Background: an optimization exercise with open tools, aiming at small area and a short achievable clock period. Do not read the settings as production practice. RTL that was checked went through simulation tests only; none was proved equivalent to the original. Some runs may be left out. An edit can pass the tests and still lose a function that they never use. The RTL of runs 2 to 5 and 10 to 13 was laid out without a check of its function.

Fig. 1: run 1, met1 routing
The bar under the picture is 50 um long.
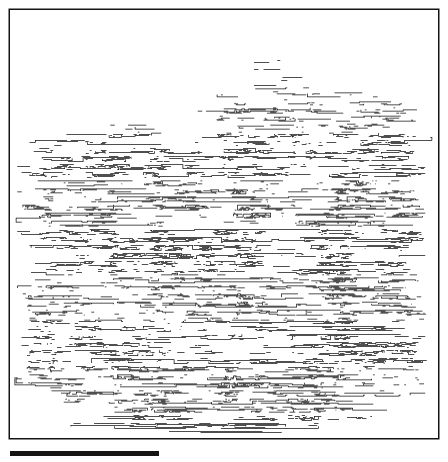
Fig. 2: run 1, clock nets
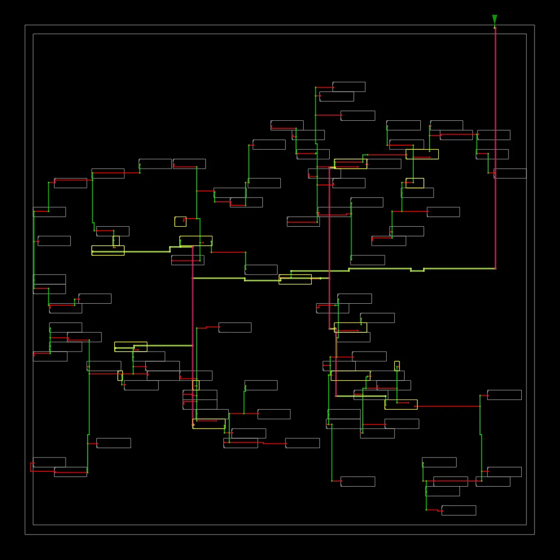
Fig. 3: run 1, M2 wires
Cells faint in the background.
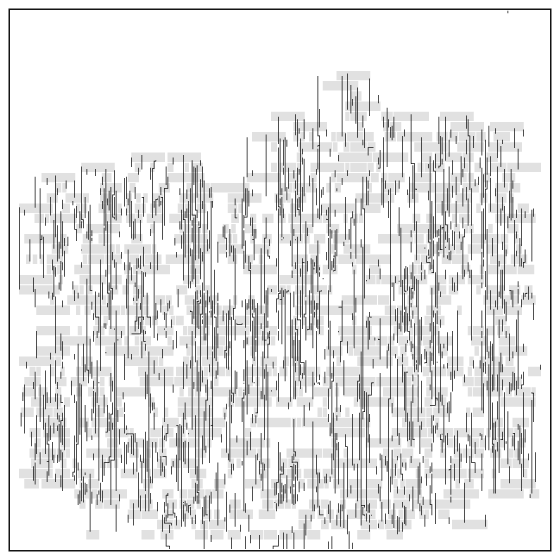
File: flow/config.mk
export PLATFORM = sky130hd
export DESIGN_NAME = hybrid_pwm_sd_2ndorder
export DESIGN_NICKNAME = hybrid_pwm_sd_2ndorder
export VERILOG_FILES = /design/flow/design.v
export SDC_FILE = /design/flow/constraint.sdc
export NUM_CORES = 4
export LEC_CHECK = 0
export CAP_MARGIN = 20
export CORE_MARGIN = 2
export CORE_UTILIZATION = 40
export SLEW_MARGIN = 20
File: flow/constraint.sdc
create_clock -name core_clock -period 11.0 [get_ports {clk}]
set_input_delay 2.2000 -clock core_clock [delete_from_list [all_inputs] [get_ports {clk}]]
set_output_delay 2.2000 -clock core_clock [all_outputs]
set_load 0.01 [all_outputs]
File: flow/design.v
module hybrid_pwm_sd_2ndorder #(parameter signalwidth=16)
(
	input clk,
	input reset_n,
	input [signalwidth-1:0] d,
	output q
);
reg q_reg;
wire [signalwidth-1:0] infiltered;
reg infilterena;
iirfilter # (.signalwidth(signalwidth),.cbits(2)) inputfilter
(
	.clk(clk),
	.reset_n(reset_n),
	.ena(infilterena),
	.d(d),
	.q(infiltered)
);
wire [signalwidth-1:0] outfiltered;
reg outfilterena;
iirfilter # (.signalwidth(signalwidth),.cbits(7),.immediate(1)) outputfilter
(
	.clk(clk),
	.reset_n(reset_n),
	.ena(1'b1),
	.d(q_comb ? {signalwidth{1'b1}} : {signalwidth{1'b0}}),
	.q(outfiltered)
);
reg [signalwidth-1:0] inprev;
reg [signalwidth+1:0] sigma;
reg [signalwidth+1:0] sigma2;
wire [signalwidth+1:0] sigmanext;
assign sigmanext = sigma + {2'b0,infiltered} - {2'b0,outfiltered};
reg [6:0] pwmcounter;
wire [6:0] pwmthreshold;
assign pwmthreshold = sigma2[signalwidth+1:signalwidth-5];
wire q_comb;
assign q_comb = pwmthreshold[6] ? infiltered[signalwidth-1] : (pwmcounter<pwmthreshold ? 1'b1 : 1'b0);
assign q=q_comb;
always @(posedge clk,negedge reset_n)
begin
	if(!reset_n) begin
		sigma<={signalwidth+2{1'b0}};
		sigma2<={signalwidth+2{1'b0}};
		pwmcounter<=7'b111110;
		infilterena<=1'b0;
	end else begin
		infilterena<=1'b0;
		if(pwmcounter==pwmthreshold)
			q_reg<=1'b0;
		if(pwmcounter==7'b11111)  
		begin
			inprev<=infiltered;
			infilterena<=1'b1;
			sigma<=sigmanext;
			sigma2<=sigmanext+{7'b0010000,sigma2[signalwidth-6:0]};
			if(sigma2[signalwidth+1]==1'b1)
				q_reg<=1'b0;
			else
				q_reg<=1'b1;
		end
		pwmcounter[6:5]<=2'b0;
		pwmcounter[4:0]<=pwmcounter[4:0]+5'b1;
	end
end
endmodule
module iirfilter # 
(
	parameter signalwidth = 16,
	parameter cbits = 5,	 
	parameter immediate = 0
)
(
	input clk,
	input reset_n,
	input ena,
	input [signalwidth-1:0] d,
	output [signalwidth-1:0] q
);
reg [signalwidth+cbits-1:0] acc;
wire [signalwidth+cbits-1:0] acc_new;
wire [signalwidth+cbits:0] delta = {d,{cbits{1'b0}}} - acc;
assign acc_new = acc + {{cbits{delta[signalwidth+cbits]}},delta[signalwidth+cbits-1:cbits]};
always @(posedge clk, negedge reset_n)
begin
	if(!reset_n)
	begin
		acc[signalwidth+cbits-1:0]<={{signalwidth{1'b1}},{cbits{1'b0}}};  
	end
	else if(ena)
		acc <= acc_new;  
end
assign q=immediate ? acc_new[signalwidth+cbits-1:cbits] : acc[signalwidth+cbits-1:cbits];
endmodule
File: flow/run.sh
#!/bin/bash
# synth_recipe.tcl (not shown) runs the flow's synth.tcl, then flattens the netlist and writes it again
# the make line also repeats each setting of config.mk as NAME=value (left out here)
make -C /OpenROAD-flow-scripts/flow DESIGN_CONFIG=/design/flow/config.mk WORK_HOME=/design/flow/orfs CLKGATE_MAP_FILE= SYNTH_SCRIPT=/design/flow/synth_recipe.tcl finish
==> results.py, run 1 <==
metrics = {
    "sta": {
        "holdWs_ps": 474,
        "rsz0062_at_grt": "false",
        "period_minus_slack_ps": 9290,
        "relSlewSlack": 0.351,
        "fin_worst_skew_ps": 8.53,
        "setup_slack_ps": 1710,
    },
    "worst_hold_path": {
        "holdPathStages": 1,
    },
    "outcome": {
        "outcome": "finished clean",
    },
    "finish": {
        "final_common_cell": "ha_1",
        "final_cell_mix": "ha_1, inv_1, nand2_1",
        "synthToLayoutAreaGrowth_pct": 10.2,
    },
    "setup_path": {
        "ff2ff_path_depth": 36,
        "path_max_fanout": 17,
        "worstPathArrival_ps": 9500,
        "crit_slowest_cell": "a22o_1",
        "worstSetupStartpoint": "pwmcounter[1]",
    },
    "floorplan": {
        "die_x_um": 144,
        "die_area_mm2": 0.0207,
        "start_util": 0.405,
        "core-area_mm2": 0.0193,
        "die_h_um": 144,
    },
    "clock_tree": {
        "clkTransAtPathRegs_ps": 60,
        "clk_path_buf_depth": 2,
        "cts_setup_buffers": 0,
        "hold_buffers": 0,
    },
    "detailed_routing": {
        "drtAntennaViolNets": 0,
        "m1WireLength_mm": 8.59,
        "drtIter0Drc": 219,
        "routed-wl-met2_mm": 7.57,
        "wire_per_inst_um": 14.1,
        "dr.pass1.iters": 4,
        "routed_via_density": 5.15,
    },
    "synth": {
        "yosys_warnings": 3,
        "syn_area_per_cell_um2": 8.75,
        "syn_nets": 1040,
        "async_flop_share": 1.00,
        "netlist.area_leader.share": 0.171,
        "yosys-top-cells-area": "ha_1, dfrtp_1, dfstp_2",
        "synth_seq_cells": 84,
    },
    "global_route": {
        "antenna_found_initial": 0,
        "grt_pass1_vias": 6095,
    },
    "run": {
        "drv_cap": 0,
    },
    "placed_design": {
        "gp_congestion": 0.861,
    },
}
Back to the opening pictures, Fig. 1:
The layer carries 8590 um of wire. The wires run mostly horizontal. The layer holds 51% of the routed length. The longest straight run is 42.3 um.
final wirelength: 16.7 mm
via count: 6108

Back to the opening pictures, Fig. 2:
clock sink count: 84
total CTS buffers: 9

Back to the opening pictures, Fig. 3:
876 nets have wire on it. The layer carries 7570 um of wire. The longest straight run is 56.1 um. The wires run mostly vertical. The layer holds 45% of the routed length.
met2 usage: 0.293

## run 1: state kept, by name, summed over array words and instances (netlist names)
| name | cells |
|---|---|
| infilterena | 1 |
| outputfilter.acc | 23 |
| inputfilter.acc | 18 |
| sigma | 18 |
| pwmcounter | 6 |
| sigma2 | 18 |
## run 1: area by class of cell
class / instances / area, um2
fill: 1930 / 10700
multi-input combinational: 699 / 5260
sequential: 84 / 2150
inverter: 101 / 379
tap: 265 / 332
clock buffer: 12 / 246
timing repair buffer: 21 / 220
clock inverter: 4 / 48.8
## run 1: per-layer routing
layer	up-vias	GRT usage
met5	-	0
met1	2861	0.250
li1	3176	-
met2	56	0.293
met3	15	0.0273
met4	0	0.0470
## run 1: path summary, 6_finish.rpt
check | slack [ps] | end
worst max-delay path | 1710 | sigma2[17]
worst min-delay path | 470 | pwmcounter[0]
worst max register to register | 1710 | sigma2[17]
worst min register to register | 470 | pwmcounter[0]
max in group asynchronous | 8180 | pwmcounter[2]
min in group asynchronous | 1870 | inputfilter.acc[1]
## run 1: worst max-delay path: cells and delay by family (launching register included)
kind	cells	cell delay, ps
and+or+nand+nor	9	1390
xor gates and xnor gates	2	340
AOI/OAI and AO/OA	19	5180
adders and majority gates	5	1650
DFF	1	540
buffers and inverters	1	50
## run 1: through the flow
step / area, um2 / std cells / util
after floorplan: 7840 / 896 / -
after global placement: 8320 / 1169 / 0.430
after detailed placement: 8340 / 1170 / 0.432
after CTS: 8640 / 1186 / 0.447
after global routing: 8640 / 1186 / 0.447
final: 8640 / 1186 / 0.447
## run 1: Yosys cell counts, types with 21 or more instances
library cell / n
xor2_1: 24
nor2_1: 50
inv_1: 101
nand2_1: 78
dfrtp_1: 47
ha_1: 107
xnor2_1: 67
o21ai_0: 75
a21oi_1: 66
dfstp_2: 37
a21o_1: 21
## run 1: logic make-up after synthesis
group                    after synthesis  share of synthesized area
AO/OA/AOI/OAI                        248                      0.204
multiplexers                           4                    0.00543
adder cells (fa/ha/maj)              126                      0.219
AND/OR/NAND/NOR                      229                      0.141
buffers and inverters                113                     0.0541
flip-flops                            84                      0.274
other                                  1                   0.000479
XOR/XNOR                              91                      0.102
==> run 1 -> run 2 <==
==> flow/design.v (replaced) <==
module hybrid_pwm_sd_2ndorder #(parameter signalwidth=16)
(
	input clk,
	input reset_n,
	input [signalwidth-1:0] d,
	output q
);
reg [4:0]  pc;        
reg        q_r;       
reg [22:0] r;         
reg [17:0] acc1;      
reg [17:0] sigma;
reg [17:0] sigma2;
wire [17:0] acc1_base = acc1 - {2'b0, acc1[17:2]} - {17'b0, |acc1[1:0]};
wire [17:0] acc1_new  = acc1_base + {2'b0, d};
wire [15:0] an_hi = r[22:7] + (q_r ? ((r[6:0] == 7'd0) ? 16'd511 : 16'd512) : 16'd0);
wire [17:0] sigma_new  = sigma + {2'b0, acc1[17:2]} - {2'b0, an_hi};
wire [17:0] sigma2_new = sigma_new + {7'b0010000, sigma2[10:0]};
wire last  = (pc == 5'd31);
wire first = (pc == 5'd0);
wire [6:0] th_next  = last ? sigma2_new[17:11] : sigma2[17:11];
wire       msb_next = first ? acc1_new[17] : acc1[17];
wire [4:0] pc_next  = pc + 5'd1;
wire       q_next   = th_next[6] ? msb_next : ({1'b0, pc_next} < th_next[5:0]);
wire [22:0] r_next = r + {7'h7f, ~r[22:7]} + (q_r ? 23'h00fdff : 23'h0)
                       + {22'b0, (r[6:0] < {6'b0, 1'b1} + {6'b0, q_r})};
always @(posedge clk, negedge reset_n)
begin
	if (!reset_n) begin
		pc     <= 5'd30;
		q_r    <= 1'b0;
		r      <= 23'h7eff81;
		acc1   <= 18'h3fffc;
		sigma  <= 18'd0;
		sigma2 <= 18'd0;
	end else begin
		pc  <= pc_next;
		q_r <= q_next;
		r   <= r_next;
		if (first)
			acc1 <= acc1_new;
		if (last) begin
			sigma  <= sigma_new;
			sigma2 <= sigma2_new;
		end
	end
end
assign q = q_r;
endmodule
Fig. 4: run 2, congestion heat map
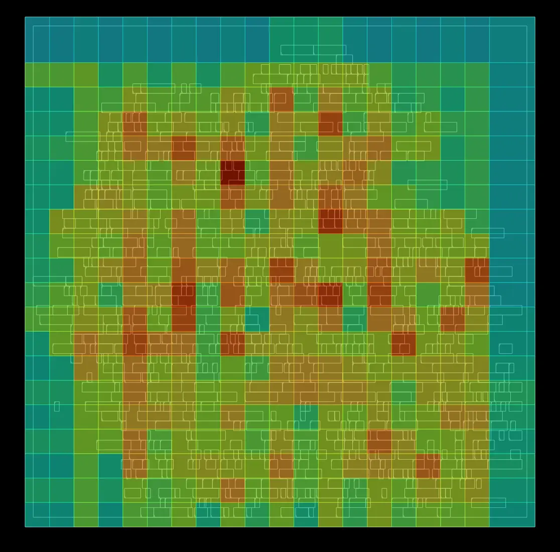
most crowded layer after global routing: met2
met1 usage: 0.229
gr usage total: 0.166
wire per inst: 14.2 um
Final Util: 0.447

==> run 2 against run 1 <==
  * Clock-buffer cell count down 2
  * Sequential share of layout area decreased by 0.34 points
  * Synthesized cell count fell by 9.3%
  * Flip-flop and latch count is 1 lower
  * Highest routed layer unchanged
==> results.py, run 2 <==
metrics = {
    "outcome": {
        "outcome": "finished clean",
    },
    "setup_path": {
        "cp_slowest_stage_delay_ps": 720,
        "required_ps": 11230,
        "crit_type": "flop to flop",
        "path_max_fanout": 12,
        "crit_buf_inv": 0,
        "crit_path_end_kind": "flop",
        "crit_family": "simple AND/OR/NAND/NOR gates",
        "worstPathArrival_ps": 7780,
        "start_kind": "flop",
        "crit_slowest_cell": "or4b_1",
        "path_common_cell": "ha_1",
    },
    "finish": {
        "synthToLayoutAreaGrowth_pct": 10.4,
        "final_common_cell": "inv_1",
        "fillCellCount": 1876,
        "final_cell_mix": "inv_1, ha_1, nand2_1",
        "largest_reg_flops": 23,
        "largest_register": "r",
        "final_cells": 1104,
    },
    "floorplan": {
        "die_area_mm2": 0.0207,
        "io_pins": 19,
        "start_util": 0.405,
        "num_rows": 51,
        "die_x_um": 144,
        "core-area_mm2": 0.0193,
        "die_h_um": 144,
    },
    "synth": {
        "yosys-top-cells-area": "ha_1, dfrtp_1, fa_1",
        "syn_nets": 981,
        "async_flop_share": 1.00,
        "synth_common_cells": "inv_1, ha_1, nand2_1, xnor2_1",
        "yosysMostFrequentCell": "inv_1",
        "syn_area_per_cell_um2": 9.64,
        "seq_area_frac_synth": 0.271,
        "netlist_area_mm2": 0.00784,
        "yosys_warnings": 1,
        "netlist.area_leader.share": 0.160,
        "synth_seq_cells": 83,
        "synth_cell_type_count": 65,
    },
    "sta": {
        "fin_worst_skew_ps": 6.28,
        "fmax_mhz": 132,
        "relSlewSlack": 0.298,
        "final_max_slew_viol_count": 0,
        "final-setup-viol-count": 0,
        "hold_violations": 0,
        "rsz0062_at_grt": "false",
        "period_minus_slack_ps": 7550,
        "holdWs_ps": 490,
        "post-route-period-util": 0.686,
        "worst_pin_slew_ps": 1050,
    },
    "placed_design": {
        "io_buffers": 18,
        "placed_cells": 1089,
        "gp_congestion": 0.825,
    },
    "detailed_routing": {
        "dr.pass1.iters": 5,
        "drtIter0Drc": 239,
        "routed_via_density": 5.03,
        "drtAntennaViolNets": 0,
    },
    "clock_tree": {
        "cts_max_level": 3,
        "cts_tree": "yes",
        "cts-root-buf": "clkbuf_16",
        "clkTransAtPathRegs_ps": 60,
        "cts_setup_buffers": 0,
        "cts_sinks": 83,
        "hold_buffers": 0,
        "clk_path_buf_depth": 2,
        "ctsResizeCount": 0,
        "cts_buffers": 9,
    },
    "run": {
        "drv_cap": 0,
    },
    "worst_hold_path": {
        "min_path_type": "flop to flop",
    },
    "global_route": {
        "grt_max_degree": 54,
        "grt_pass1_vias": 5554,
        "grt_pass1_wl_mm": 27.3,
        "antenna_found_initial": 0,
    },
}
Fig. 5: run 2, metal 4
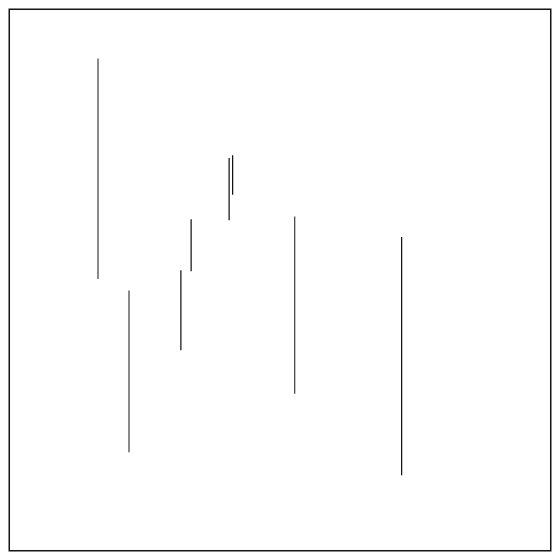
The longest straight run is 63.2 um. The wires run mostly vertical. 6 nets have wire on it. The layer carries 273 um of wire.
via count: 5549
final wirelength: 15.6 mm

-- run 2: worst min-delay path, cell delays in order, from the launching register on --
cell and delay [ps]:
dfrtp_1 320, nand2_1 80, nand2_1 60
-- run 2: layer usage --
metal	track usage	routed length [um]	vias to the layer above
li1	-	-	2833
met1	0.229	7830	2644
met2	0.267	7120	54
met3	0.0310	420	18
met4	0.0454	272	0
met5	0	0	-
-- run 2: path summary, 6_finish.rpt --
kind,start,endpoint,slack [ps],cells past startpoint
min,sigma2[11],sigma2[11],490,2
max,r[5],q_r,3450,25
max reg2reg,r[5],q_r,3450,25
min reg2reg,sigma2[11],sigma2[11],490,2
max in group asynchronous,reset_n,r[16],8130,2
min in group asynchronous,reset_n,acc1[1],1800,1
-- run 2: cell type report --
class,count,area (um2),area share
repair buffers,20,193,0.0223
inverters,109,409,0.0473
multi-input cells,612,5280,0.610
clock inverters,5,77.6,0.00897
flip-flops and latches,83,2120,0.245
well taps,265,332,0.0383
clock buffers,10,239,0.0276
-- run 2: logic make-up after synthesis --
logic type	after synthesis	synth area share
AO/OA/AOI/OAI	185	0.152
XOR/XNOR	76	0.0888
adder cells (fa/ha/maj)	150	0.287
buffers and inverters	118	0.0565
flip-flops	83	0.271
multiplexers	24	0.0340
AND/OR/NAND/NOR	177	0.111
-- run 2: metrics by stage --
stage                     instance area [um2]  setup slack [ps]
after detailed placement                 8330              3530
after CTS                                8650              3460
final                                    8650              3450
after global routing                     8650              2910
after global placement                   8330              3630
after floorplan                          7840              3630
==> run 2 -> run 3 <==
==> flow/design.v (replaced) <==
module hybrid_pwm_sd_2ndorder #(parameter signalwidth=16)
(
	input clk,
	input reset_n,
	input [signalwidth-1:0] d,
	output q
);
reg [4:0]  pc;        
reg        q_r;       
reg [22:0] r;         
reg [17:0] acc1;      
reg        m;         
reg [15:0] dreg;      
reg [6:0]  th;        
reg [17:0] s2;        
reg [10:0] ep;        
wire last  = (pc == 5'd31);
wire first = (pc == 5'd0);
wire pre   = (pc == 5'd30);
wire st1   = (pc == 5'd1);
wire st2   = (pc == 5'd2);
wire st3   = (pc == 5'd3);
wire st4   = (pc == 5'd4);
wire [16:0] lo_sum = {1'b0, acc1[15:0]} + {1'b0, d};
wire m_new = acc1[17] ^ (acc1[16] & lo_sum[16]);
wire [17:0] a_op  = st1 ? {2'b0, dreg} : ~{2'b0, acc1[17:2]};
wire        a_cin = ~st1 & ~|acc1[1:0];
wire [17:0] acc1_sum = acc1 + a_op + {17'b0, a_cin};
wire [17:0] s_op = last ? ~{2'b0, r[22:7]} :
                   st1  ? ~{7'b0, ep} :
                   st2  ?  {7'b0, ep} :
                           {2'b0, acc1[17:2]};
wire        s_cin = last | st1;
wire [17:0] s2_sum = s2 + s_op + {17'b0, s_cin};
wire [4:0] pc_next = pc + 5'd1;
wire       q_gen   = th[6] ? m : ({1'b0, pc_next} < th[5:0]);
wire       q_last  = s2_sum[17] ? m : (s2_sum[16:11] != 6'd0);
wire       q_first = th[6] ? m_new : (th[5:1] != 5'd0);
wire       q_next  = last ? q_last : first ? q_first : q_gen;
wire f = q_r & ~last;
wire p = q_gen & pre;
wire [22:0] r_next = r + {7'h7f, ~r[22:7]} + (f ? 23'h00fdff : 23'h0) + (p ? 23'h00ffff : 23'h0)
                       + {22'b0, (r[6:0] < {6'b0, 1'b1} + {6'b0, f})};
always @(posedge clk)
	dreg <= d;
always @(posedge clk, negedge reset_n)
begin
	if (!reset_n) begin
		pc   <= 5'd30;
		q_r  <= 1'b0;
		r    <= 23'h7eff81;
		acc1 <= 18'h2fffd;
		m    <= 1'b1;
		th   <= 7'd0;
		s2   <= 18'h17fff;
		ep   <= 11'd0;
	end else begin
		pc  <= pc_next;
		q_r <= q_next;
		r   <= r_next;
		if (first)
			m <= m_new;
		if (st1 | st4)
			acc1 <= acc1_sum;
		if (last | st1 | st2 | st3)
			s2 <= s2_sum;
		if (last)
			th <= s2_sum[17:11];
		if (st1)
			ep <= s2[10:0];
	end
end
assign q = q_r;
endmodule
Fig. 6: run 3, met3 routing
The bar under the picture is 50 um long.
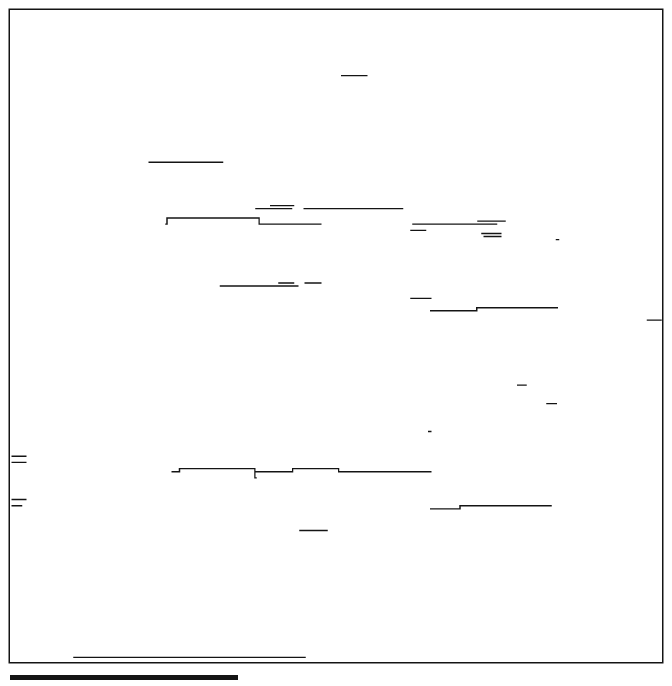
The layer carries 348 um of wire. The layer holds 2.1% of the routed length.
met3 Use GR: 0.0362
via count: 5757

Fig. 7: run 3, met1 routing
The bar under the picture is 50 um long.
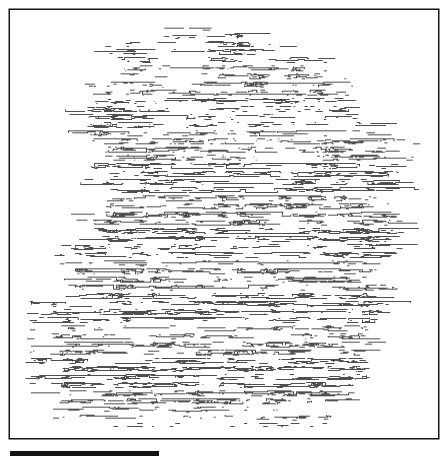
The wires run mostly horizontal. The layer holds 50% of the routed length. The layer carries 8200 um of wire.
met1 usage: 0.236
final wirelength: 16.5 mm

==> run 3 against run 2 <==
  * Non-clock buffer count grew 4
  * Setup slack improved by 1600 ps
  * Largest cell class unchanged
  * Die area is 0.94% lower
==> results.py, run 3 <==
metrics = {
    "outcome": {
        "outcome": "finished clean",
    },
    "setup_path": {
        "worstPathArrival_ps": 6250,
        "ff2ff_path_depth": 23,
        "crit_family": "compound AO/OA/AOI/OAI gates",
        "path_common_cell": "a21oi_1",
        "crit_type": "flop to flop",
        "path_max_fanout": 15,
        "required_ps": 11290,
        "cp.depth": 23,
        "crit_buf_inv": 2,
        "start_kind": "flop",
        "crit_slowest_cell": "inv_1",
        "crit_path_end_kind": "flop",
        "crit_chain": "inv_1 -> ha_1 -> ha_1 -> a21boi_0 -> o21a_1 -> o21ai_0 -> nand2b_1 -> a21oi_1 -> o31a_1 -> nand3_1 -> inv_1 -> fa_1 -> ha_1 -> fa_1 -> a21oi_1 -> o211ai_1 -> a31oi_1 -> a21oi_1 -> a41o_1 -> nor3_1 -> o21bai_1 -> a21oi_1 -> xnor2_1",
        "cp_slowest_stage_delay_ps": 790,
    },
    "floorplan": {
        "num_rows": 50,
        "io_pins": 19,
        "core-area_mm2": 0.0189,
        "die_area_mm2": 0.0205,
        "die_x_um": 143,
        "die_h_um": 143,
        "start_util": 0.411,
    },
    "sta": {
        "final_max_slew_viol_count": 0,
        "fin_worst_skew_ps": 9.97,
        "post-route-period-util": 0.542,
        "fmax_mhz": 168,
        "final-setup-viol-count": 0,
        "rsz0062_at_grt": "false",
        "hold_violations": 0,
        "tns_ps": 0,
        "period_minus_slack_ps": 5960,
        "relSlewSlack": 0.361,
        "worst_pin_slew_ps": 957,
    },
    "detailed_routing": {
        "drtAntennaViolNets": 0,
        "drtIter0Drc": 236,
        "drc": 0,
        "dr.pass1.iters": 4,
        "wire_per_inst_um": 14.7,
        "routed_via_density": 5.14,
    },
    "synth": {
        "yosys-top-cells-area": "dfstp_2, ha_1, dfrtp_1",
        "synth_common_cells": "a21oi_1, ha_1, inv_1, nand2_1, nor2_1",
        "syn_area_per_cell_um2": 9.24,
        "netlist_area_mm2": 0.00776,
        "synth_cell_type_count": 65,
        "syn_nets": 979,
        "yosysMostFrequentCell": "a21oi_1",
        "syn_inst": 840,
        "yosys_warnings": 1,
        "synth_edf_count": 0,
        "seq_area_frac_synth": 0.321,
        "netlist.area_leader.share": 0.179,
        "synth_seq_cells": 100,
        "synthFlopType": "dfstp_2",
        "async_flop_share": 0.840,
        "yosysTopAreaCell": "dfstp_2",
    },
    "finish": {
        "final_common_cell": "a21oi_1",
        "final_cell_mix": "a21oi_1, ha_1, inv_1",
        "largest_reg_flops": 23,
        "nets": 993,
        "synthToLayoutAreaGrowth_pct": 9.79,
        "reg.largest.list": "r: 23 flops, acc1: 18 flops, s2: 18 flops",
        "final_cells": 1119,
        "diodes": 0,
        "drive_gt1_frac": 0.125,
        "stdcell_area_mm2": 0.00852,
        "largest_register": "r",
    },
    "placed_design": {
        "placed_cells": 1103,
        "placed_area_mm2": 0.00823,
        "dp_hpwl_mm": 12.5,
        "gp_congestion": 0.840,
        "io_buffers": 18,
    },
    "clock_tree": {
        "clkTransAtPathRegs_ps": 70,
        "hold_buffers": 0,
        "cts_tree": "yes",
        "cts_buffers": 9,
        "clock_latency_ps": 370,
        "cts-root-buf": "clkbuf_16",
        "clk_path_buf_depth": 2,
        "ctsResizeCount": 0,
        "cts_sinks": 100,
        "cts_setup_buffers": 0,
        "cts_max_level": 3,
    },
    "worst_hold_path": {
        "min_path_type": "flop to flop",
        "holdPathStages": 2,
    },
    "global_route": {
        "antenna_found_initial": 0,
        "grt_max_degree": 60,
        "grt_overflow": 0,
        "grt_pass1_vias": 5769,
        "track_usage": 0.175,
        "grt_pass1_wl_mm": 28.5,
    },
    "run": {
        "drv_cap": 0,
    },
}
==> run 3: cell count changes after synthesis, sizes merged, moves of 13 or more <==
cell / before / now
nand2: 52 / 76
xnor2: 53 / 31
nor2: 43 / 62
dfxtp: 0 / 16
a211oi: 12 / 25
dfrtp: 47 / 31
and3: 5 / 22
clkbuf: 6 / 19
a21oi: 52 / 87
fa: 50 / 36
inv: 109 / 80
ha: 100 / 85
dfstp: 36 / 53
==> run 3: kinds of logic (layout without fill, tap and decap cells) <==
kind of cell / after synthesis / after routing / synth area share
simple gates: 228 / 228 / 0.139
mux: 16 / 16 / 0.0224
compound gates: 229 / 229 / 0.186
fa+ha+maj: 121 / 121 / 0.230
xor+xnor: 45 / 45 / 0.0527
buf+inv: 101 / 120 / 0.0495
flops: 100 / 100 / 0.321
==> run 3: cell type report <==
cell class / count / area, um2
multi-input cells: 639 / 4890
fillers: 1878 / 10400
clock buffers: 9 / 225
clock inverters: 7 / 65.1
well taps: 260 / 325
flip-flops and latches: 100 / 2490
inverters: 80 / 300
repair buffers: 24 / 223
==> run 3: final timing paths <==
path                       slack, ps      to     from
setup / recovery                5040   r[21]    pc[1]
hold / removal                   480  s2[14]   s2[14]
setup reg to reg                5040   r[21]    pc[1]
hold reg to reg                  480  s2[14]   s2[14]
max in group asynchronous       8180   r[16]  reset_n
min in group asynchronous       1730   ep[3]  reset_n
==> run 3: routing by layer <==
layer / wire (um) / track usage / vias up
li1: - / - / 2978
met1: 8200 / 0.236 / 2723
met2: 7750 / 0.289 / 47
met3: 348 / 0.0362 / 9
met4: 164 / 0.0397 / 0
met5: 0 / 0 / -
==> run 3: worst register-to-register path, delay by kind of cell (launching register included) <==
kind	cells	cell delay, ps
XOR/XNOR	1	130
buffers and inverters	2	860
flip-flops	1	560
adder cells (fa/ha/maj)	5	1780
AND/OR/NAND/NOR	3	460
AO/OA/AOI/OAI	12	2110
==> run 3: stage by stage <==
| step | hold WS, ps | util | setup WS, ps |
|---|---|---|---|
| 6_report | 481 | 0.451 | 5040 |
| 4_1_cts | 488 | 0.451 | 4950 |
| 2_1_floorplan | 447 | - | 5790 |
| 5_1_grt | 523 | 0.451 | 4550 |
| 3_5_place_dp | 470 | 0.436 | 5000 |
| 3_3_place_gp | 460 | 0.436 | 5130 |
==> run 3 -> run 4 <==
==> flow/design.v (replaced) <==
module hybrid_pwm_sd_2ndorder #(parameter signalwidth=16)
(
	input clk,
	input reset_n,
	input [signalwidth-1:0] d,
	output q
);
reg [4:0]  pc;        
reg        q_r;       
reg [22:0] w;         
reg [17:0] acc1;      
reg        m;         
reg [15:0] dreg;      
reg [6:0]  th;        
reg [17:0] s2;        
reg [10:0] ep;        
wire st30 = (pc == 5'd30);
wire st31 = (pc == 5'd31);
wire st0  = (pc == 5'd0);
wire st1  = (pc == 5'd1);
wire st2  = (pc == 5'd2);
wire st3  = (pc == 5'd3);
wire st4  = (pc == 5'd4);
wire st5  = (pc == 5'd5);
wire [16:0] lo_sum = {1'b0, acc1[15:0]} + {1'b0, d};
wire m_new = acc1[17] ^ (acc1[16] & lo_sum[16]);
wire q31 = th[6] ? m : th[5];
wire use_acc = st1 | st5;
wire inv = st31 | st2 | st5;
wire [17:0] b_sel = st31 ? {2'b0, w[22:7]} :
                    st30 ? {{9{q31}}, 9'b0} :
                    st1  ? {2'b0, dreg} :
                    (st2 | st3) ? {7'b0, ep} :
                    {2'b0, acc1[17:2]};
wire [17:0] b_op = b_sel ^ {18{inv}};
wire [17:0] a_op = use_acc ? acc1 : s2;
wire cin = st30 | st2 | (st31 & (q_r | ~&w[6:0])) | (st5 & ~|acc1[1:0]);
wire [17:0] sum = a_op + b_op + {17'b0, cin};
wire [4:0] pc_next = pc + 5'd1;
wire q_gen   = th[6] ? m : ({1'b0, pc_next} < th[5:0]);
wire q_last  = sum[17] ? m : (sum[16:11] != 6'd0);
wire q_first = th[6] ? m_new : (th[5:1] != 5'd0);
wire q_next  = st31 ? q_last : st0 ? q_first : q_gen;
wire [22:0] w_next = w + {7'h7f, ~w[22:7]} + (q_r ? 23'h00fe00 : 23'h0)
                       + {22'b0, q_r ? (w[6:0] == 7'd0) : 1'b1};
always @(posedge clk)
	dreg <= d;
always @(posedge clk, negedge reset_n)
begin
	if (!reset_n) begin
		pc   <= 5'd30;
		q_r  <= 1'b0;
		w    <= 23'h7f0000;
		acc1 <= 18'h2fffd;
		m    <= 1'b1;
		th   <= 7'd0;
		s2   <= 18'h17fff;
		ep   <= 11'd0;
	end else begin
		pc  <= pc_next;
		q_r <= q_next;
		w   <= w_next;
		if (st0)
			m <= m_new;
		if (use_acc)
			acc1 <= sum;
		if (st30 | st31 | st2 | st3 | st4)
			s2 <= sum;
		if (st31)
			th <= sum[17:11];
		if (st2)
			ep <= s2[10:0];
	end
end
assign q = q_r;
endmodule
Fig. 8: run 4, M2 wires
Cells faint in the background.
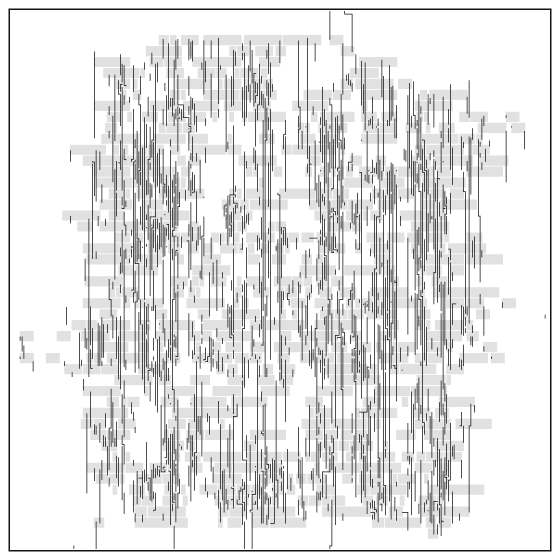
659 nets have wire on it. The wires run mostly vertical. The longest straight run is 67.1 um. The layer holds 47% of the routed length.
met2 usage: 0.304
final wirelength: 15.6 mm
via count: 4986

Fig. 9: run 4, clock nets
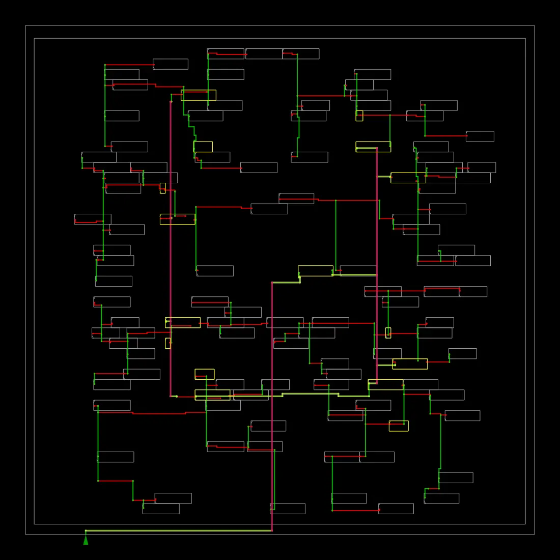
Layout clock buffers: 15
sequential cell count: 100

==> run 4 against run 3 <==
  * Still clean
  * First-iteration DRC count is 29% lower
==> results.py, run 4 <==
metrics = {
    "outcome": {
        "outcome": "finished clean",
    },
    "floorplan": {
        "die_x_um": 134,
        "die_area_mm2": 0.0179,
        "io_pins": 19,
        "start_util": 0.409,
    },
    "global_route": {
        "grt_pass1_wl_mm": 26.0,
        "antenna_found_initial": 0,
        "grt_overflow": 0,
    },
    "clock_tree": {
        "hold_buffers": 0,
        "ctsResizeCount": 0,
        "cts_max_level": 3,
        "cts_setup_buffers": 0,
    },
    "finish": {
        "fillCellCount": 1522,
        "largest_reg_flops": 23,
        "reg.largest.list": "w: 23 flops, acc1: 18 flops, s2: 18 flops",
        "diodes": 0,
    },
    "sta": {
        "worst_pin_slew_ps": 982,
        "tns_ps": 0,
        "final-setup-viol-count": 0,
        "fin_worst_skew_ps": 7.01,
        "rsz0062_at_grt": "false",
        "period_minus_slack_ps": 5410,
        "fmax_mhz": 185,
        "final_max_slew_viol_count": 0,
    },
    "detailed_routing": {
        "routed_via_density": 5.46,
        "drtIter0Drc": 167,
        "drc": 0,
        "wire_per_inst_um": 17.1,
    },
    "setup_path": {
        "crit_path_end_kind": "flop",
        "crit_type": "flop to flop",
        "start_kind": "flop",
        "path_max_fanout": 53,
    },
    "placed_design": {
        "io_buffers": 18,
        "gp_congestion": 0.831,
    },
    "synth": {
        "netlist_area_mm2": 0.00675,
        "syn_inst": 675,
        "async_flop_share": 0.840,
        "yosys_warnings": 1,
        "yosysTopAreaCell": "dfstp_2",
        "yosysMostFrequentCell": "ha_1",
        "synth_edf_count": 0,
        "synth_cell_type_count": 59,
    },
}
run 4: cell count changes after synthesis, moves of 16 or more:
cell / before / now
ha_1: 85 / 69
nand2_1: 76 / 52
mux2_2: 11 / 42
nor2_1: 62 / 28
a21oi_1: 87 / 36
inv_1: 79 / 40
fa_1: 36 / 11
run 4: critical path: stages, from the launching register on:
cell      delay [ps]
dfstp_2          380
inv_1             70
ha_1             130
or3b_2           440
buf_4            320
nor2_2           810
o21ai_0          210
a22oi_1          230
xnor2_1          180
fa_1             230
inv_1             60
fa_1             410
nor2b_1          240
o31ai_1          120
a211o_1          290
a21oi_1          290
o21a_1           260
o22ai_1          120
nor4_1           360
a211oi_2         110
run 4: kinds of logic (layout without fill, tap and decap cells):
| kind of cell | count (synthesis) | after routing | synth area share |
|---|---|---|---|
| AO/OA/AOI/OAI | 181 | 181 | 0.173 |
| XOR/XNOR | 50 | 50 | 0.0669 |
| adder cells (fa/ha/maj) | 80 | 80 | 0.160 |
| buffers and inverters | 60 | 78 | 0.0350 |
| flip-flops | 100 | 100 | 0.367 |
| multiplexers | 58 | 58 | 0.0937 |
| AND/OR/NAND/NOR | 146 | 146 | 0.104 |
run 4: layout make-up:
class	count	share of cell area
Tap cell	220	0.0369
Multi-Input combinational cell	515	0.545
Sequential cell	100	0.332
Clock inverter	1	0.000671
Inverter	40	0.0201
Timing Repair Buffer	22	0.0279
Clock buffer	15	0.0373
run 4: final timing paths:
kind,from,endpoint,slack (ps),cells after the start
setup / recovery,pc[1],q_r,5590,19
hold / removal,s2[12],s2[12],480,2
max in group asynchronous,reset_n,ep[0],8180,2
hold reg to reg,s2[12],s2[12],480,2
setup reg to reg,pc[1],q_r,5590,19
min in group asynchronous,reset_n,s2[15],1820,1
run 4: per-stage QoR:
stage          area (um2)  setup WS (ps)  hold slack [ps]  instances
4_1_cts              7450           5500              482        913
5_1_grt              7450           5060              499        913
6_report             7450           5590              477        913
3_5_place_dp         7170           5510              472        897
3_3_place_gp         7170           5700              468        897
2_1_floorplan        6750           6630              452        675
run 4: layer usage:
metal  vias up  global-route usage  wire length, um
met1      2398               0.249             7410
met5         -                   0                0
met3        21              0.0257              452
met4         0              0.0715              399
li1       2469                   -                -
met2        98               0.304             7320
Fig. 10: run 4, congestion heat map
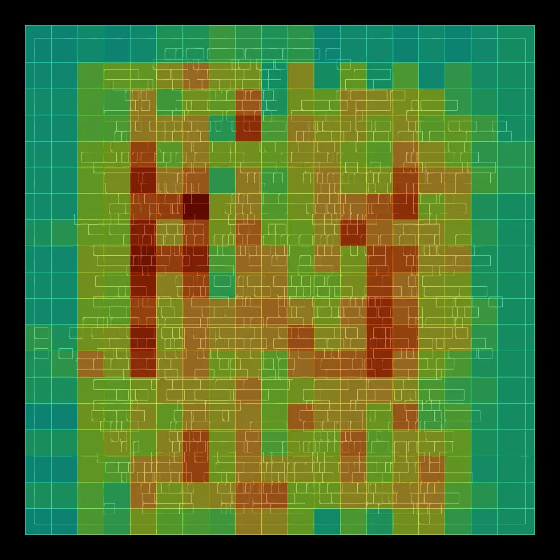

==> run 4 -> run 5 <==
==> flow/flow/run.sh (new file) <==
#!/bin/bash
# Standard ORFS layout (standard.sh), with timing repair asked to leave
# extra setup margin so that the layout runs well faster than the clock.
set -euo pipefail
bash standard.sh SETUP_SLACK_MARGIN=7.5 finish > flow_make.log 2>&1
==> flow/standard.sh (new file) <==
#!/bin/bash
# synth_recipe.tcl (not shown) runs the flow's synth.tcl, then flattens the netlist and writes it again
# the make line also repeats each setting of config.mk as NAME=value (left out here)
make -C /OpenROAD-flow-scripts/flow DESIGN_CONFIG=/design/flow/config.mk WORK_HOME=/design/flow/orfs CLKGATE_MAP_FILE= SYNTH_SCRIPT=/design/flow/synth_recipe.tcl "${@:-finish}"
removed: flow/run.sh
Fig. 11: run 5, congestion heat map
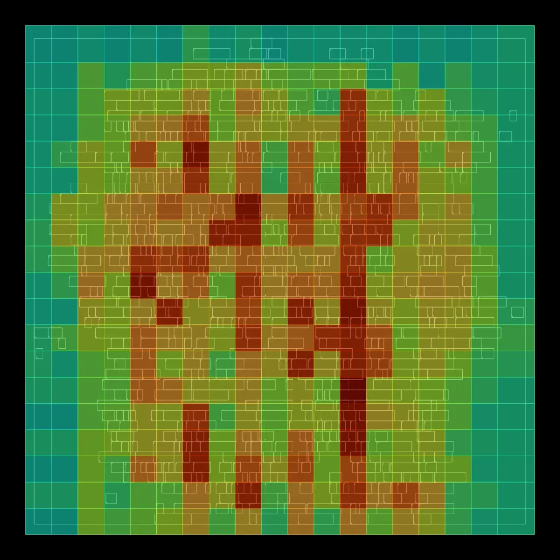
met3 Use GR: 0.0291
met1 usage: 0.264

Fig. 12: run 5, met1 routing
The bar under the picture is 50 um long.
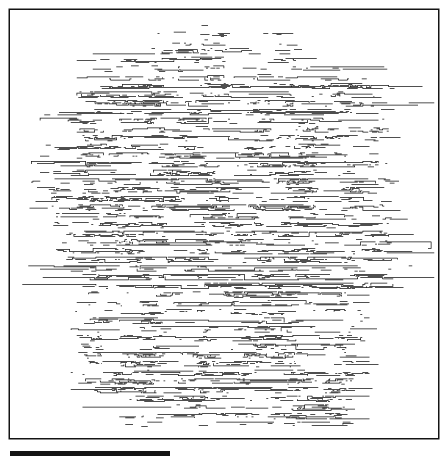
The layer holds 45% of the routed length. 779 nets have wire on it. The longest straight run is 68.1 um.
final wirelength: 17.7 mm
via count: 5301

==> run 5 against run 4 <==
  * Flip-flop and latch count is the same
  * Register-to-register slack better by 1300 ps
  * Design area increased by 13%
  * Die area stayed put
  * Non-clock buffer count up 40
  * Sequential share of layout area is 3.8 points lower
  * Highest routed layer unchanged
  * Still clean
  * Global-route usage increased by 2.2 points
  * Critical path depth is the same
  * Clock skew increased by 7.6 ps
==> results.py, run 5 <==
metrics = {
    "clock_tree": {
        "cts-root-buf": "clkbuf_16",
        "clk_path_buf_depth": 2,
        "cts_buffers": 9,
        "cts_tree": "yes",
        "cts_max_level": 3,
        "clock_latency_ps": 370,
        "cts_sinks": 100,
        "clkTransAtPathRegs_ps": 70,
    },
    "synth": {
        "yosys-top-cells-area": "dfstp_2, dfrtp_1, ha_1",
        "synth_common_cells": "ha_1, nand2_1, o21ai_0, dfstp_2, mux2_2",
        "synth_edf_count": 0,
        "syn_area_per_cell_um2": 10.0,
        "syn_nets": 773,
        "syn_inst": 675,
        "synth_seq_cells": 100,
        "synth_cell_type_count": 59,
        "yosys_warnings": 1,
        "netlist_area_mm2": 0.00675,
        "seq_area_frac_synth": 0.367,
        "yosysMostFrequentCell": "ha_1",
        "async_flop_share": 0.840,
        "synthFlopType": "dfstp_2",
        "yosysTopAreaCell": "dfstp_2",
        "netlist.area_leader.share": 0.171,
    },
    "setup_path": {
        "worstPathArrival_ps": 4320,
        "path_max_fanout": 6,
        "crit_type": "flop to flop",
        "required_ps": 11260,
        "crit_buf_inv": 4,
        "crit_chain": "inv_2 -> ha_2 -> or3b_4 -> buf_12 -> nor2_4 -> buf_4 -> nand2_1 -> o21ai_1 -> a22oi_1 -> xnor2_1 -> ha_1 -> o21a_1 -> o31ai_4 -> a211o_1 -> a21oi_2 -> o21a_1 -> o211ai_1 -> buf_4 -> mux2_2",
        "r2r-end": "acc1[16]",
        "cp.depth": 19,
        "cp_slowest_stage_delay_ps": 390,
        "r2r_setup_slack_ps": 6940,
        "crit_family": "compound AO/OA/AOI/OAI gates",
        "ff2ff_path_depth": 19,
        "crit_path_end_kind": "flop",
        "reg2reg_from": "pc[1]",
        "crit_slowest_cell": "dfstp_2",
        "start_kind": "flop",
    },
    "finish": {
        "final_cell_mix": "nand2_1, ha_1, dfstp_2",
        "drive_gt1_frac": 0.331,
        "nets": 827,
        "largest_reg_flops": 23,
        "synthToLayoutAreaGrowth_pct": 25.0,
        "final_cells": 954,
        "diodes": 0,
        "largest_register": "w",
        "fillCellCount": 1433,
        "reg.largest.list": "w: 23 flops, acc1: 18 flops, s2: 18 flops",
    },
    "sta": {
        "post-route-period-util": 0.370,
        "holdWs_ps": 465,
        "final-setup-viol-count": 0,
        "relSlewSlack": 0.534,
        "hold_violations": 0,
        "worst_pin_slew_ps": 700,
        "period_minus_slack_ps": 4060,
        "final_max_slew_viol_count": 0,
        "fin_worst_skew_ps": 14.6,
        "fmax_mhz": 246,
        "tns_ps": 0,
        "rsz0062_at_grt": "true",
    },
    "global_route": {
        "grt_pass1_vias": 5553,
        "grt_overflow": 0,
        "grt_pass1_wl_mm": 28.7,
        "track_usage": 0.207,
        "antenna_found_initial": 0,
        "grt_max_degree": 53,
    },
    "run": {
        "drv_cap": 0,
    },
    "floorplan": {
        "start_util": 0.409,
        "num_rows": 47,
        "die_area_mm2": 0.0179,
        "io_pins": 19,
        "die_h_um": 134,
        "die_x_um": 134,
        "core-area_mm2": 0.0165,
    },
    "detailed_routing": {
        "dr.pass1.iters": 4,
        "drtAntennaViolNets": 0,
        "drtIter0Drc": 273,
        "routed_via_density": 5.56,
        "drc": 0,
        "wire_per_inst_um": 18.5,
    },
    "outcome": {
        "outcome": "finished clean",
    },
    "worst_hold_path": {
        "min_path_type": "flop to flop",
        "holdPathStages": 2,
        "hp-start": "s2[13]",
        "hold_end": "s2[13]",
    },
    "placed_design": {
        "gp_congestion": 0.839,
        "dp_hpwl_mm": 12.1,
        "placed_cells": 897,
        "io_buffers": 18,
    },
}
==> run 5: changes by cell type in the layout (fill, tap and decap cells not counted), moves of 5 or more <==
cell             change
buf_4               +31
clkdlybuf4s50_1     -17
ha_1                -17
o21ai_0             -16
ha_4                +11
o21ai_1             +11
a21oi_1             -10
a21oi_2              +8
buf_12               +6
clkbuf_2             +6
dlygate4sd2_1        +6
ha_2                 +6
o21ai_2              +5
==> run 5: cell type report <==
type / count / area (um2) / area share
sequential: 100 / 2480 / 0.294
clock buffer: 10 / 250 / 0.0296
inverter: 40 / 150 / 0.0178
timing repair buffer: 62 / 612 / 0.0725
multi-input combinational: 516 / 4610 / 0.546
tap: 220 / 275 / 0.0326
clock inverter: 6 / 61.3 / 0.00726
==> run 5: worst min-delay path, delay by kind of cell (launching register included) <==
kind | cells | cell delay [ps]
AO/OA/AOI/OAI | 1 | 50
flip-flops | 1 | 370
AND/OR/NAND/NOR | 1 | 40
==> run 5: cells by family after synthesis <==
kind of cell	count (synthesis)	share of synthesized area
xor+xnor	50	0.0669
buf+inv	60	0.0350
flops	100	0.367
compound gates	181	0.173
mux	58	0.0937
simple gates	146	0.104
fa+ha+maj	80	0.160
==> run 5: worst max-delay path by stage <==
stage,end,startpoint,slack [ps]
finish,acc1[16],pc[1],6940
global route,q_r,pc[0],6730
CTS,acc1[16],pc[0],6980
detailed placement,q_r,pc[0],5930
global placement,q_r,pc[1],6000
floorplan,q_r,pc[1],7070
==> run 5: per-layer routing <==
metal / wire, um / up-vias / GRT usage
li1: - / 2562 / -
met1: 8010 / 2603 / 0.264
met2: 8330 / 97 / 0.335
met3: 542 / 39 / 0.0291
met4: 767 / 0 / 0.124
met5: 0 / - / 0
==> run 5: stage by stage <==
step	worst slack, ps	cell area, um2	utilization
after floorplan	7070	6910	-
after global placement	6000	7290	0.441
after detailed placement	5930	7290	0.441
after CTS	6980	8360	0.506
after global routing	6730	8440	0.511
final	6940	8440	0.511
==> run 5: repair_timing <==
item                       in CTS  in global routing
gates cloned                    4                  0
gates resized for setup       104                 37
setup endpoints to repair      52                 38
hold buffers                    0                  0
pin swaps                      41                 19
setup buffers                  35                  2
==> run 5 -> run 6 <==
==> flow/design.v (replaced) <==
module hybrid_pwm_sd_2ndorder #(parameter signalwidth=16)
(
	input clk,
	input reset_n,
	input [signalwidth-1:0] d,
	output q
);
reg [4:0]  pc;        
reg        q_r;       
reg [22:0] w;         
reg [17:0] acc1;      
reg        m;         
reg [15:0] dreg;      
reg [6:0]  th;        
reg [17:0] s2;        
reg [10:0] ep;        
reg        f30, f31, f0, f1, f2, f3, f4, f5;    
wire [16:0] lo_sum = {1'b0, acc1[15:0]} + {1'b0, d};
wire c16 = lo_sum[16];
wire q31 = th[6] ? m : th[5];
wire [17:0] b_oth = ({18{f30}} & {{9{q31}}, 9'b0})
                  | ({18{f1}} & {2'b0, dreg})
                  | ({18{f2 | f3}} & ({7'b0, ep} ^ {18{f2}}))
                  | ({18{f4 | f5}} & ({2'b0, acc1[17:2]} ^ {18{f5}}));
wire [17:0] b_op = f31 ? ~{2'b0, w[22:7]} : b_oth;
wire [17:0] a_op = (f1 | f5) ? acc1 : s2;
wire cin = f30 | f2 | (f31 & (q_r | ~&w[6:0])) | (f5 & ~|acc1[1:0]);
wire [17:0] sum = a_op + b_op + {17'b0, cin};
wire [4:0] pc_next = pc + 5'd1;
wire q_gen   = th[6] ? m : ({1'b0, pc_next} < th[5:0]);
wire q_last  = sum[17] ? m : (sum[16:11] != 6'd0);
wire q_oth   = f31 ? q_last : f0 ? (th[5:1] != 5'd0) : q_gen;
wire sel_m   = f0 & th[6];
wire q_c1    = sel_m ? (acc1[17] ^ acc1[16]) : q_oth;
wire q_c0    = sel_m ? acc1[17] : q_oth;
wire q_next  = c16 ? q_c1 : q_c0;
wire m_new   = c16 ? (acc1[17] ^ acc1[16]) : acc1[17];
wire [22:0] w_next = w + {7'h7f, ~w[22:7]} + (q_r ? 23'h00fe00 : 23'h0)
                       + {22'b0, q_r ? (w[6:0] == 7'd0) : 1'b1};
always @(posedge clk)
	dreg <= d;
always @(posedge clk, negedge reset_n)
begin
	if (!reset_n) begin
		pc   <= 5'd30;
		q_r  <= 1'b0;
		w    <= 23'h7f0000;
		acc1 <= 18'h2fffd;
		m    <= 1'b1;
		th   <= 7'd0;
		s2   <= 18'h17fff;
		ep   <= 11'd0;
		{f30, f31, f0, f1, f2, f3, f4, f5} <= 8'b10000000;
	end else begin
		pc  <= pc_next;
		q_r <= q_next;
		w   <= w_next;
		{f30, f31, f0, f1, f2, f3, f4, f5} <= {pc == 5'd29, f30, f31, f0, f1, f2, f3, f4};
		if (f0)
			m <= m_new;
		if (f1 | f5)
			acc1 <= sum;
		if (f30 | f31 | f2 | f3 | f4)
			s2 <= sum;
		if (f31)
			th <= sum[17:11];
		if (f2)
			ep <= s2[10:0];
	end
end
assign q = q_r;
endmodule
==> flow/run.sh (new file) <==
#!/bin/bash
# synth_recipe.tcl (not shown) runs the flow's synth.tcl, then flattens the netlist and writes it again
# the make line also repeats each setting of config.mk as NAME=value (left out here)
make -C /OpenROAD-flow-scripts/flow DESIGN_CONFIG=/design/flow/config.mk WORK_HOME=/design/flow/orfs CLKGATE_MAP_FILE= SYNTH_SCRIPT=/design/flow/synth_recipe.tcl finish
removed: flow/flow/run.sh
removed: flow/standard.sh
Fig. 13: run 6, met1 routing
The bar under the picture is 50 um long.
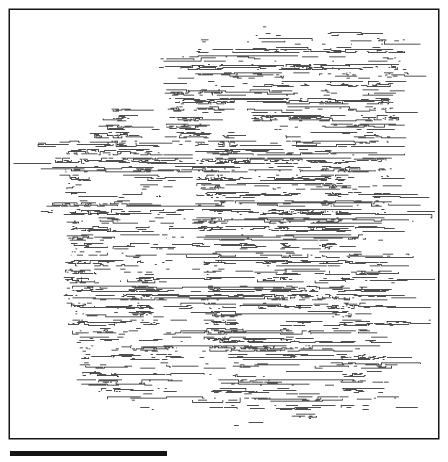
The layer carries 8010 um of wire. The wires run mostly horizontal. The layer holds 46% of the routed length.
via count: 5326
met1 usage: 0.271

==> run 6 against run 5 <==
  * Setup slack got worse by 850 ps
  * Clock-buffer cell count rose by 1
  * Design area shrank 8.5%
  * First-iteration DRC count up 1.8%
  * Final cell count increased by 0.73%
  * Global-route usage down 0.86 points
  * Core utilization shrank 6.3 points
==> results.py, run 6 <==
metrics = {
    "setup_path": {
        "crit_type": "flop to flop",
        "ff2ff_path_depth": 15,
        "worstSetupStartpoint": "f5",
        "crit_path_end_kind": "flop",
        "required_ps": 11220,
    },
    "finish": {
        "reg.largest.list": "w: 23 flops, acc1: 18 flops, s2: 18 flops",
        "drive_gt1_frac": 0.173,
        "final_cells": 961,
        "final_common_cell": "ha_1",
        "final_util": 0.448,
        "fillCellCount": 1631,
    },
    "sta": {
        "tns_ps": 0,
        "final-setup-viol-count": 0,
        "post-route-period-util": 0.446,
        "setup_slack_ps": 6090,
        "rsz0062_at_grt": "false",
    },
    "worst_hold_path": {
        "min_path_type": "flop to flop",
    },
    "clock_tree": {
        "cts_setup_buffers": 0,
        "clkTransAtPathRegs_ps": 70,
        "cts-root-buf": "clkbuf_16",
        "cts_tree": "yes",
        "ctsResizeCount": 0,
        "clk_path_buf_depth": 2,
    },
    "synth": {
        "yosysTopAreaCell": "dfstp_2",
        "synthFlopType": "dfrtp_1",
        "seq_area_frac_synth": 0.382,
        "synth_common_cells": "ha_1, a21oi_1, nor2_1, inv_1, mux2_2",
        "syn_nets": 816,
        "yosysMostFrequentCell": "ha_1",
        "netlist_area_mm2": 0.00702,
        "async_flop_share": 0.852,
    },
    "floorplan": {
        "start_util": 0.407,
        "die_area_mm2": 0.0186,
        "io_pins": 19,
        "die_h_um": 136,
        "num_rows": 48,
    },
    "detailed_routing": {
        "drtAntennaViolNets": 0,
        "wirelength_mm": 17.3,
        "drtIter0Drc": 278,
    },
    "outcome": {
        "outcome": "finished clean",
    },
    "placed_design": {
        "preCtsSetupSlack_ps": 6200,
        "placed_cells": 945,
    },
    "global_route": {
        "track_usage": 0.199,
        "grt_pass1_wl_mm": 28.5,
    },
}
Fig. 14: run 6, clock nets
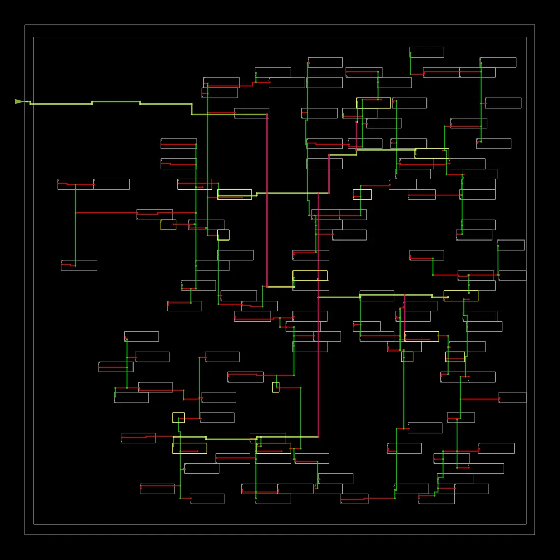
Worst-Skew Late Latency: 360 ps

## run 6: cell count changes in the layout (fill, tap and decap cells not counted), moves of 15 or more
cell and delta:
a21oi_1 +38, inv_1 +20, nand2_1 -15, clkdlybuf4s50_1 +17, nor2_1 +33, buf_4 -31
## run 6: metal layers
layer | global-route usage | wire length (um) | part of all wire | vias up
met5 | 0 | 0 | 0 | -
met4 | 0.0532 | 240 | 0.014 | 0
met3 | 0.0415 | 891 | 0.052 | 20
met2 | 0.321 | 8110 | 0.47 | 127
met1 | 0.271 | 8010 | 0.46 | 2587
li1 | - | - | - | 2592
## run 6: worst min-delay path by stage
stage | start | to | slack (ps) | cells past startpoint
2_1_floorplan | f1 | f2 | 350 | 0
3_3_place_gp | f4 | f5 | 420 | 0
3_5_place_dp | f4 | f5 | 410 | 0
4_1_cts | f3 | f4 | 430 | 0
5_1_grt | f4 | f5 | 450 | 0
6_report | f3 | f4 | 430 | 0
## run 6: logic make-up (layout without fill, tap and decap cells)
logic type	after synthesis	in the layout	synth area share
DFF	108	108	0.382
AOI/OAI and AO/OA	201	201	0.186
adders and majority gates	77	77	0.149
xor gates and xnor gates	31	31	0.0387
and+or+nand+nor	169	169	0.115
buffers and inverters	81	96	0.0437
muxes	54	54	0.0859
## run 6: critical path, cell delays in order, from the launching register on
cell	delay, ps
dfrtp_1	780
nand2b_1	560
a21oi_1	140
a2111oi_0	450
a21oi_1	120
fa_1	500
inv_1	90
fa_1	200
nor2b_1	70
o31a_1	280
o21bai_1	350
a2111oi_0	200
a311oi_1	550
nand3_1	140
nor4_1	220
a31oi_1	130
## run 6: cell type report
class                      instances  area [um2]  share of cell area
clock inverter                     5        42.5             0.00551
tap                              225         282              0.0365
timing repair buffer              22         208              0.0269
inverter                          58         218              0.0282
multi-input combinational        532        4040               0.523
clock buffer                      11         253              0.0327
sequential                       108        2680               0.347
==> run 6 -> run 7 <==
==> flow/flow/run.sh (new file) <==
#!/bin/bash
# Standard ORFS layout (standard.sh), with timing repair asked to leave
# extra setup margin so that the layout runs well faster than the clock.
set -euo pipefail
bash standard.sh SETUP_SLACK_MARGIN=7.0 finish > flow_make.log 2>&1
==> flow/standard.sh (new file) <==
#!/bin/bash
# synth_recipe.tcl (not shown) runs the flow's synth.tcl, then flattens the netlist and writes it again
# the make line also repeats each setting of config.mk as NAME=value (left out here)
make -C /OpenROAD-flow-scripts/flow DESIGN_CONFIG=/design/flow/config.mk WORK_HOME=/design/flow/orfs CLKGATE_MAP_FILE= SYNTH_SCRIPT=/design/flow/synth_recipe.tcl "${@:-finish}"
removed: flow/run.sh
Fig. 15: run 7, met3 routing
The bar under the picture is 50 um long.
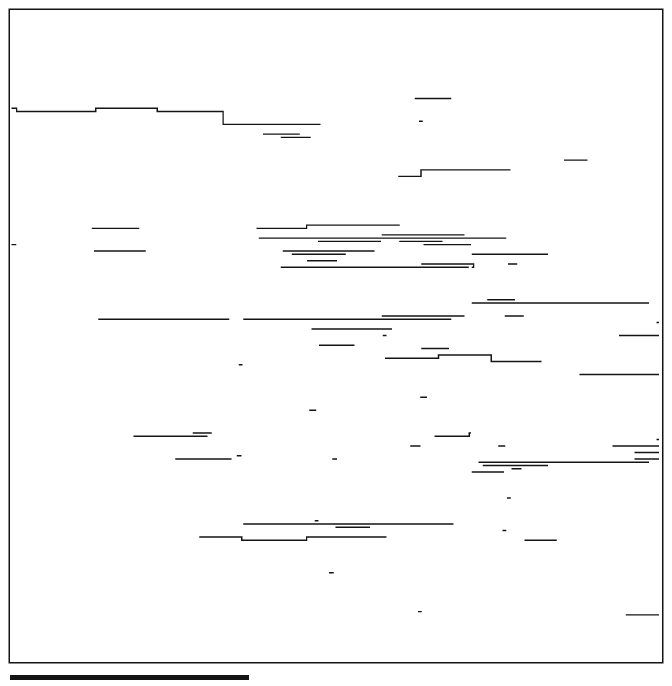
The longest straight run is 51.5 um. The layer carries 824 um of wire. 47 nets have wire on it.
via count: 5356
met3 Use GR: 0.0415

==> run 7 against run 6 <==
  * Flip-flop and latch count stayed put
  * Critical path type is now input pin to flop
  * Wire length up 1.6%
==> results.py, run 7 <==
metrics = {
    "outcome": {
        "outcome": "finished clean",
    },
    "synth": {
        "synth_cell_type_count": 66,
        "syn_inst": 721,
        "yosysMostFrequentCell": "ha_1",
        "netlist_area_mm2": 0.00702,
        "syn_nets": 816,
        "yosysTopAreaCell": "dfstp_2",
        "syn_area_per_cell_um2": 9.74,
        "seq_area_frac_synth": 0.382,
        "async_flop_share": 0.852,
        "synth_seq_cells": 108,
        "synthFlopType": "dfrtp_1",
        "netlist.area_leader.share": 0.168,
        "synth_edf_count": 0,
        "yosys_warnings": 1,
        "synth_common_cells": "ha_1, a21oi_1, nor2_1, inv_1, mux2_2",
    },
    "floorplan": {
        "num_rows": 48,
        "die_area_mm2": 0.0186,
        "io_pins": 19,
        "start_util": 0.407,
        "die_h_um": 136,
        "die_x_um": 136,
    },
    "setup_path": {
        "crit_family": "compound AO/OA/AOI/OAI gates",
        "crit_chain": "clkdlybuf4s50_1 -> ha_1 -> or3_1 -> a211oi_2 -> o21bai_1 -> a22oi_2 -> xnor2_1 -> o221ai_1 -> a31oi_1",
        "path_max_fanout": 2,
        "reg2reg_from": "f5",
        "crit_path_end_kind": "flop",
        "cp_slowest_stage_delay_ps": 480,
        "required_ps": 11280,
        "crit_slowest_cell": "clkdlybuf4s50_1",
        "start_kind": "input pin",
        "r2r_setup_slack_ps": 7140,
        "crit_buf_inv": 1,
        "crit_type": "input pin to flop",
        "r2r-end": "q_r",
        "ff2ff_path_depth": 16,
    },
    "global_route": {
        "grt_overflow": 0,
        "track_usage": 0.200,
        "grt_pass1_vias": 5467,
        "grt_pass1_wl_mm": 28.7,
        "grt_max_degree": 63,
    },
    "detailed_routing": {
        "routed-wl-met2_mm": 8.31,
        "routed_via_density": 5.52,
        "dr.pass1.iters": 4,
        "routed-wl-met3_um": 823,
        "wire_per_inst_um": 18.1,
        "drtIter0Drc": 324,
        "drc": 0,
        "top_layer_used": "met4",
    },
    "worst_hold_path": {
        "holdPathStages": 0,
        "hp-start": "f30",
        "min_path_type": "flop to flop",
        "hold_end": "f31",
    },
    "clock_tree": {
        "clock_latency_ps": 360,
        "clkTransAtPathRegs_ps": 80,
        "cts_sinks": 108,
        "cts_buffers": 9,
        "clk_path_buf_depth": 2,
    },
    "run": {
        "drv_cap": 0,
    },
    "finish": {
        "drive_gt1_frac": 0.205,
        "final_cell_mix": "ha_1, a21oi_1, nor2_1",
        "final_cells": 970,
        "fillCellCount": 1612,
        "largest_reg_flops": 23,
        "largest_register": "w",
        "stdcell_area_mm2": 0.00788,
        "diodes": 0,
        "synthToLayoutAreaGrowth_pct": 12.3,
    },
    "sta": {
        "worst_pin_slew_ps": 799,
        "period_minus_slack_ps": 3950,
        "post-route-period-util": 0.359,
        "tns_ps": 0,
        "final_max_slew_viol_count": 0,
        "rsz0062_at_grt": "true",
        "fmax_mhz": 253,
        "final-setup-viol-count": 0,
        "relSlewSlack": 0.467,
        "hold_violations": 0,
        "fin_worst_skew_ps": 5.94,
    },
    "placed_design": {
        "gp_congestion": 0.903,
        "io_buffers": 18,
        "placed_area_mm2": 0.00743,
        "placed_cells": 945,
    },
}
Fig. 16: run 7, metal 4
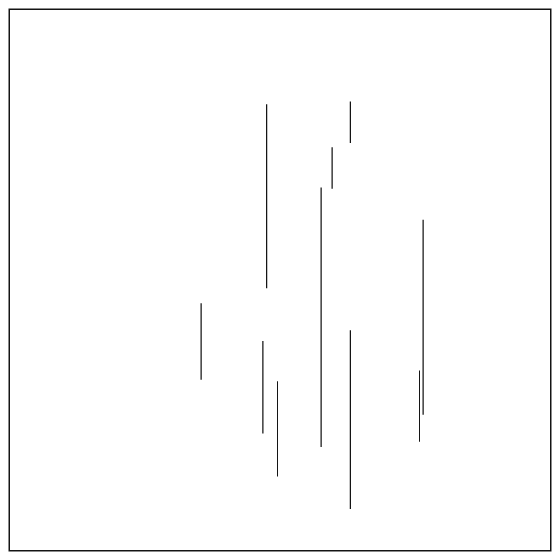
The layer carries 309 um of wire. 8 nets have wire on it. The longest straight run is 65.3 um. The wires run mostly vertical.
final wirelength: 17.5 mm

run 7: cell counts after synthesis:
No cell type changed its count.
run 7: stage by stage:
| stage | util | setup slack (ps) | hold WS [ps] |
|---|---|---|---|
| 3_3_place_gp | 0.431 | 6410 | 418 |
| 3_5_place_dp | 0.431 | 6200 | 412 |
| 2_1_floorplan | - | 7250 | 349 |
| 6_report | 0.457 | 7050 | 444 |
| 5_1_grt | 0.457 | 6920 | 452 |
| 4_1_cts | 0.453 | 7010 | 447 |
run 7: cell families after synthesis:
family / count (synthesis) / synth area share
AO/OA/AOI/OAI: 201 / 0.186
buffers and inverters: 81 / 0.0437
flip-flops: 108 / 0.382
AND/OR/NAND/NOR: 169 / 0.115
XOR/XNOR: 31 / 0.0387
multiplexers: 54 / 0.0859
adder cells (fa/ha/maj): 77 / 0.149
run 7: area by class of cell:
| type | instances | area, um2 | area share |
|---|---|---|---|
| Inverter | 58 | 221 | 0.0281 |
| Tap cell | 225 | 282 | 0.0357 |
| Clock inverter | 5 | 42.5 | 0.00540 |
| Multi-Input combinational cell | 532 | 4120 | 0.522 |
| Sequential cell | 108 | 2690 | 0.341 |
| Clock buffer | 11 | 253 | 0.0321 |
| Timing Repair Buffer | 31 | 282 | 0.0357 |
run 7: layer usage:
layer	global-route usage	vias up
li1	-	2616
met1	0.271	2610
met2	0.323	108
met3	0.0415	22
met4	0.0573	0
met5	0	-
run 7: what timing repair did:
action,CTS,global route
pin swaps,6,5
hold endpoints to repair,0,0
cloned,0,0
setup buffers,3,6
gates resized for setup,17,9
hold buffers,0,0
setup endpoints to repair,28,12
run 7: worst max path at each step:
stage / from / end / slack, ps
3_5_place_dp: f2 / q_r / 6200
4_1_cts: d[5] / q_r / 7010
5_1_grt: f5 / q_r / 6920
6_report: d[12] / q_r / 7050
2_1_floorplan: d[9] / q_r / 7250
3_3_place_gp: f2 / q_r / 6410
==> run 7 -> run 8 <==
==> flow/flow/run.sh (replaced) <==
#!/bin/bash
# Standard ORFS layout (standard.sh), with timing repair asked to leave
# extra setup margin so that the layout runs well faster than the clock.
set -euo pipefail
bash standard.sh SETUP_SLACK_MARGIN=8.0 finish > flow_make.log 2>&1
Fig. 17: run 8, metal 4
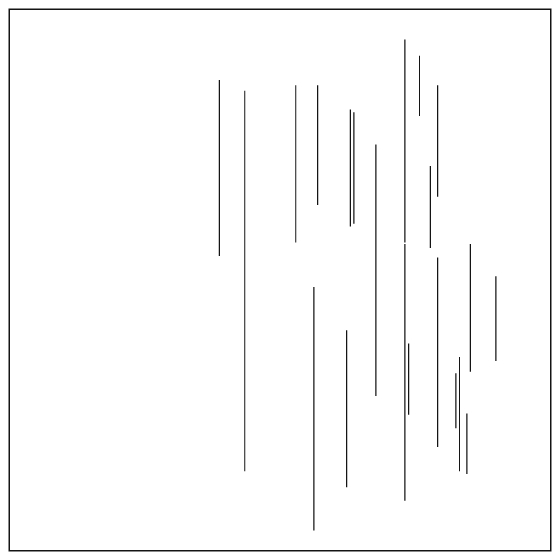
18 nets have wire on it. The wires run mostly vertical. The longest straight run is 95.9 um. The layer holds 3.9% of the routed length.
via count: 5801
final wirelength: 20.0 mm

Fig. 18: run 8, met3 routing
The bar under the picture is 50 um long.
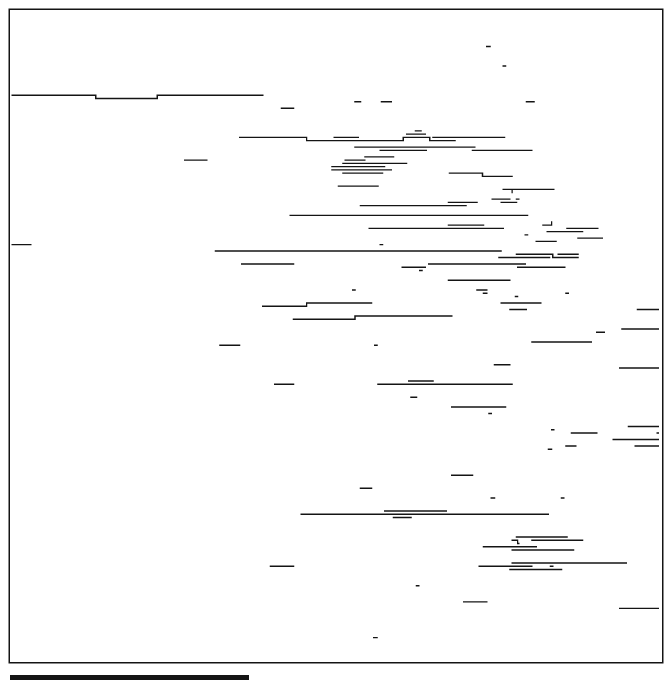
The wires run mostly horizontal. 67 nets have wire on it.
met3 Use GR: 0.0363

==> run 8 against run 7 <==
  * Clock-buffer cell count grew 1
  * Critical path type unchanged
  * Hold slack gained 32 ps
  * Core utilization grew 8.3 points
  * Highest routed layer unchanged
  * Wire length grew 14%
==> results.py, run 8 <==
metrics = {
    "synth": {
        "synth_common_cells": "ha_1, a21oi_1, nor2_1, inv_1, mux2_2",
        "netlist_area_mm2": 0.00702,
        "yosysMostFrequentCell": "ha_1",
        "syn_inst": 721,
        "synth_cell_type_count": 66,
        "yosys-top-cells-area": "dfstp_2, dfrtp_1, ha_1",
        "synth_edf_count": 0,
        "synthFlopType": "dfrtp_1",
        "seq_area_frac_synth": 0.382,
        "syn_nets": 816,
        "synth_seq_cells": 108,
        "yosys_warnings": 1,
        "yosysTopAreaCell": "dfstp_2",
        "async_flop_share": 0.852,
        "syn_area_per_cell_um2": 9.74,
        "netlist.area_leader.share": 0.168,
    },
    "global_route": {
        "grt_pass1_wl_mm": 31.1,
        "track_usage": 0.220,
        "antenna_found_initial": 0,
        "grt_overflow": 0,
        "grt_max_degree": 49,
        "grt_pass1_vias": 5912,
    },
    "setup_path": {
        "start_kind": "input pin",
        "crit_chain": "buf_6 -> ha_4 -> a21o_1 -> a21o_1 -> a211oi_2 -> o21bai_2 -> a22oi_2 -> xnor2_2 -> o221ai_1 -> a31oi_1",
        "crit_slowest_cell": "a211oi_2",
        "crit_type": "input pin to flop",
        "path_max_fanout": 2,
        "required_ps": 11280,
        "cp_slowest_stage_delay_ps": 230,
        "path_common_cell": "a21o_1",
        "worstSetupStartpoint": "d[9]",
        "worstPathArrival_ps": 3910,
        "reg2reg_from": "w[4]",
        "crit_path_end_kind": "flop",
    },
    "sta": {
        "final_max_slew_viol_count": 0,
        "rsz0062_at_grt": "true",
        "tns_ps": 0,
        "post-route-period-util": 0.330,
        "final-setup-viol-count": 0,
        "hold_violations": 0,
        "fmax_mhz": 276,
        "setup_slack_ps": 7380,
        "fin_worst_skew_ps": 13.5,
        "relSlewSlack": 0.578,
        "holdWs_ps": 476,
        "period_minus_slack_ps": 3620,
        "worst_pin_slew_ps": 632,
    },
    "floorplan": {
        "io_pins": 19,
        "die_h_um": 136,
        "die_x_um": 136,
        "core-area_mm2": 0.0172,
        "num_rows": 48,
        "start_util": 0.407,
        "die_area_mm2": 0.0186,
    },
    "placed_design": {
        "placed_area_mm2": 0.00762,
        "dp_hpwl_mm": 13.0,
        "gp_congestion": 0.902,
        "placed_cells": 945,
        "io_buffers": 18,
        "preCtsSetupSlack_ps": 6450,
    },
    "detailed_routing": {
        "wire_per_inst_um": 19.5,
        "drtIter0Drc": 392,
        "drc": 0,
        "drtAntennaViolNets": 0,
        "dr.pass1.iters": 5,
        "routed_via_density": 5.66,
    },
    "clock_tree": {
        "cts-root-buf": "clkbuf_16",
        "clk_path_buf_depth": 2,
        "cts_buffers": 9,
        "cts_max_level": 3,
        "cts_sinks": 108,
        "cts_tree": "yes",
        "clock_latency_ps": 360,
        "clkTransAtPathRegs_ps": 70,
    },
    "worst_hold_path": {
        "min_path_type": "flop to flop",
        "hp-start": "s2[16]",
    },
    "finish": {
        "largest_reg_flops": 23,
        "synthToLayoutAreaGrowth_pct": 32.8,
        "diodes": 0,
        "nets": 890,
        "final_common_cell": "inv_1",
        "stdcell_area_mm2": 0.00932,
        "largest_register": "w",
        "reg.largest.list": "w: 23 flops, acc1: 18 flops, s2: 18 flops",
        "final_cells": 1025,
        "final_cell_mix": "inv_1, nor2_1, dfstp_2",
        "drive_gt1_frac": 0.414,
    },
    "outcome": {
        "outcome": "finished clean",
    },
    "run": {
        "drv_cap": 0,
    },
}
run 8: layer usage:
| layer | vias up | global-route usage | wire [um] |
|---|---|---|---|
| li1 | 2735 | - | - |
| met1 | 2856 | 0.291 | 8760 |
| met3 | 49 | 0.0363 | 951 |
| met2 | 161 | 0.349 | 9520 |
| met5 | - | 0 | 0 |
| met4 | 0 | 0.110 | 784 |
run 8: kinds of logic (layout without fill, tap and decap cells):
family,count (synthesis),after routing,synth area share
multiplexers,54,54,0.0859
flip-flops,108,108,0.382
adder cells (fa/ha/maj),77,77,0.149
AND/OR/NAND/NOR,169,170,0.115
XOR/XNOR,31,31,0.0387
AO/OA/AOI/OAI,201,201,0.186
buffers and inverters,81,159,0.0437
run 8: path summary, 6_finish.rpt:
path	endpoint	slack [ps]	cells after the start
max	q_r	7380	10
min	s2[16]	480	2
max reg2reg	q_r	7480	14
min reg2reg	s2[16]	480	2
max in group asynchronous	f1	8250	2
min in group asynchronous	acc1[1]	1840	1
run 8: stage by stage:
| stage | util |
|---|---|
| floorplan | - |
| global placement | 0.442 |
| detailed placement | 0.442 |
| CTS | 0.515 |
| global route | 0.541 |
| finish | 0.541 |
run 8: area by class of cell:
class | count | area, um2
clock buffer | 12 | 246
inverter | 58 | 221
fill | 1443 | 7910
multi-input combinational | 533 | 5020
sequential | 108 | 2690
timing repair buffer | 85 | 813
clock inverter | 4 | 48.8
tap | 225 | 282
run 8: timing repair:
item | in CTS | in global routing
setup endpoints to repair | 56 | 95
buffers inserted | 46 | 16
gates resized for setup | 155 | 74
pin swaps | 44 | 44
hold buffers | 0 | 0
endpoints found under the hold margin | 0 | 0
gates cloned | 2 | 0
run 8: critical path: cells and delay by family:
family	cells	cell delay [ps]
buffers and inverters	1	100
AOI/OAI and AO/OA	7	1230
adders and majority gates	1	210
xor gates and xnor gates	1	160
Fig. 19: run 8, met1 routing
The bar under the picture is 50 um long.
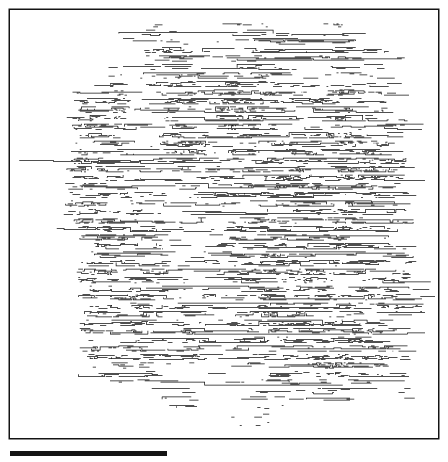

==> run 8 -> run 9 <==
==> flow/flow/run.sh (replaced) <==
#!/bin/bash
# Standard ORFS layout (standard.sh), with timing repair asked to leave
# extra setup margin so that the layout runs well faster than the clock.
set -euo pipefail
bash standard.sh SETUP_SLACK_MARGIN=7.5 finish > flow_make.log 2>&1
Fig. 20: run 9, met1 routing
The bar under the picture is 50 um long.
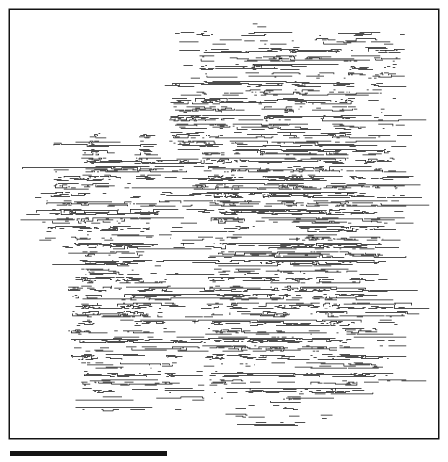
812 nets have wire on it. The longest straight run is 47.8 um. The layer carries 8440 um of wire. The wires run mostly horizontal. The layer holds 46% of the routed length.
via count: 5579
final wirelength: 18.4 mm
met1 usage: 0.294

==> run 9 against run 8 <==
  * Flip-flop and latch count did not move
  * Non-clock buffer count down 32
  * Sequential share of layout area is 3.1 points higher
  * Fmax is 1.0% higher
  * Synthesized cell count unchanged
  * Register-to-register slack improved by 30 ps
  * Final cell count is 3.2% lower
  * Global-route usage fell by 1.5 points
==> results.py, run 9 <==
metrics = {
    "worst_hold_path": {
        "min_path_type": "flop to flop",
        "hp-start": "f30",
    },
    "synth": {
        "synth_edf_count": 0,
        "syn_inst": 721,
        "synthFlopType": "dfrtp_1",
        "syn_nets": 816,
        "yosysTopAreaCell": "dfstp_2",
        "seq_area_frac_synth": 0.382,
        "yosys_warnings": 1,
        "synth_common_cells": "ha_1, a21oi_1, nor2_1, inv_1, mux2_2",
        "syn_area_per_cell_um2": 9.74,
        "synth_seq_cells": 108,
        "netlist.area_leader.share": 0.168,
        "synth_cell_type_count": 66,
    },
    "setup_path": {
        "crit_slowest_cell": "a22oi_2",
        "required_ps": 11280,
        "crit_type": "input pin to flop",
        "reg2reg_from": "f1",
        "start_kind": "input pin",
        "worstSetupStartpoint": "d[1]",
        "crit_chain": "buf_4 -> ha_4 -> a31o_4 -> a21o_1 -> a21oi_2 -> o21ai_2 -> a22oi_2 -> xnor2_2 -> o221ai_2 -> a31oi_1",
        "worstPathArrival_ps": 3860,
    },
    "floorplan": {
        "num_rows": 48,
        "io_pins": 19,
        "die_area_mm2": 0.0186,
        "die_x_um": 136,
    },
    "sta": {
        "final_max_slew_viol_count": 0,
        "post-route-period-util": 0.326,
        "final-setup-viol-count": 0,
        "holdWs_ps": 461,
        "worst_pin_slew_ps": 664,
        "fin_worst_skew_ps": 9.65,
        "tns_ps": 0,
    },
    "finish": {
        "largest_register": "w",
        "diodes": 0,
        "drive_gt1_frac": 0.305,
        "synthToLayoutAreaGrowth_pct": 20.0,
        "reg.largest.list": "w: 23 flops, acc1: 18 flops, s2: 18 flops",
    },
    "global_route": {
        "grt_pass1_wl_mm": 29.5,
        "grt_overflow": 0,
        "grt_pass1_vias": 5491,
    },
    "detailed_routing": {
        "dr.pass1.iters": 6,
        "wire_per_inst_um": 18.5,
        "routed_via_density": 5.62,
    },
    "clock_tree": {
        "cts-root-buf": "clkbuf_16",
        "cts_sinks": 108,
        "cts_max_level": 3,
        "cts_buffers": 9,
        "hold_buffers": 0,
    },
    "outcome": {
        "outcome": "finished clean",
    },
    "placed_design": {
        "preCtsSetupSlack_ps": 6430,
    },
}
Fig. 21: run 9, met3 routing
The bar under the picture is 50 um long.
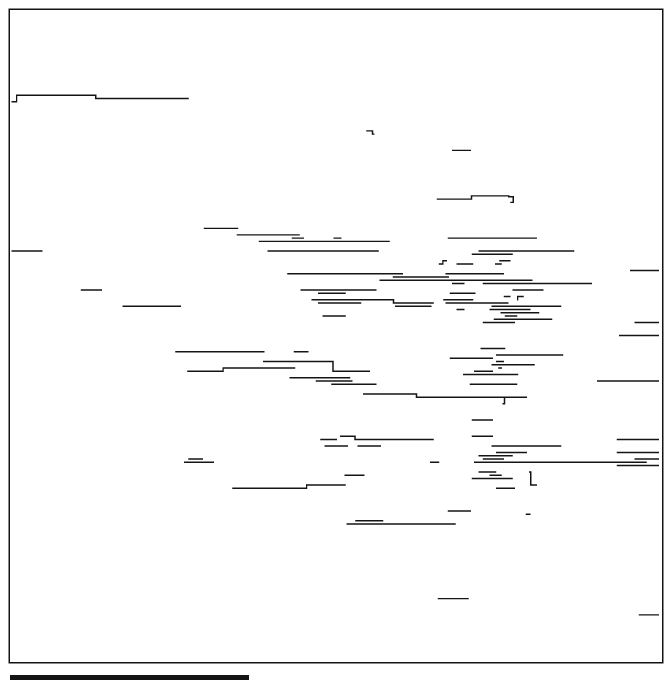
The wires run mostly horizontal. The longest straight run is 35.9 um. The layer carries 940 um of wire. The layer holds 5.1% of the routed length. 73 nets have wire on it.
met3 Use GR: 0.0296

[run 9: worst max path at each step]
stage,cells after the start,to,slack [ps]
global route,16,q_r,7340
CTS,10,q_r,7400
floorplan,8,q_r,7360
finish,10,q_r,7410
detailed placement,15,q_r,6430
global placement,15,q_r,6520
[run 9: cell families (layout without fill, tap and decap cells)]
logic type               count (synthesis)  after routing  synth area share
AO/OA/AOI/OAI                          201            201             0.186
XOR/XNOR                                31             31            0.0387
adder cells (fa/ha/maj)                 77             77             0.149
buffers and inverters                   81            127            0.0437
flip-flops                             108            108             0.382
multiplexers                            54             54            0.0859
AND/OR/NAND/NOR                        169            169             0.115
[run 9: cell type report]
type	count	area, um2	share of cell area
flip-flops and latches	108	2690	0.319
repair buffers	53	434	0.0515
inverters	58	221	0.0263
clock buffers	11	233	0.0276
multi-input cells	532	4520	0.537
well taps	225	282	0.0334
clock inverters	5	43.8	0.00520
[run 9: what timing repair did]
action | in CTS | in global routing
cloned | 0 | 1
endpoints found under the setup margin | 41 | 29
resized for setup | 85 | 54
pin swaps | 25 | 37
setup buffers | 21 | 9
[run 9: stage by stage]
| step | std cells | area (um2) |
|---|---|---|
| final | 992 | 8430 |
| after global routing | 992 | 8430 |
| after CTS | 982 | 8140 |
| after detailed placement | 945 | 7490 |
| after global placement | 945 | 7490 |
| after floorplan | 721 | 7090 |
[run 9: layer usage]
layer | up-vias | track usage | share of wire
li1 | 2667 | - | -
met3 | 20 | 0.0296 | 0.051
met2 | 171 | 0.324 | 0.48
met5 | - | 0 | 0
met4 | 0 | 0.0579 | 0.014
met1 | 2721 | 0.294 | 0.46
[run 9: critical path, delay by kind of cell]
| family | cells | cell delay, ps |
|---|---|---|
| buf+inv | 1 | 120 |
| xor+xnor | 1 | 160 |
| compound gates | 7 | 1180 |
| fa+ha+maj | 1 | 200 |
Fig. 22: run 9, clock nets
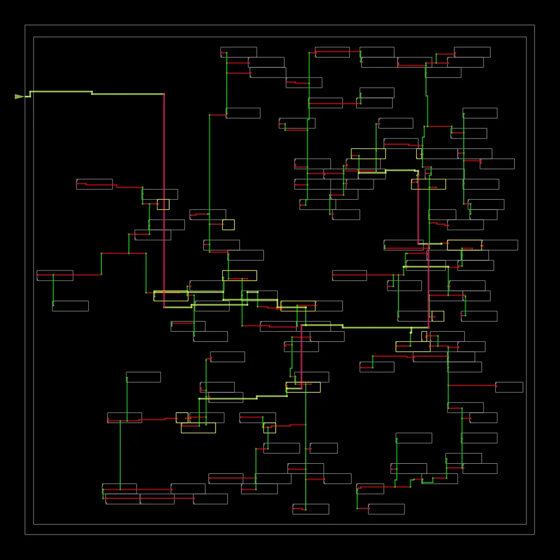

==> run 9 -> run 10 <==
--- a/flow/design.v
+++ b/flow/design.v
@@ -15,8 +15,8 @@
 reg [17:0] s2;        
 reg [10:0] ep;        
 reg        f30, f31, f0, f1, f2, f3, f4, f5;    
-wire [16:0] lo_sum = {1'b0, acc1[15:0]} + {1'b0, d};
-wire c16 = lo_sum[16];
+wire c16;
+carry16 u_c16 (.a(acc1[15:0]), .b(d), .c(c16));
 wire q31 = th[6] ? m : th[5];
 wire [17:0] b_oth = ({18{f30}} & {{9{q31}}, 9'b0})
                   | ({18{f1}} & {2'b0, dreg})
@@ -33,8 +33,9 @@
 wire sel_m   = f0 & th[6];
 wire q_c1    = sel_m ? (acc1[17] ^ acc1[16]) : q_oth;
 wire q_c0    = sel_m ? acc1[17] : q_oth;
-wire q_next  = c16 ? q_c1 : q_c0;
-wire m_new   = c16 ? (acc1[17] ^ acc1[16]) : acc1[17];
+wire q_next, m_new;
+mux2x u_qsel (.s(c16), .a1(q_c1), .a0(q_c0), .y(q_next));
+mux2x u_msel (.s(c16), .a1(acc1[17] ^ acc1[16]), .a0(acc1[17]), .y(m_new));
 wire [22:0] w_next = w + {7'h7f, ~w[22:7]} + (q_r ? 23'h00fe00 : 23'h0)
                        + {22'b0, q_r ? (w[6:0] == 7'd0) : 1'b1};
 always @(posedge clk)
@@ -70,3 +71,29 @@
 end
 assign q = q_r;
 endmodule
+module carry16 (input [15:0] a, input [15:0] b, output c);
+wire [15:0] g0 = a & b;
+wire [15:0] p0 = a | b;
+wire [7:0] g1, p1;
+wire [3:0] g2, p2;
+wire [1:0] g3, p3;
+genvar i;
+generate
+	for (i = 0; i < 8; i = i + 1) begin : l1
+		assign g1[i] = g0[2*i+1] | (p0[2*i+1] & g0[2*i]);
+		assign p1[i] = p0[2*i+1] & p0[2*i];
+	end
+	for (i = 0; i < 4; i = i + 1) begin : l2
+		assign g2[i] = g1[2*i+1] | (p1[2*i+1] & g1[2*i]);
+		assign p2[i] = p1[2*i+1] & p1[2*i];
+	end
+	for (i = 0; i < 2; i = i + 1) begin : l3
+		assign g3[i] = g2[2*i+1] | (p2[2*i+1] & g2[2*i]);
+		assign p3[i] = p2[2*i+1] & p2[2*i];
+	end
+endgenerate
+assign c = g3[1] | (p3[1] & g3[0]);
+endmodule
+module mux2x (input s, input a1, input a0, output y);
+assign y = s ? a1 : a0;
+endmodule
--- a/flow/config.mk
+++ b/flow/config.mk
@@ -9,3 +9,4 @@
 export CORE_MARGIN = 2
 export CORE_UTILIZATION = 40
 export SLEW_MARGIN = 20
+export SYNTH_HIERARCHICAL = 1
Fig. 23: run 10, clock nets
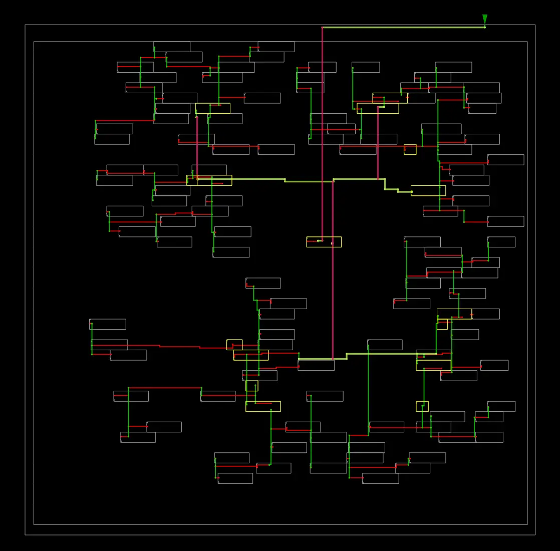
clock sink count: 108
sequential cell count: 108
Layout clock buffers: 9
final clock skew: 6.57 ps

Fig. 24: run 10, met1 routing
The bar under the picture is 50 um long.
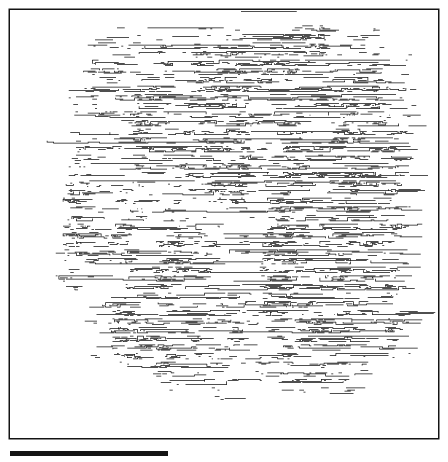
798 nets have wire on it. The layer carries 8350 um of wire. The layer holds 45% of the routed length.
met1 usage: 0.274
final wirelength: 18.8 mm
via count: 5695

==> run 10 against run 9 <==
  * Still clean on timing, DRC and antenna
  * Global-route usage grew 0.46 points
  * Flip-flop and latch count did not move
  * Register-to-register slack got worse by 270 ps
  * Wire length up 2.2%
  * Critical path type is now flop to flop
  * Critical endpoint unchanged
==> results.py, run 10 <==
metrics = {
    "setup_path": {
        "start_kind": "flop",
        "worstSetupStartpoint": "f4",
        "crit_type": "flop to flop",
        "cp.depth": 16,
        "crit_family": "compound AO/OA/AOI/OAI gates",
        "crit_path_end_kind": "flop",
        "cp_slowest_stage_delay_ps": 410,
        "ff2ff_path_depth": 16,
        "reg2reg_from": "f4",
        "crit_slowest_cell": "fa_2",
    },
    "detailed_routing": {
        "drtIter0Drc": 418,
        "top_layer_used": "met4",
        "wire_per_inst_um": 18.9,
        "m1WireLength_mm": 8.35,
        "routed-wl-met3_um": 834,
        "dr.pass1.iters": 5,
    },
    "floorplan": {
        "start_util": 0.411,
        "io_pins": 19,
        "die_area_mm2": 0.0182,
    },
    "sta": {
        "tns_ps": 0,
        "worst_pin_slew_ps": 628,
        "fmax_mhz": 266,
        "final_max_slew_viol_count": 0,
        "final-setup-viol-count": 0,
        "hold_violations": 0,
        "period_minus_slack_ps": 3760,
        "relSlewSlack": 0.581,
        "rsz0062_at_grt": "true",
    },
    "synth": {
        "synth_xor_area_frac": 0.0408,
        "yosysTopAreaCell": "dfstp_2",
        "synth-compound-area-share": 0.202,
        "yosys-top-cells-area": "dfstp_2, dfrtp_1, ha_1",
        "syn_area_per_cell_um2": 9.82,
        "syn_inst": 699,
        "netlist.area_leader.share": 0.172,
        "netlist_area_mm2": 0.00687,
        "synth_common_cells": "a21oi_1, nand2_1, inv_1, o21ai_0, ha_1",
        "yosys_warnings": 7,
        "yosysMostFrequentCell": "a21oi_1",
    },
    "placed_design": {
        "gp_congestion": 0.873,
        "dp_hpwl_mm": 12.5,
        "io_buffers": 18,
    },
    "finish": {
        "drive_gt1_frac": 0.359,
        "reg.largest.list": "w: 23 flops, acc1: 18 flops, s2: 18 flops",
        "final_util": 0.512,
        "largest_register": "w",
    },
    "clock_tree": {
        "cts_tree": "yes",
        "clock_latency_ps": 360,
        "clk_path_buf_depth": 2,
        "cts_max_level": 3,
        "clkTransAtPathRegs_ps": 80,
    },
    "worst_hold_path": {
        "min_path_type": "flop to flop",
    },
    "global_route": {
        "grt_max_degree": 48,
        "grt_overflow": 0,
    },
    "run": {
        "drv_cap": 0,
    },
    "outcome": {
        "outcome": "finished clean",
    },
}
-- run 10: timing repair --
item                                    4_1_cts  5_1_grt
gates cloned                                  2        0
hold buffers                                  0        0
resized for setup                           104       63
endpoints found under the setup margin       42       13
pin swaps                                    35       36
buffers inserted                             32       21
-- run 10: worst min-delay path by stage --
stage | from | slack (ps) | end | cells after the start
3_5_place_dp | f3 | 460 | f4 | 0
4_1_cts | s2[15] | 480 | s2[15] | 2
2_1_floorplan | f31 | 370 | f0 | 0
5_1_grt | f30 | 500 | f31 | 0
6_report | s2[15] | 480 | s2[15] | 2
3_3_place_gp | s2[15] | 460 | s2[15] | 2
-- run 10: logic make-up after synthesis --
kind of cell | Yosys count
compound gates | 214
simple gates | 153
flops | 108
buf+inv | 75
fa+ha+maj | 63
mux | 54
xor+xnor | 32
-- run 10: per-module statistics from Yosys, one instance, submodules excluded --
module	flops+latches	cells inside	copies in the design
mux2x	0	1	2
carry16	0	34	1
hybrid_pwm_sd_2ndorder	108	663	1
-- run 10: stage by stage --
step                      hold slack [ps]  std cells  cell area [um2]  worst slack [ps]
after floorplan                       369        699             6880              7310
after global placement                460        921             7260              6270
after detailed placement              459        921             7260              6020
after CTS                             483        971             8200              7350
after global routing                  503        992             8550              7150
final                                 483        992             8550              7240
-- run 10: layout make-up --
type | instances | area (um2)
fill | 1484 | 8150
multi-input combinational | 516 | 4370
sequential | 108 | 2690
timing repair buffer | 78 | 693
tap | 220 | 275
clock buffer | 9 | 225
inverter | 54 | 211
clock inverter | 7 | 82.6
-- run 10: per-layer routing --
metal	global-route usage	vias up
met3	0.0357	39
met4	0.0822	0
met5	0	-
met1	0.274	2808
li1	-	2675
met2	0.349	173
-- run 10: tightest hold or removal path, stage by stage, from the launching register on --
cell     delay (ps)
dfrtp_1         340
nand2_1          50
o21ai_0          60
==> run 10 -> run 11 <==
--- a/flow/design.v
+++ b/flow/design.v
@@ -14,18 +14,19 @@
 reg [6:0]  th;        
 reg [17:0] s2;        
 reg [10:0] ep;        
-reg        f30, f31, f0, f1, f2, f3, f4, f5;    
+reg        f31, f0, f1, f2, f3, f4, f5;    
+reg        fa;        
 wire c16;
 carry16 u_c16 (.a(acc1[15:0]), .b(d), .c(c16));
-wire q31 = th[6] ? m : th[5];
-wire [17:0] b_oth = ({18{f30}} & {{9{q31}}, 9'b0})
-                  | ({18{f1}} & {2'b0, dreg})
+wire [17:0] b_oth = ({18{f1}} & {2'b0, dreg})
                   | ({18{f2 | f3}} & ({7'b0, ep} ^ {18{f2}}))
                   | ({18{f4 | f5}} & ({2'b0, acc1[17:2]} ^ {18{f5}}));
-wire [17:0] b_op = f31 ? ~{2'b0, w[22:7]} : b_oth;
-wire [17:0] a_op = (f1 | f5) ? acc1 : s2;
-wire cin = f30 | f2 | (f31 & (q_r | ~&w[6:0])) | (f5 & ~|acc1[1:0]);
-wire [17:0] sum = a_op + b_op + {17'b0, cin};
+wire [7:0] wu;
+wire [17:0] b_op = f31 ? ~{1'b0, wu, w[15:7]} : b_oth;
+wire [17:0] a_op = fa ? acc1 : s2;
+wire cin = f2 | f4 | (f31 & (q_r | ~&w[6:0])) | (f5 & ~|acc1[1:0]);
+wire [17:0] sum;
+add18 u_sadd (.a(a_op), .b(b_op), .ci(cin), .s(sum));
 wire [4:0] pc_next = pc + 5'd1;
 wire q_gen   = th[6] ? m : ({1'b0, pc_next} < th[5:0]);
 wire q_last  = sum[17] ? m : (sum[16:11] != 6'd0);
@@ -35,9 +36,9 @@
 wire q_c0    = sel_m ? acc1[17] : q_oth;
 wire q_next, m_new;
 mux2x u_qsel (.s(c16), .a1(q_c1), .a0(q_c0), .y(q_next));
-mux2x u_msel (.s(c16), .a1(acc1[17] ^ acc1[16]), .a0(acc1[17]), .y(m_new));
-wire [22:0] w_next = w + {7'h7f, ~w[22:7]} + (q_r ? 23'h00fe00 : 23'h0)
-                       + {22'b0, q_r ? (w[6:0] == 7'd0) : 1'b1};
+mux2x u_msel (.s(c16), .a1(f0 ? acc1[17] ^ acc1[16] : m), .a0(f0 ? acc1[17] : m), .y(m_new));
+wire [22:0] w_next;
+radd u_radd (.w(w), .f(q_r), .y(w_next), .u(wu));
 always @(posedge clk)
 	dreg <= d;
 always @(posedge clk, negedge reset_n)
@@ -49,19 +50,20 @@
 		acc1 <= 18'h2fffd;
 		m    <= 1'b1;
 		th   <= 7'd0;
-		s2   <= 18'h17fff;
+		s2   <= 18'h18000;
 		ep   <= 11'd0;
-		{f30, f31, f0, f1, f2, f3, f4, f5} <= 8'b10000000;
+		{f31, f0, f1, f2, f3, f4, f5} <= 7'b0000000;
+		fa   <= 1'b0;
 	end else begin
 		pc  <= pc_next;
 		q_r <= q_next;
 		w   <= w_next;
-		{f30, f31, f0, f1, f2, f3, f4, f5} <= {pc == 5'd29, f30, f31, f0, f1, f2, f3, f4};
-		if (f0)
-			m <= m_new;
-		if (f1 | f5)
+		{f31, f0, f1, f2, f3, f4, f5} <= {pc == 5'd30, f31, f0, f1, f2, f3, f4};
+		fa  <= f0 | f4;
+		m   <= m_new;
+		if (fa)
 			acc1 <= sum;
-		if (f30 | f31 | f2 | f3 | f4)
+		if (f31 | f2 | f3 | f4)
 			s2 <= sum;
 		if (f31)
 			th <= sum[17:11];
@@ -97,3 +99,12 @@
 module mux2x (input s, input a1, input a0, output y);
 assign y = s ? a1 : a0;
 endmodule
+module add18 (input [17:0] a, input [17:0] b, input ci, output [17:0] s);
+assign s = a + b + {17'b0, ci};
+endmodule
+module radd (input [22:0] w, input f, output [22:0] y, output [7:0] u);
+assign u = {1'b0, w[22:16]} + {7'b0, f};
+wire [22:0] b = {{7{~f | u[7]}}, ~u[6:0], ~w[15:7]};
+wire ci = f ? (w[6:0] == 7'd0) : 1'b1;
+assign y = w + b + {22'b0, ci};
+endmodule
==> run 11 against run 10 <==
  * Fmax fell by 5.7%
  * Register-to-register slack got worse by 230 ps
  * Hold slack got worse by 0.80 ps
  * Die area rose by 2.8%
  * Via count rose by 0.19%
  * Design area rose by 0.76%
  * First-iteration DRC count rose by 5.3%
  * Global-route usage rose by 0.42 points
==> results.py, run 11 <==
metrics = {
    "outcome": {
        "outcome": "finished clean",
    },
    "finish": {
        "largest_register": "w",
        "final_common_cell": "mux2_2",
        "drive_gt1_frac": 0.371,
        "synthToLayoutAreaGrowth_pct": 22.0,
        "largest_reg_flops": 23,
        "stdcell_area_mm2": 0.00862,
        "final_cell_mix": "mux2_2, a21oi_1, dfrtp_1",
    },
    "worst_hold_path": {
        "min_path_type": "flop to flop",
        "hp-start": "f3",
        "hold_end": "f4",
    },
    "detailed_routing": {
        "drtAntennaViolNets": 0,
        "drtIter0Drc": 440,
        "drc": 0,
        "routed_via_density": 5.89,
        "wire_per_inst_um": 20.1,
    },
    "synth": {
        "synth_common_cells": "mux2_2, a21oi_1, dfrtp_1, nor2_1, ha_1",
        "netlist.area_leader.share": 0.220,
        "seq_area_frac_synth": 0.377,
        "syn_inst": 693,
        "async_flop_share": 0.852,
        "syn_area_per_cell_um2": 10.2,
        "syn_nets": 758,
        "yosys-top-cells-area": "dfrtp_1, dfstp_2, mux2_2",
        "synth_cell_type_count": 84,
    },
    "placed_design": {
        "dp_hpwl_mm": 13.2,
    },
    "setup_path": {
        "crit_slowest_cell": "dfrtp_2",
        "r2r-end": "q_r",
        "r2r_setup_slack_ps": 7010,
        "reg2reg_from": "f2",
        "path_max_fanout": 8,
        "ff2ff_path_depth": 18,
    },
    "global_route": {
        "track_usage": 0.214,
        "antenna_found_initial": 0,
        "grt_max_degree": 52,
        "grt_pass1_vias": 5824,
        "grt_pass1_wl_mm": 30.8,
    },
    "sta": {
        "rsz0062_at_grt": "true",
        "tns_ps": 0,
        "relSlewSlack": 0.371,
        "post-route-period-util": 0.363,
        "fmax_mhz": 251,
        "worst_pin_slew_ps": 937,
        "final_max_slew_viol_count": 0,
    },
    "floorplan": {
        "core-area_mm2": 0.0173,
        "die_h_um": 137,
        "start_util": 0.408,
    },
    "clock_tree": {
        "cts_tree": "yes",
        "cts_buffers": 9,
        "clock_latency_ps": 370,
        "cts-root-buf": "clkbuf_16",
        "cts_sinks": 108,
        "cts_max_level": 3,
    },
    "run": {
        "drv_cap": 0,
    },
}
## run 11: cell types whose count changed in the layout (fill, tap and decap cells not counted), moves of 6 or more
cell and change:
o21ai_0 -26, nand2_1 -25, mux2_2 +23, buf_4 -19
dfrtp_1 +15, dfstp_2 -15, inv_1 -15, a21oi_1 +9
o21a_1 -9, ha_1 -8, mux2_4 +8, a21oi_4 +7
a21oi_2 -6, fa_1 -6
## run 11: worst max-delay path: cells and delay by family, from the launching register on
kind / cells / cell delay (ps)
compound gates: 8 / 1230
flops: 1 / 460
buf+inv: 2 / 230
xor+xnor: 1 / 130
fa+ha+maj: 2 / 740
simple gates: 3 / 630
mux: 2 / 470
## run 11: repair_timing
item | CTS | global route
hold buffers | 0 | 0
setup buffers | 20 | 11
pin swaps | 25 | 24
cloned | 2 | 1
resized for setup | 110 | 44
hold endpoints to repair | 0 | 0
endpoints found under the setup margin | 36 | 9
## run 11: cell type report
class / instances / area [um2]
tap: 225 / 282
timing repair buffer: 56 / 523
sequential: 108 / 2670
fill: 1522 / 8680
multi-input combinational: 526 / 4700
clock buffer: 11 / 243
inverter: 37 / 139
clock inverter: 5 / 66.3
## run 11: routing by layer
layer  up-vias  global-route usage  part of all wire
met4         0              0.0739             0.026
met5         -                   0                 0
met2       154               0.341              0.47
li1       2680                   -                 -
met3        34              0.0422             0.050
met1      2838               0.291              0.46
## run 11: worst max-delay path by stage
stage	start	to	slack (ps)	cells past startpoint
global route	f2	q_r	6890	18
CTS	f2	q_r	7110	19
global placement	f5	q_r	6170	15
detailed placement	f2	q_r	6210	18
finish	f2	q_r	7010	18
floorplan	d[5]	q_r	7370	6
## run 11: cell families after synthesis
group                      Yosys count  share of synthesized area
AOI/OAI and AO/OA                  214                      0.209
xor gates and xnor gates            38                     0.0482
and+or+nand+nor                    140                     0.0992
buffers and inverters               60                     0.0360
DFF                                108                      0.377
adders and majority gates           49                     0.0905
muxes                               84                      0.140
## run 11: per-module statistics from Yosys, one instance, submodules excluded
module,cell area [um2],flip-flops and latches,cells inside
carry16,210,0,34
add18,958,0,134
hybrid_pwm_sd_2ndorder,4470,108,331
mux2x,15.0,0,1
radd,1400,0,192
## run 11: per-stage QoR
| stage | utilization | instances | setup slack, ps | hold WS [ps] |
|---|---|---|---|---|
| floorplan | - | 693 | 7370 | 349 |
| global placement | 0.431 | 918 | 6170 | 429 |
| detailed placement | 0.431 | 918 | 6210 | 442 |
| CTS | 0.482 | 956 | 7110 | 472 |
| global route | 0.498 | 968 | 6890 | 486 |
| finish | 0.498 | 968 | 7010 | 482 |
Fig. 25: run 11, metal 4
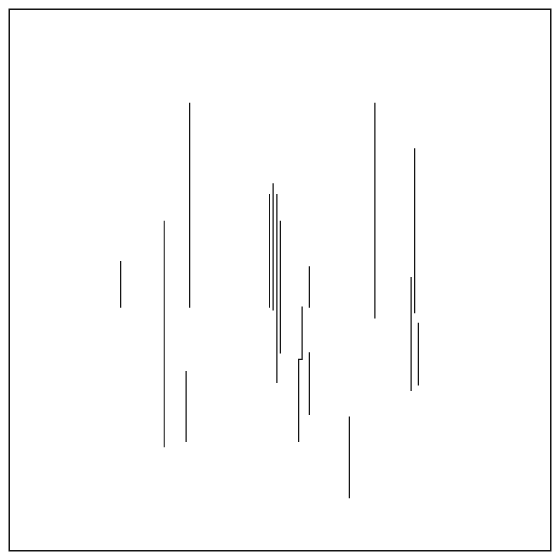
The longest straight run is 57.1 um. 12 nets have wire on it. The layer holds 2.6% of the routed length.
final wirelength: 19.4 mm
via count: 5706

Fig. 26: run 11, M2 wires
Cells faint in the background.
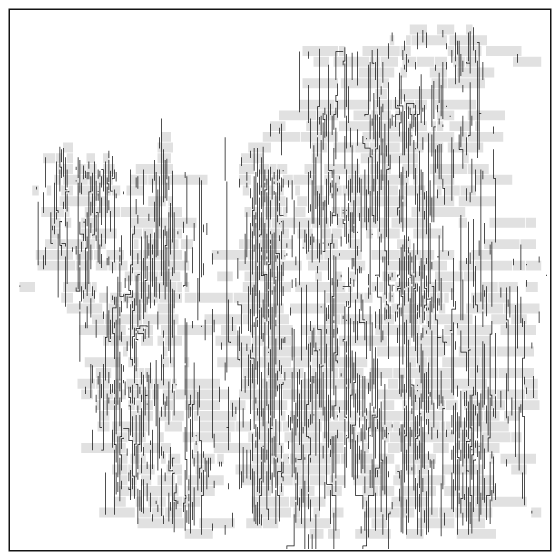
The longest straight run is 48.3 um. 718 nets have wire on it. The layer carries 9070 um of wire. The wires run mostly vertical.
met2 usage: 0.341

==> run 11 -> run 12 <==
--- a/flow/config.mk
+++ b/flow/config.mk
@@ -5,8 +5,8 @@
 export SDC_FILE = /design/flow/constraint.sdc
 export NUM_CORES = 4
 export LEC_CHECK = 0
+export ABC_AREA = 1
 export CAP_MARGIN = 20
 export CORE_MARGIN = 2
 export CORE_UTILIZATION = 40
 export SLEW_MARGIN = 20
-export SYNTH_HIERARCHICAL = 1
==> run 12 against run 11 <==
  * Non-clock buffer count decreased by 25
  * Via count increased by 5.3%
  * Clock-buffer cell count decreased by 1
  * Sequential share of layout area increased by 2.6 points
  * Fmax increased by 16%
  * Synthesized area decreased by 0.11%
==> results.py, run 12 <==
metrics = {
    "outcome": {
        "outcome": "finished clean",
    },
    "sta": {
        "worst_pin_slew_ps": 832,
        "rsz0062_at_grt": "false",
        "period_minus_slack_ps": 3430,
        "fin_worst_skew_ps": 8.28,
        "relSlewSlack": 0.445,
        "final_max_slew_viol_count": 0,
        "tns_ps": 0,
        "final-setup-viol-count": 0,
        "holdWs_ps": 428,
        "fmax_mhz": 292,
        "hold_violations": 0,
        "post-route-period-util": 0.312,
    },
    "synth": {
        "syn_nets": 976,
        "synth_seq_cells": 108,
        "synth_cell_type_count": 55,
        "netlist_area_mm2": 0.00705,
        "synth_edf_count": 0,
        "yosys_warnings": 1,
        "synth_common_cells": "nand2_1, inv_1, o21ai_0, dfrtp_1, nor2_1",
        "syn_area_per_cell_um2": 7.76,
        "synthFlopType": "dfrtp_1",
        "syn_inst": 909,
        "netlist.area_leader.share": 0.220,
        "yosys-top-cells-area": "dfrtp_1, nand2_1, dfstp_2",
        "async_flop_share": 0.852,
        "seq_area_frac_synth": 0.377,
        "yosysMostFrequentCell": "nand2_1",
        "yosysTopAreaCell": "dfrtp_1",
    },
    "floorplan": {
        "die_x_um": 137,
        "die_area_mm2": 0.0187,
        "io_pins": 19,
        "start_util": 0.408,
        "num_rows": 48,
        "die_h_um": 137,
        "core-area_mm2": 0.0173,
    },
    "setup_path": {
        "path_max_fanout": 3,
        "worstPathArrival_ps": 3680,
        "crit_type": "input pin to flop",
        "crit_path_end_kind": "flop",
        "required_ps": 11250,
        "start_kind": "input pin",
        "r2r_setup_slack_ps": 7730,
        "ff2ff_path_depth": 19,
    },
    "global_route": {
        "antenna_found_initial": 0,
        "grt_overflow": 0,
        "grt_pass1_wl_mm": 29.8,
        "grt_max_degree": 63,
        "grt_pass1_vias": 5457,
    },
    "finish": {
        "diodes": 0,
        "largest_register": "w",
        "largest_reg_flops": 23,
        "synthToLayoutAreaGrowth_pct": 12.5,
        "reg.largest.list": "w: 23 flops, acc1: 18 flops, s2: 18 flops",
        "final_cell_mix": "nand2_1, inv_1, o21ai_0",
        "nets": 999,
        "final_common_cell": "nand2_1",
        "drive_gt1_frac": 0.156,
    },
    "worst_hold_path": {
        "holdPathStages": 0,
        "min_path_type": "flop to flop",
    },
    "clock_tree": {
        "cts_buffers": 9,
        "clk_path_buf_depth": 2,
        "hold_buffers": 0,
        "cts_max_level": 3,
        "clkTransAtPathRegs_ps": 80,
        "cts_tree": "yes",
        "cts-root-buf": "clkbuf_16",
        "cts_sinks": 108,
        "clock_latency_ps": 360,
    },
    "detailed_routing": {
        "routed_via_density": 5.17,
        "drtIter0Drc": 507,
        "drtAntennaViolNets": 0,
        "drc": 0,
        "top_layer_used": "met4",
        "wire_per_inst_um": 16.5,
        "routed-wl-met3_mm": 1.20,
        "routed-wl-met2_mm": 8.37,
        "m1WireLength_mm": 9.29,
        "dr.pass1.iters": 5,
    },
    "placed_design": {
        "dp_hpwl_mm": 13.9,
        "gp_congestion": 0.867,
        "io_buffers": 18,
    },
    "run": {
        "drv_cap": 0,
    },
}
run 12: logic make-up after synthesis:
logic type               share of synthesized area
AND/OR/NAND/NOR                              0.237
AO/OA/AOI/OAI                                0.168
buffers and inverters                       0.0768
flip-flops                                   0.377
adder cells (fa/ha/maj)                     0.0912
XOR/XNOR                                    0.0507
run 12: cell type report:
type | instances | area [um2]
Multi-Input combinational cell | 660 | 3910
Sequential cell | 108 | 2660
Fill cell | 1711 | 9360
Clock inverter | 6 | 78.8
Tap cell | 225 | 282
Inverter | 119 | 469
Timing Repair inverter | 3 | 17.5
Timing Repair Buffer | 31 | 289
Clock buffer | 10 | 229
run 12: stage by stage:
step           instances  cell area (um2)  worst slack (ps)  utilization
5_1_grt             1162             7940              7480        0.459
6_report            1162             7940              7570        0.459
3_5_place_dp        1133             7440              7180        0.430
2_1_floorplan        909             7050              7740            -
4_1_cts             1152             7780              7460        0.450
3_3_place_gp        1133             7440              7210        0.430
run 12: critical path, stage by stage:
cell	delay, ps
clkdlybuf4s50_1	520
nor2_2	60
a21oi_1	110
o211ai_1	100
nand2_1	130
nand2_1	80
nand2_2	80
nand2_1	80
nand2_1	70
nand2_1	70
a21oi_2	140
a21oi_2	40
run 12: worst paths after layout:
| check | from | to |
|---|---|---|
| setup / recovery | d[3] | q_r |
| hold / removal | f4 | f5 |
| setup reg to reg | q_r | q_r |
| hold reg to reg | f4 | f5 |
| max in group asynchronous | reset_n | f1 |
| min in group asynchronous | reset_n | w[12] |
run 12: repair_timing:
item	4_1_cts	5_1_grt
gates resized for setup	5	21
setup endpoints to repair	7	14
setup buffers	1	9
pin swaps	0	3
gates cloned	2	1
run 12: routing by layer:
metal,vias up,GRT usage
met5,-,0
met3,17,0.0326
met2,161,0.314
met1,2779,0.310
met4,0,0.0682
li1,3050,-
Fig. 27: run 12, M2 wires
Cells faint in the background.
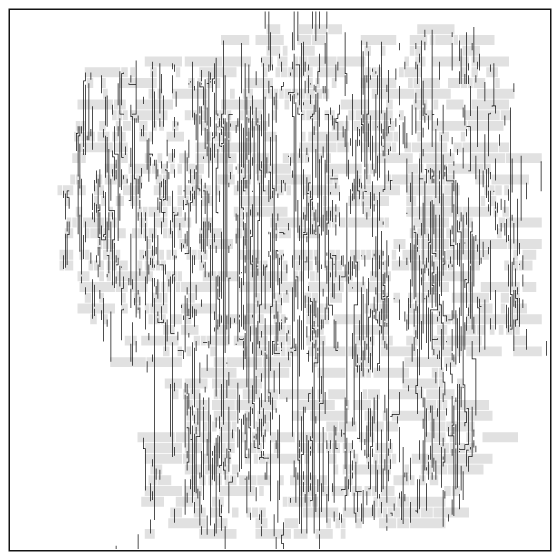
The wires run mostly vertical. The longest straight run is 70.7 um. The layer holds 44% of the routed length. 764 nets have wire on it. The layer carries 8370 um of wire.
met2 usage: 0.314
via count: 6007
final wirelength: 19.2 mm

Fig. 28: run 12, congestion heat map
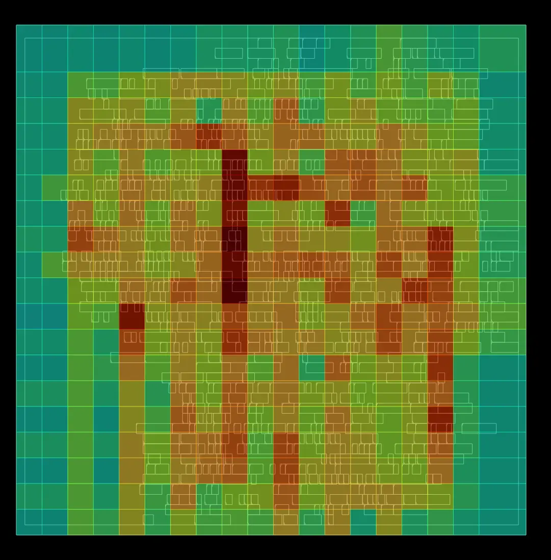
met1 usage: 0.310
gr usage total: 0.210

Fig. 29: run 12, clock nets
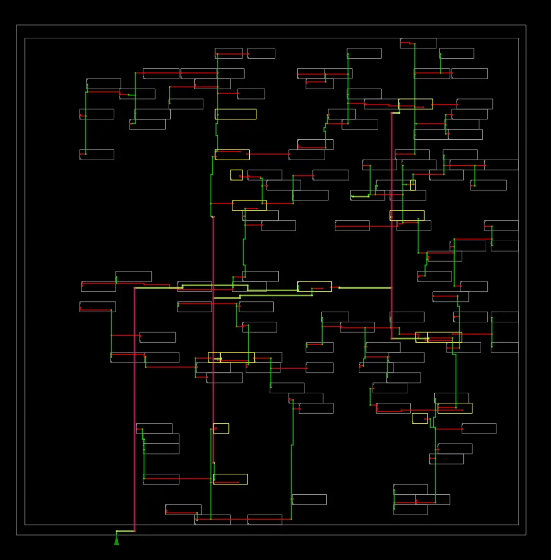

==> run 12 -> run 13 <==
--- a/flow/config.mk
+++ b/flow/config.mk
@@ -8,5 +8,5 @@
 export ABC_AREA = 1
 export CAP_MARGIN = 20
 export CORE_MARGIN = 2
-export CORE_UTILIZATION = 40
+export CORE_UTILIZATION = 65
 export SLEW_MARGIN = 20
Fig. 30: run 13, clock nets
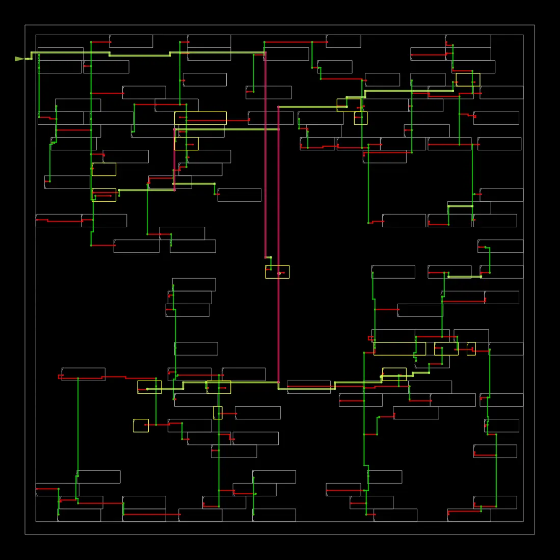
Layout clock buffers: 10
Worst-Skew Late Latency: 390 ps
final clock skew: 9.83 ps

==> run 13 against run 12 <==
  * Critical path depth is 1 lower
  * Flip-flop and latch count is the same
  * Critical path type unchanged
  * Wire length shrank 3.0%
  * Die area down 37%
  * Highest routed layer unchanged
  * Synthesized area is the same
  * Clock skew is 1.5 ps higher
  * First-iteration DRC count rose by 13%
==> results.py, run 13 <==
metrics = {
    "setup_path": {
        "crit_family": "buffers and inverters",
        "r2r-end": "q_r",
        "start_kind": "input pin",
        "crit_type": "input pin to flop",
        "cp_slowest_stage_delay_ps": 450,
        "crit_slowest_cell": "clkdlybuf4s50_1",
        "worstSetupStartpoint": "d[5]",
        "worstPathArrival_ps": 3750,
        "critPathCapture": "q_r",
        "cp.depth": 11,
        "reg2reg_from": "f4",
        "path_common_cell": "nand2_1",
    },
    "floorplan": {
        "io_pins": 19,
        "die_h_um": 108,
        "start_util": 0.659,
        "core-area_mm2": 0.0107,
    },
    "outcome": {
        "outcome": "finished clean",
    },
    "clock_tree": {
        "cts_sinks": 108,
        "clkTransAtPathRegs_ps": 100,
        "cts_buffers": 9,
        "cts_tree": "yes",
        "hold_buffers": 0,
        "cts_max_level": 3,
    },
    "global_route": {
        "grt_pass1_wl_mm": 29.7,
        "track_usage": 0.332,
        "grt_max_degree": 58,
        "grt_pass1_vias": 6021,
    },
    "synth": {
        "syn_nets": 976,
        "yosysTopAreaCell": "dfrtp_1",
        "synth_seq_cells": 108,
        "seq_area_frac_synth": 0.377,
        "yosysMostFrequentCell": "nand2_1",
        "netlist.area_leader.share": 0.220,
        "syn_area_per_cell_um2": 7.76,
    },
    "sta": {
        "period_minus_slack_ps": 3470,
        "worst_pin_slew_ps": 779,
        "tns_ps": 0,
        "final-setup-viol-count": 0,
        "relSlewSlack": 0.480,
        "rsz0062_at_grt": "false",
        "hold_violations": 0,
        "setup_slack_ps": 7530,
        "post-route-period-util": 0.315,
    },
    "placed_design": {
        "io_buffers": 18,
        "dp_hpwl_mm": 13.4,
        "gp_congestion": 0.988,
    },
    "detailed_routing": {
        "dr.pass1.iters": 7,
        "wire_per_inst_um": 17.2,
        "drc": 0,
    },
    "finish": {
        "final_common_cell": "nand2_1",
        "final_cells": 1079,
        "nets": 1001,
        "diodes": 0,
        "final_cell_mix": "nand2_1, inv_1, o21ai_0",
    },
}
Fig. 31: run 13, met3 routing
The bar under the picture is 20 um long.
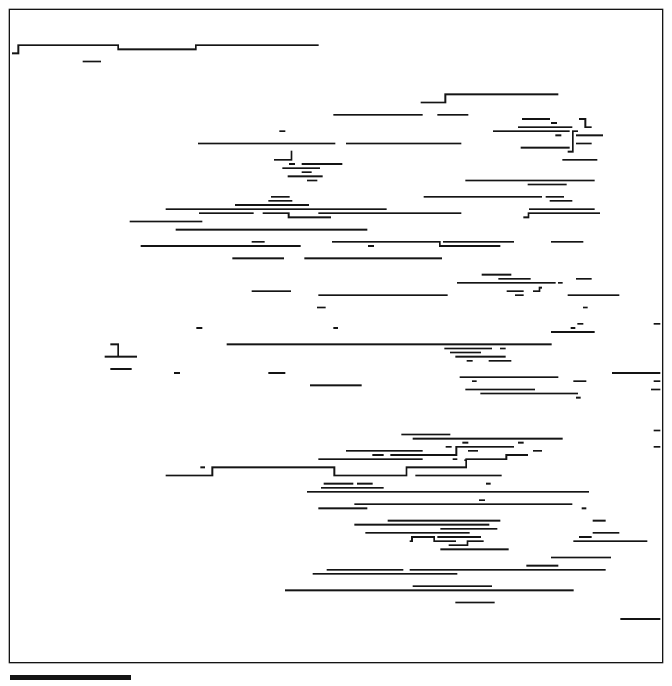
The layer carries 1340 um of wire. The longest straight run is 53.6 um. 86 nets have wire on it. The layer holds 7.2% of the routed length. The wires run mostly horizontal.
met3 Use GR: 0.0759
final wirelength: 18.6 mm
via count: 6279

==> run 13: cell counts after synthesis <==
Identical to the previous run, type by type.
==> run 13: per-stage QoR <==
stage	util	hold WS, ps	instance area [um2]
after floorplan	-	352	7050
after global placement	0.686	370	7330
after detailed placement	0.686	381	7330
after CTS	0.709	405	7590
after global routing	0.724	426	7740
final	0.724	396	7740
==> run 13: repair_timing <==
action                                  CTS  global route
resized for setup                         5            16
buffers inserted                          1            11
gates cloned                              2             1
pin swaps                                 0             2
endpoints found under the setup margin   12            15
==> run 13: kinds of logic (layout without fill, tap and decap cells) <==
group	count (synthesis)	count (layout)	synth area share
XOR/XNOR	40	40	0.0507
AO/OA/AOI/OAI	197	197	0.168
adder cells (fa/ha/maj)	49	49	0.0912
AND/OR/NAND/NOR	374	374	0.237
flip-flops	108	108	0.377
buffers and inverters	141	171	0.0768
==> run 13: how the worst min path moves through the flow <==
| stage | startpoint | to | slack (ps) | depth (start not counted) |
|---|---|---|---|---|
| floorplan | f1 | f2 | 350 | 0 |
| global placement | f3 | f4 | 370 | 0 |
| detailed placement | f3 | f4 | 380 | 0 |
| CTS | f3 | f4 | 400 | 0 |
| global route | f3 | f4 | 430 | 0 |
| finish | f3 | f4 | 400 | 0 |
==> run 13: final cells by class <==
| type | count | area (um2) | share of cell area |
|---|---|---|---|
| Clock buffer | 10 | 138 | 0.0178 |
| Tap cell | 140 | 175 | 0.0226 |
| Inverter | 119 | 465 | 0.0601 |
| Multi-Input combinational cell | 660 | 3880 | 0.501 |
| Timing Repair inverter | 3 | 17.5 | 0.00226 |
| Clock inverter | 6 | 86.3 | 0.0112 |
| Sequential cell | 108 | 2660 | 0.344 |
| Timing Repair Buffer | 33 | 317 | 0.0409 |
==> run 13: layer usage <==
layer | track usage | vias to the layer above | wire, um
met4 | 0.151 | 0 | 732
met5 | 0 | - | 0
met3 | 0.0759 | 60 | 1340
li1 | - | 3051 | -
met2 | 0.534 | 231 | 8500
met1 | 0.427 | 2937 | 8030

==> layout pictures side by side <==
Congestion heat map.
picture 1
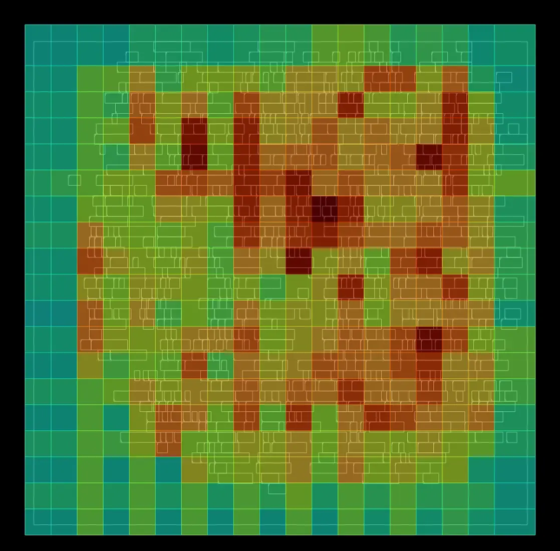
picture 2
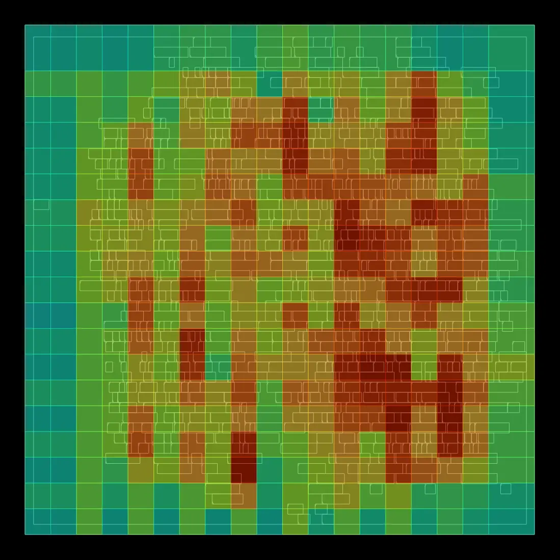
picture 3
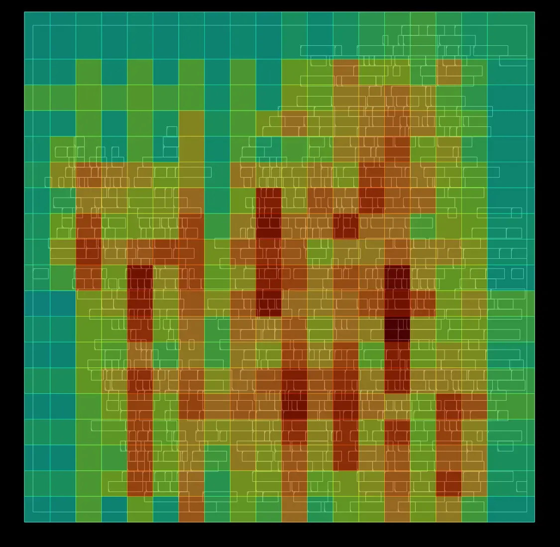
picture 4
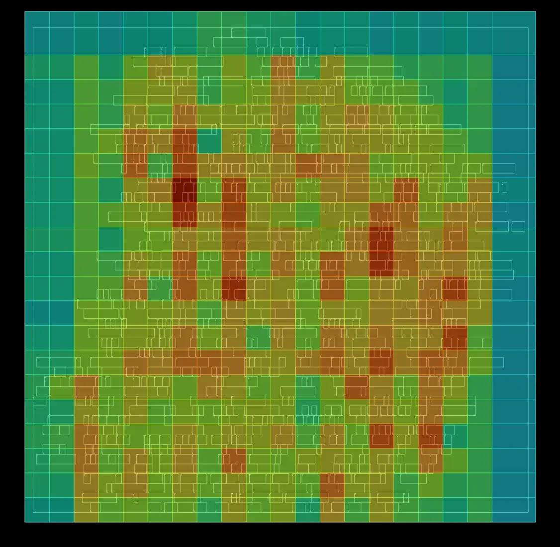
picture 5
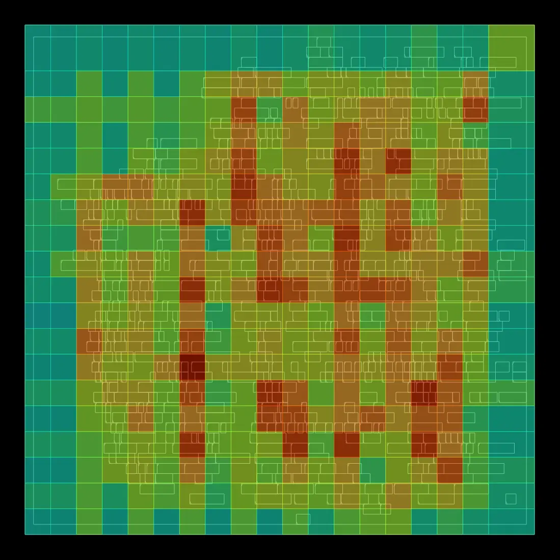
picture 6
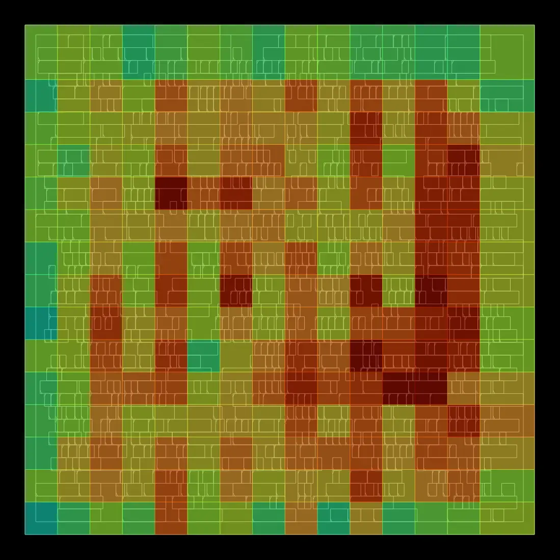
Of these, highest track usage: picture 6
Of these, least wire per cell: picture 4
run 10: picture 1
run 11: picture 3
run 13: picture 6
run 3: picture 4
run 6: picture 5
run 8: picture 2


==> layout pictures side by side <==
Metal 4.
Plate I
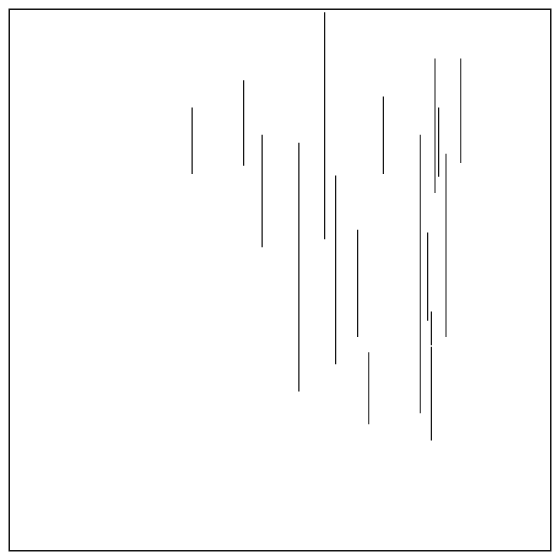
Plate II
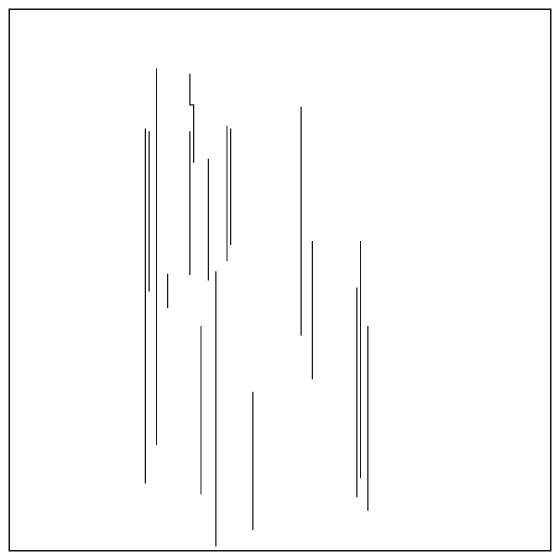
- run 10 = Plate I
- run 5 = Plate II

Key to Plate I:
15 nets have wire on it. The layer carries 538 um of wire.

[afterwards: timing with drivers on the ports]
The flow's constraints put no driver on any port. The routed layouts listed below were extracted and timed again, unchanged, in two steps. Step 1 sets driving cells, clkbuf_16 on the clock port and buf_2 on the other inputs (assumed; they add their load-dependent delay and slew). Step 2 also shifts input and output timing later by t, the mid clock arrival at the registers, as if the neighbouring blocks saw the same clock. Slacks: no drivers / after step 1 / after step 2; pairs: no drivers / after step 1.
run	shift t [ns]	slack for setup (ns)	clock arrival spread, ns	worst slew at a driven data input, ns
run 1	0.388	1.713 / 1.713 / 1.713	0.008 / 0.008	0.06
run 2	0.389	3.450 / 3.450 / 3.450	0.007 / 0.006	0.04
run 3	0.405	5.036 / 5.036 / 5.036	0.010 / 0.011	0.03
run 4	0.387	5.594 / 5.594 / 5.594	0.009 / 0.009	0.03
run 5	0.402	6.935 / 6.935 / 6.928	0.014 / 0.015	0.04
run 6	0.399	6.090 / 6.090 / 6.090	0.006 / 0.005	0.04
run 7	0.401	7.055 / 7.075 / 6.674	0.006 / 0.006	0.04
run 8	0.400	7.375 / 7.383 / 6.983	0.014 / 0.014	0.05
run 9	0.397	7.411 / 7.429 / 7.032	0.009 / 0.010	0.03
run 10	0.394	7.240 / 7.240 / 6.972	0.006 / 0.007	0.06
run 11	0.404	7.011 / 7.011 / 7.011	0.010 / 0.010	0.05
run 12	0.397	7.570 / 7.586 / 7.189	0.008 / 0.008	0.04
run 13	0.418	7.532 / 7.538 / 7.120	0.009 / 0.010	0.03
After both steps every run listed still meets setup and hold. For run 13, which loses most, drivers alone change the setup slack by +0.006 ns; drivers and shift together by -0.412 ns.
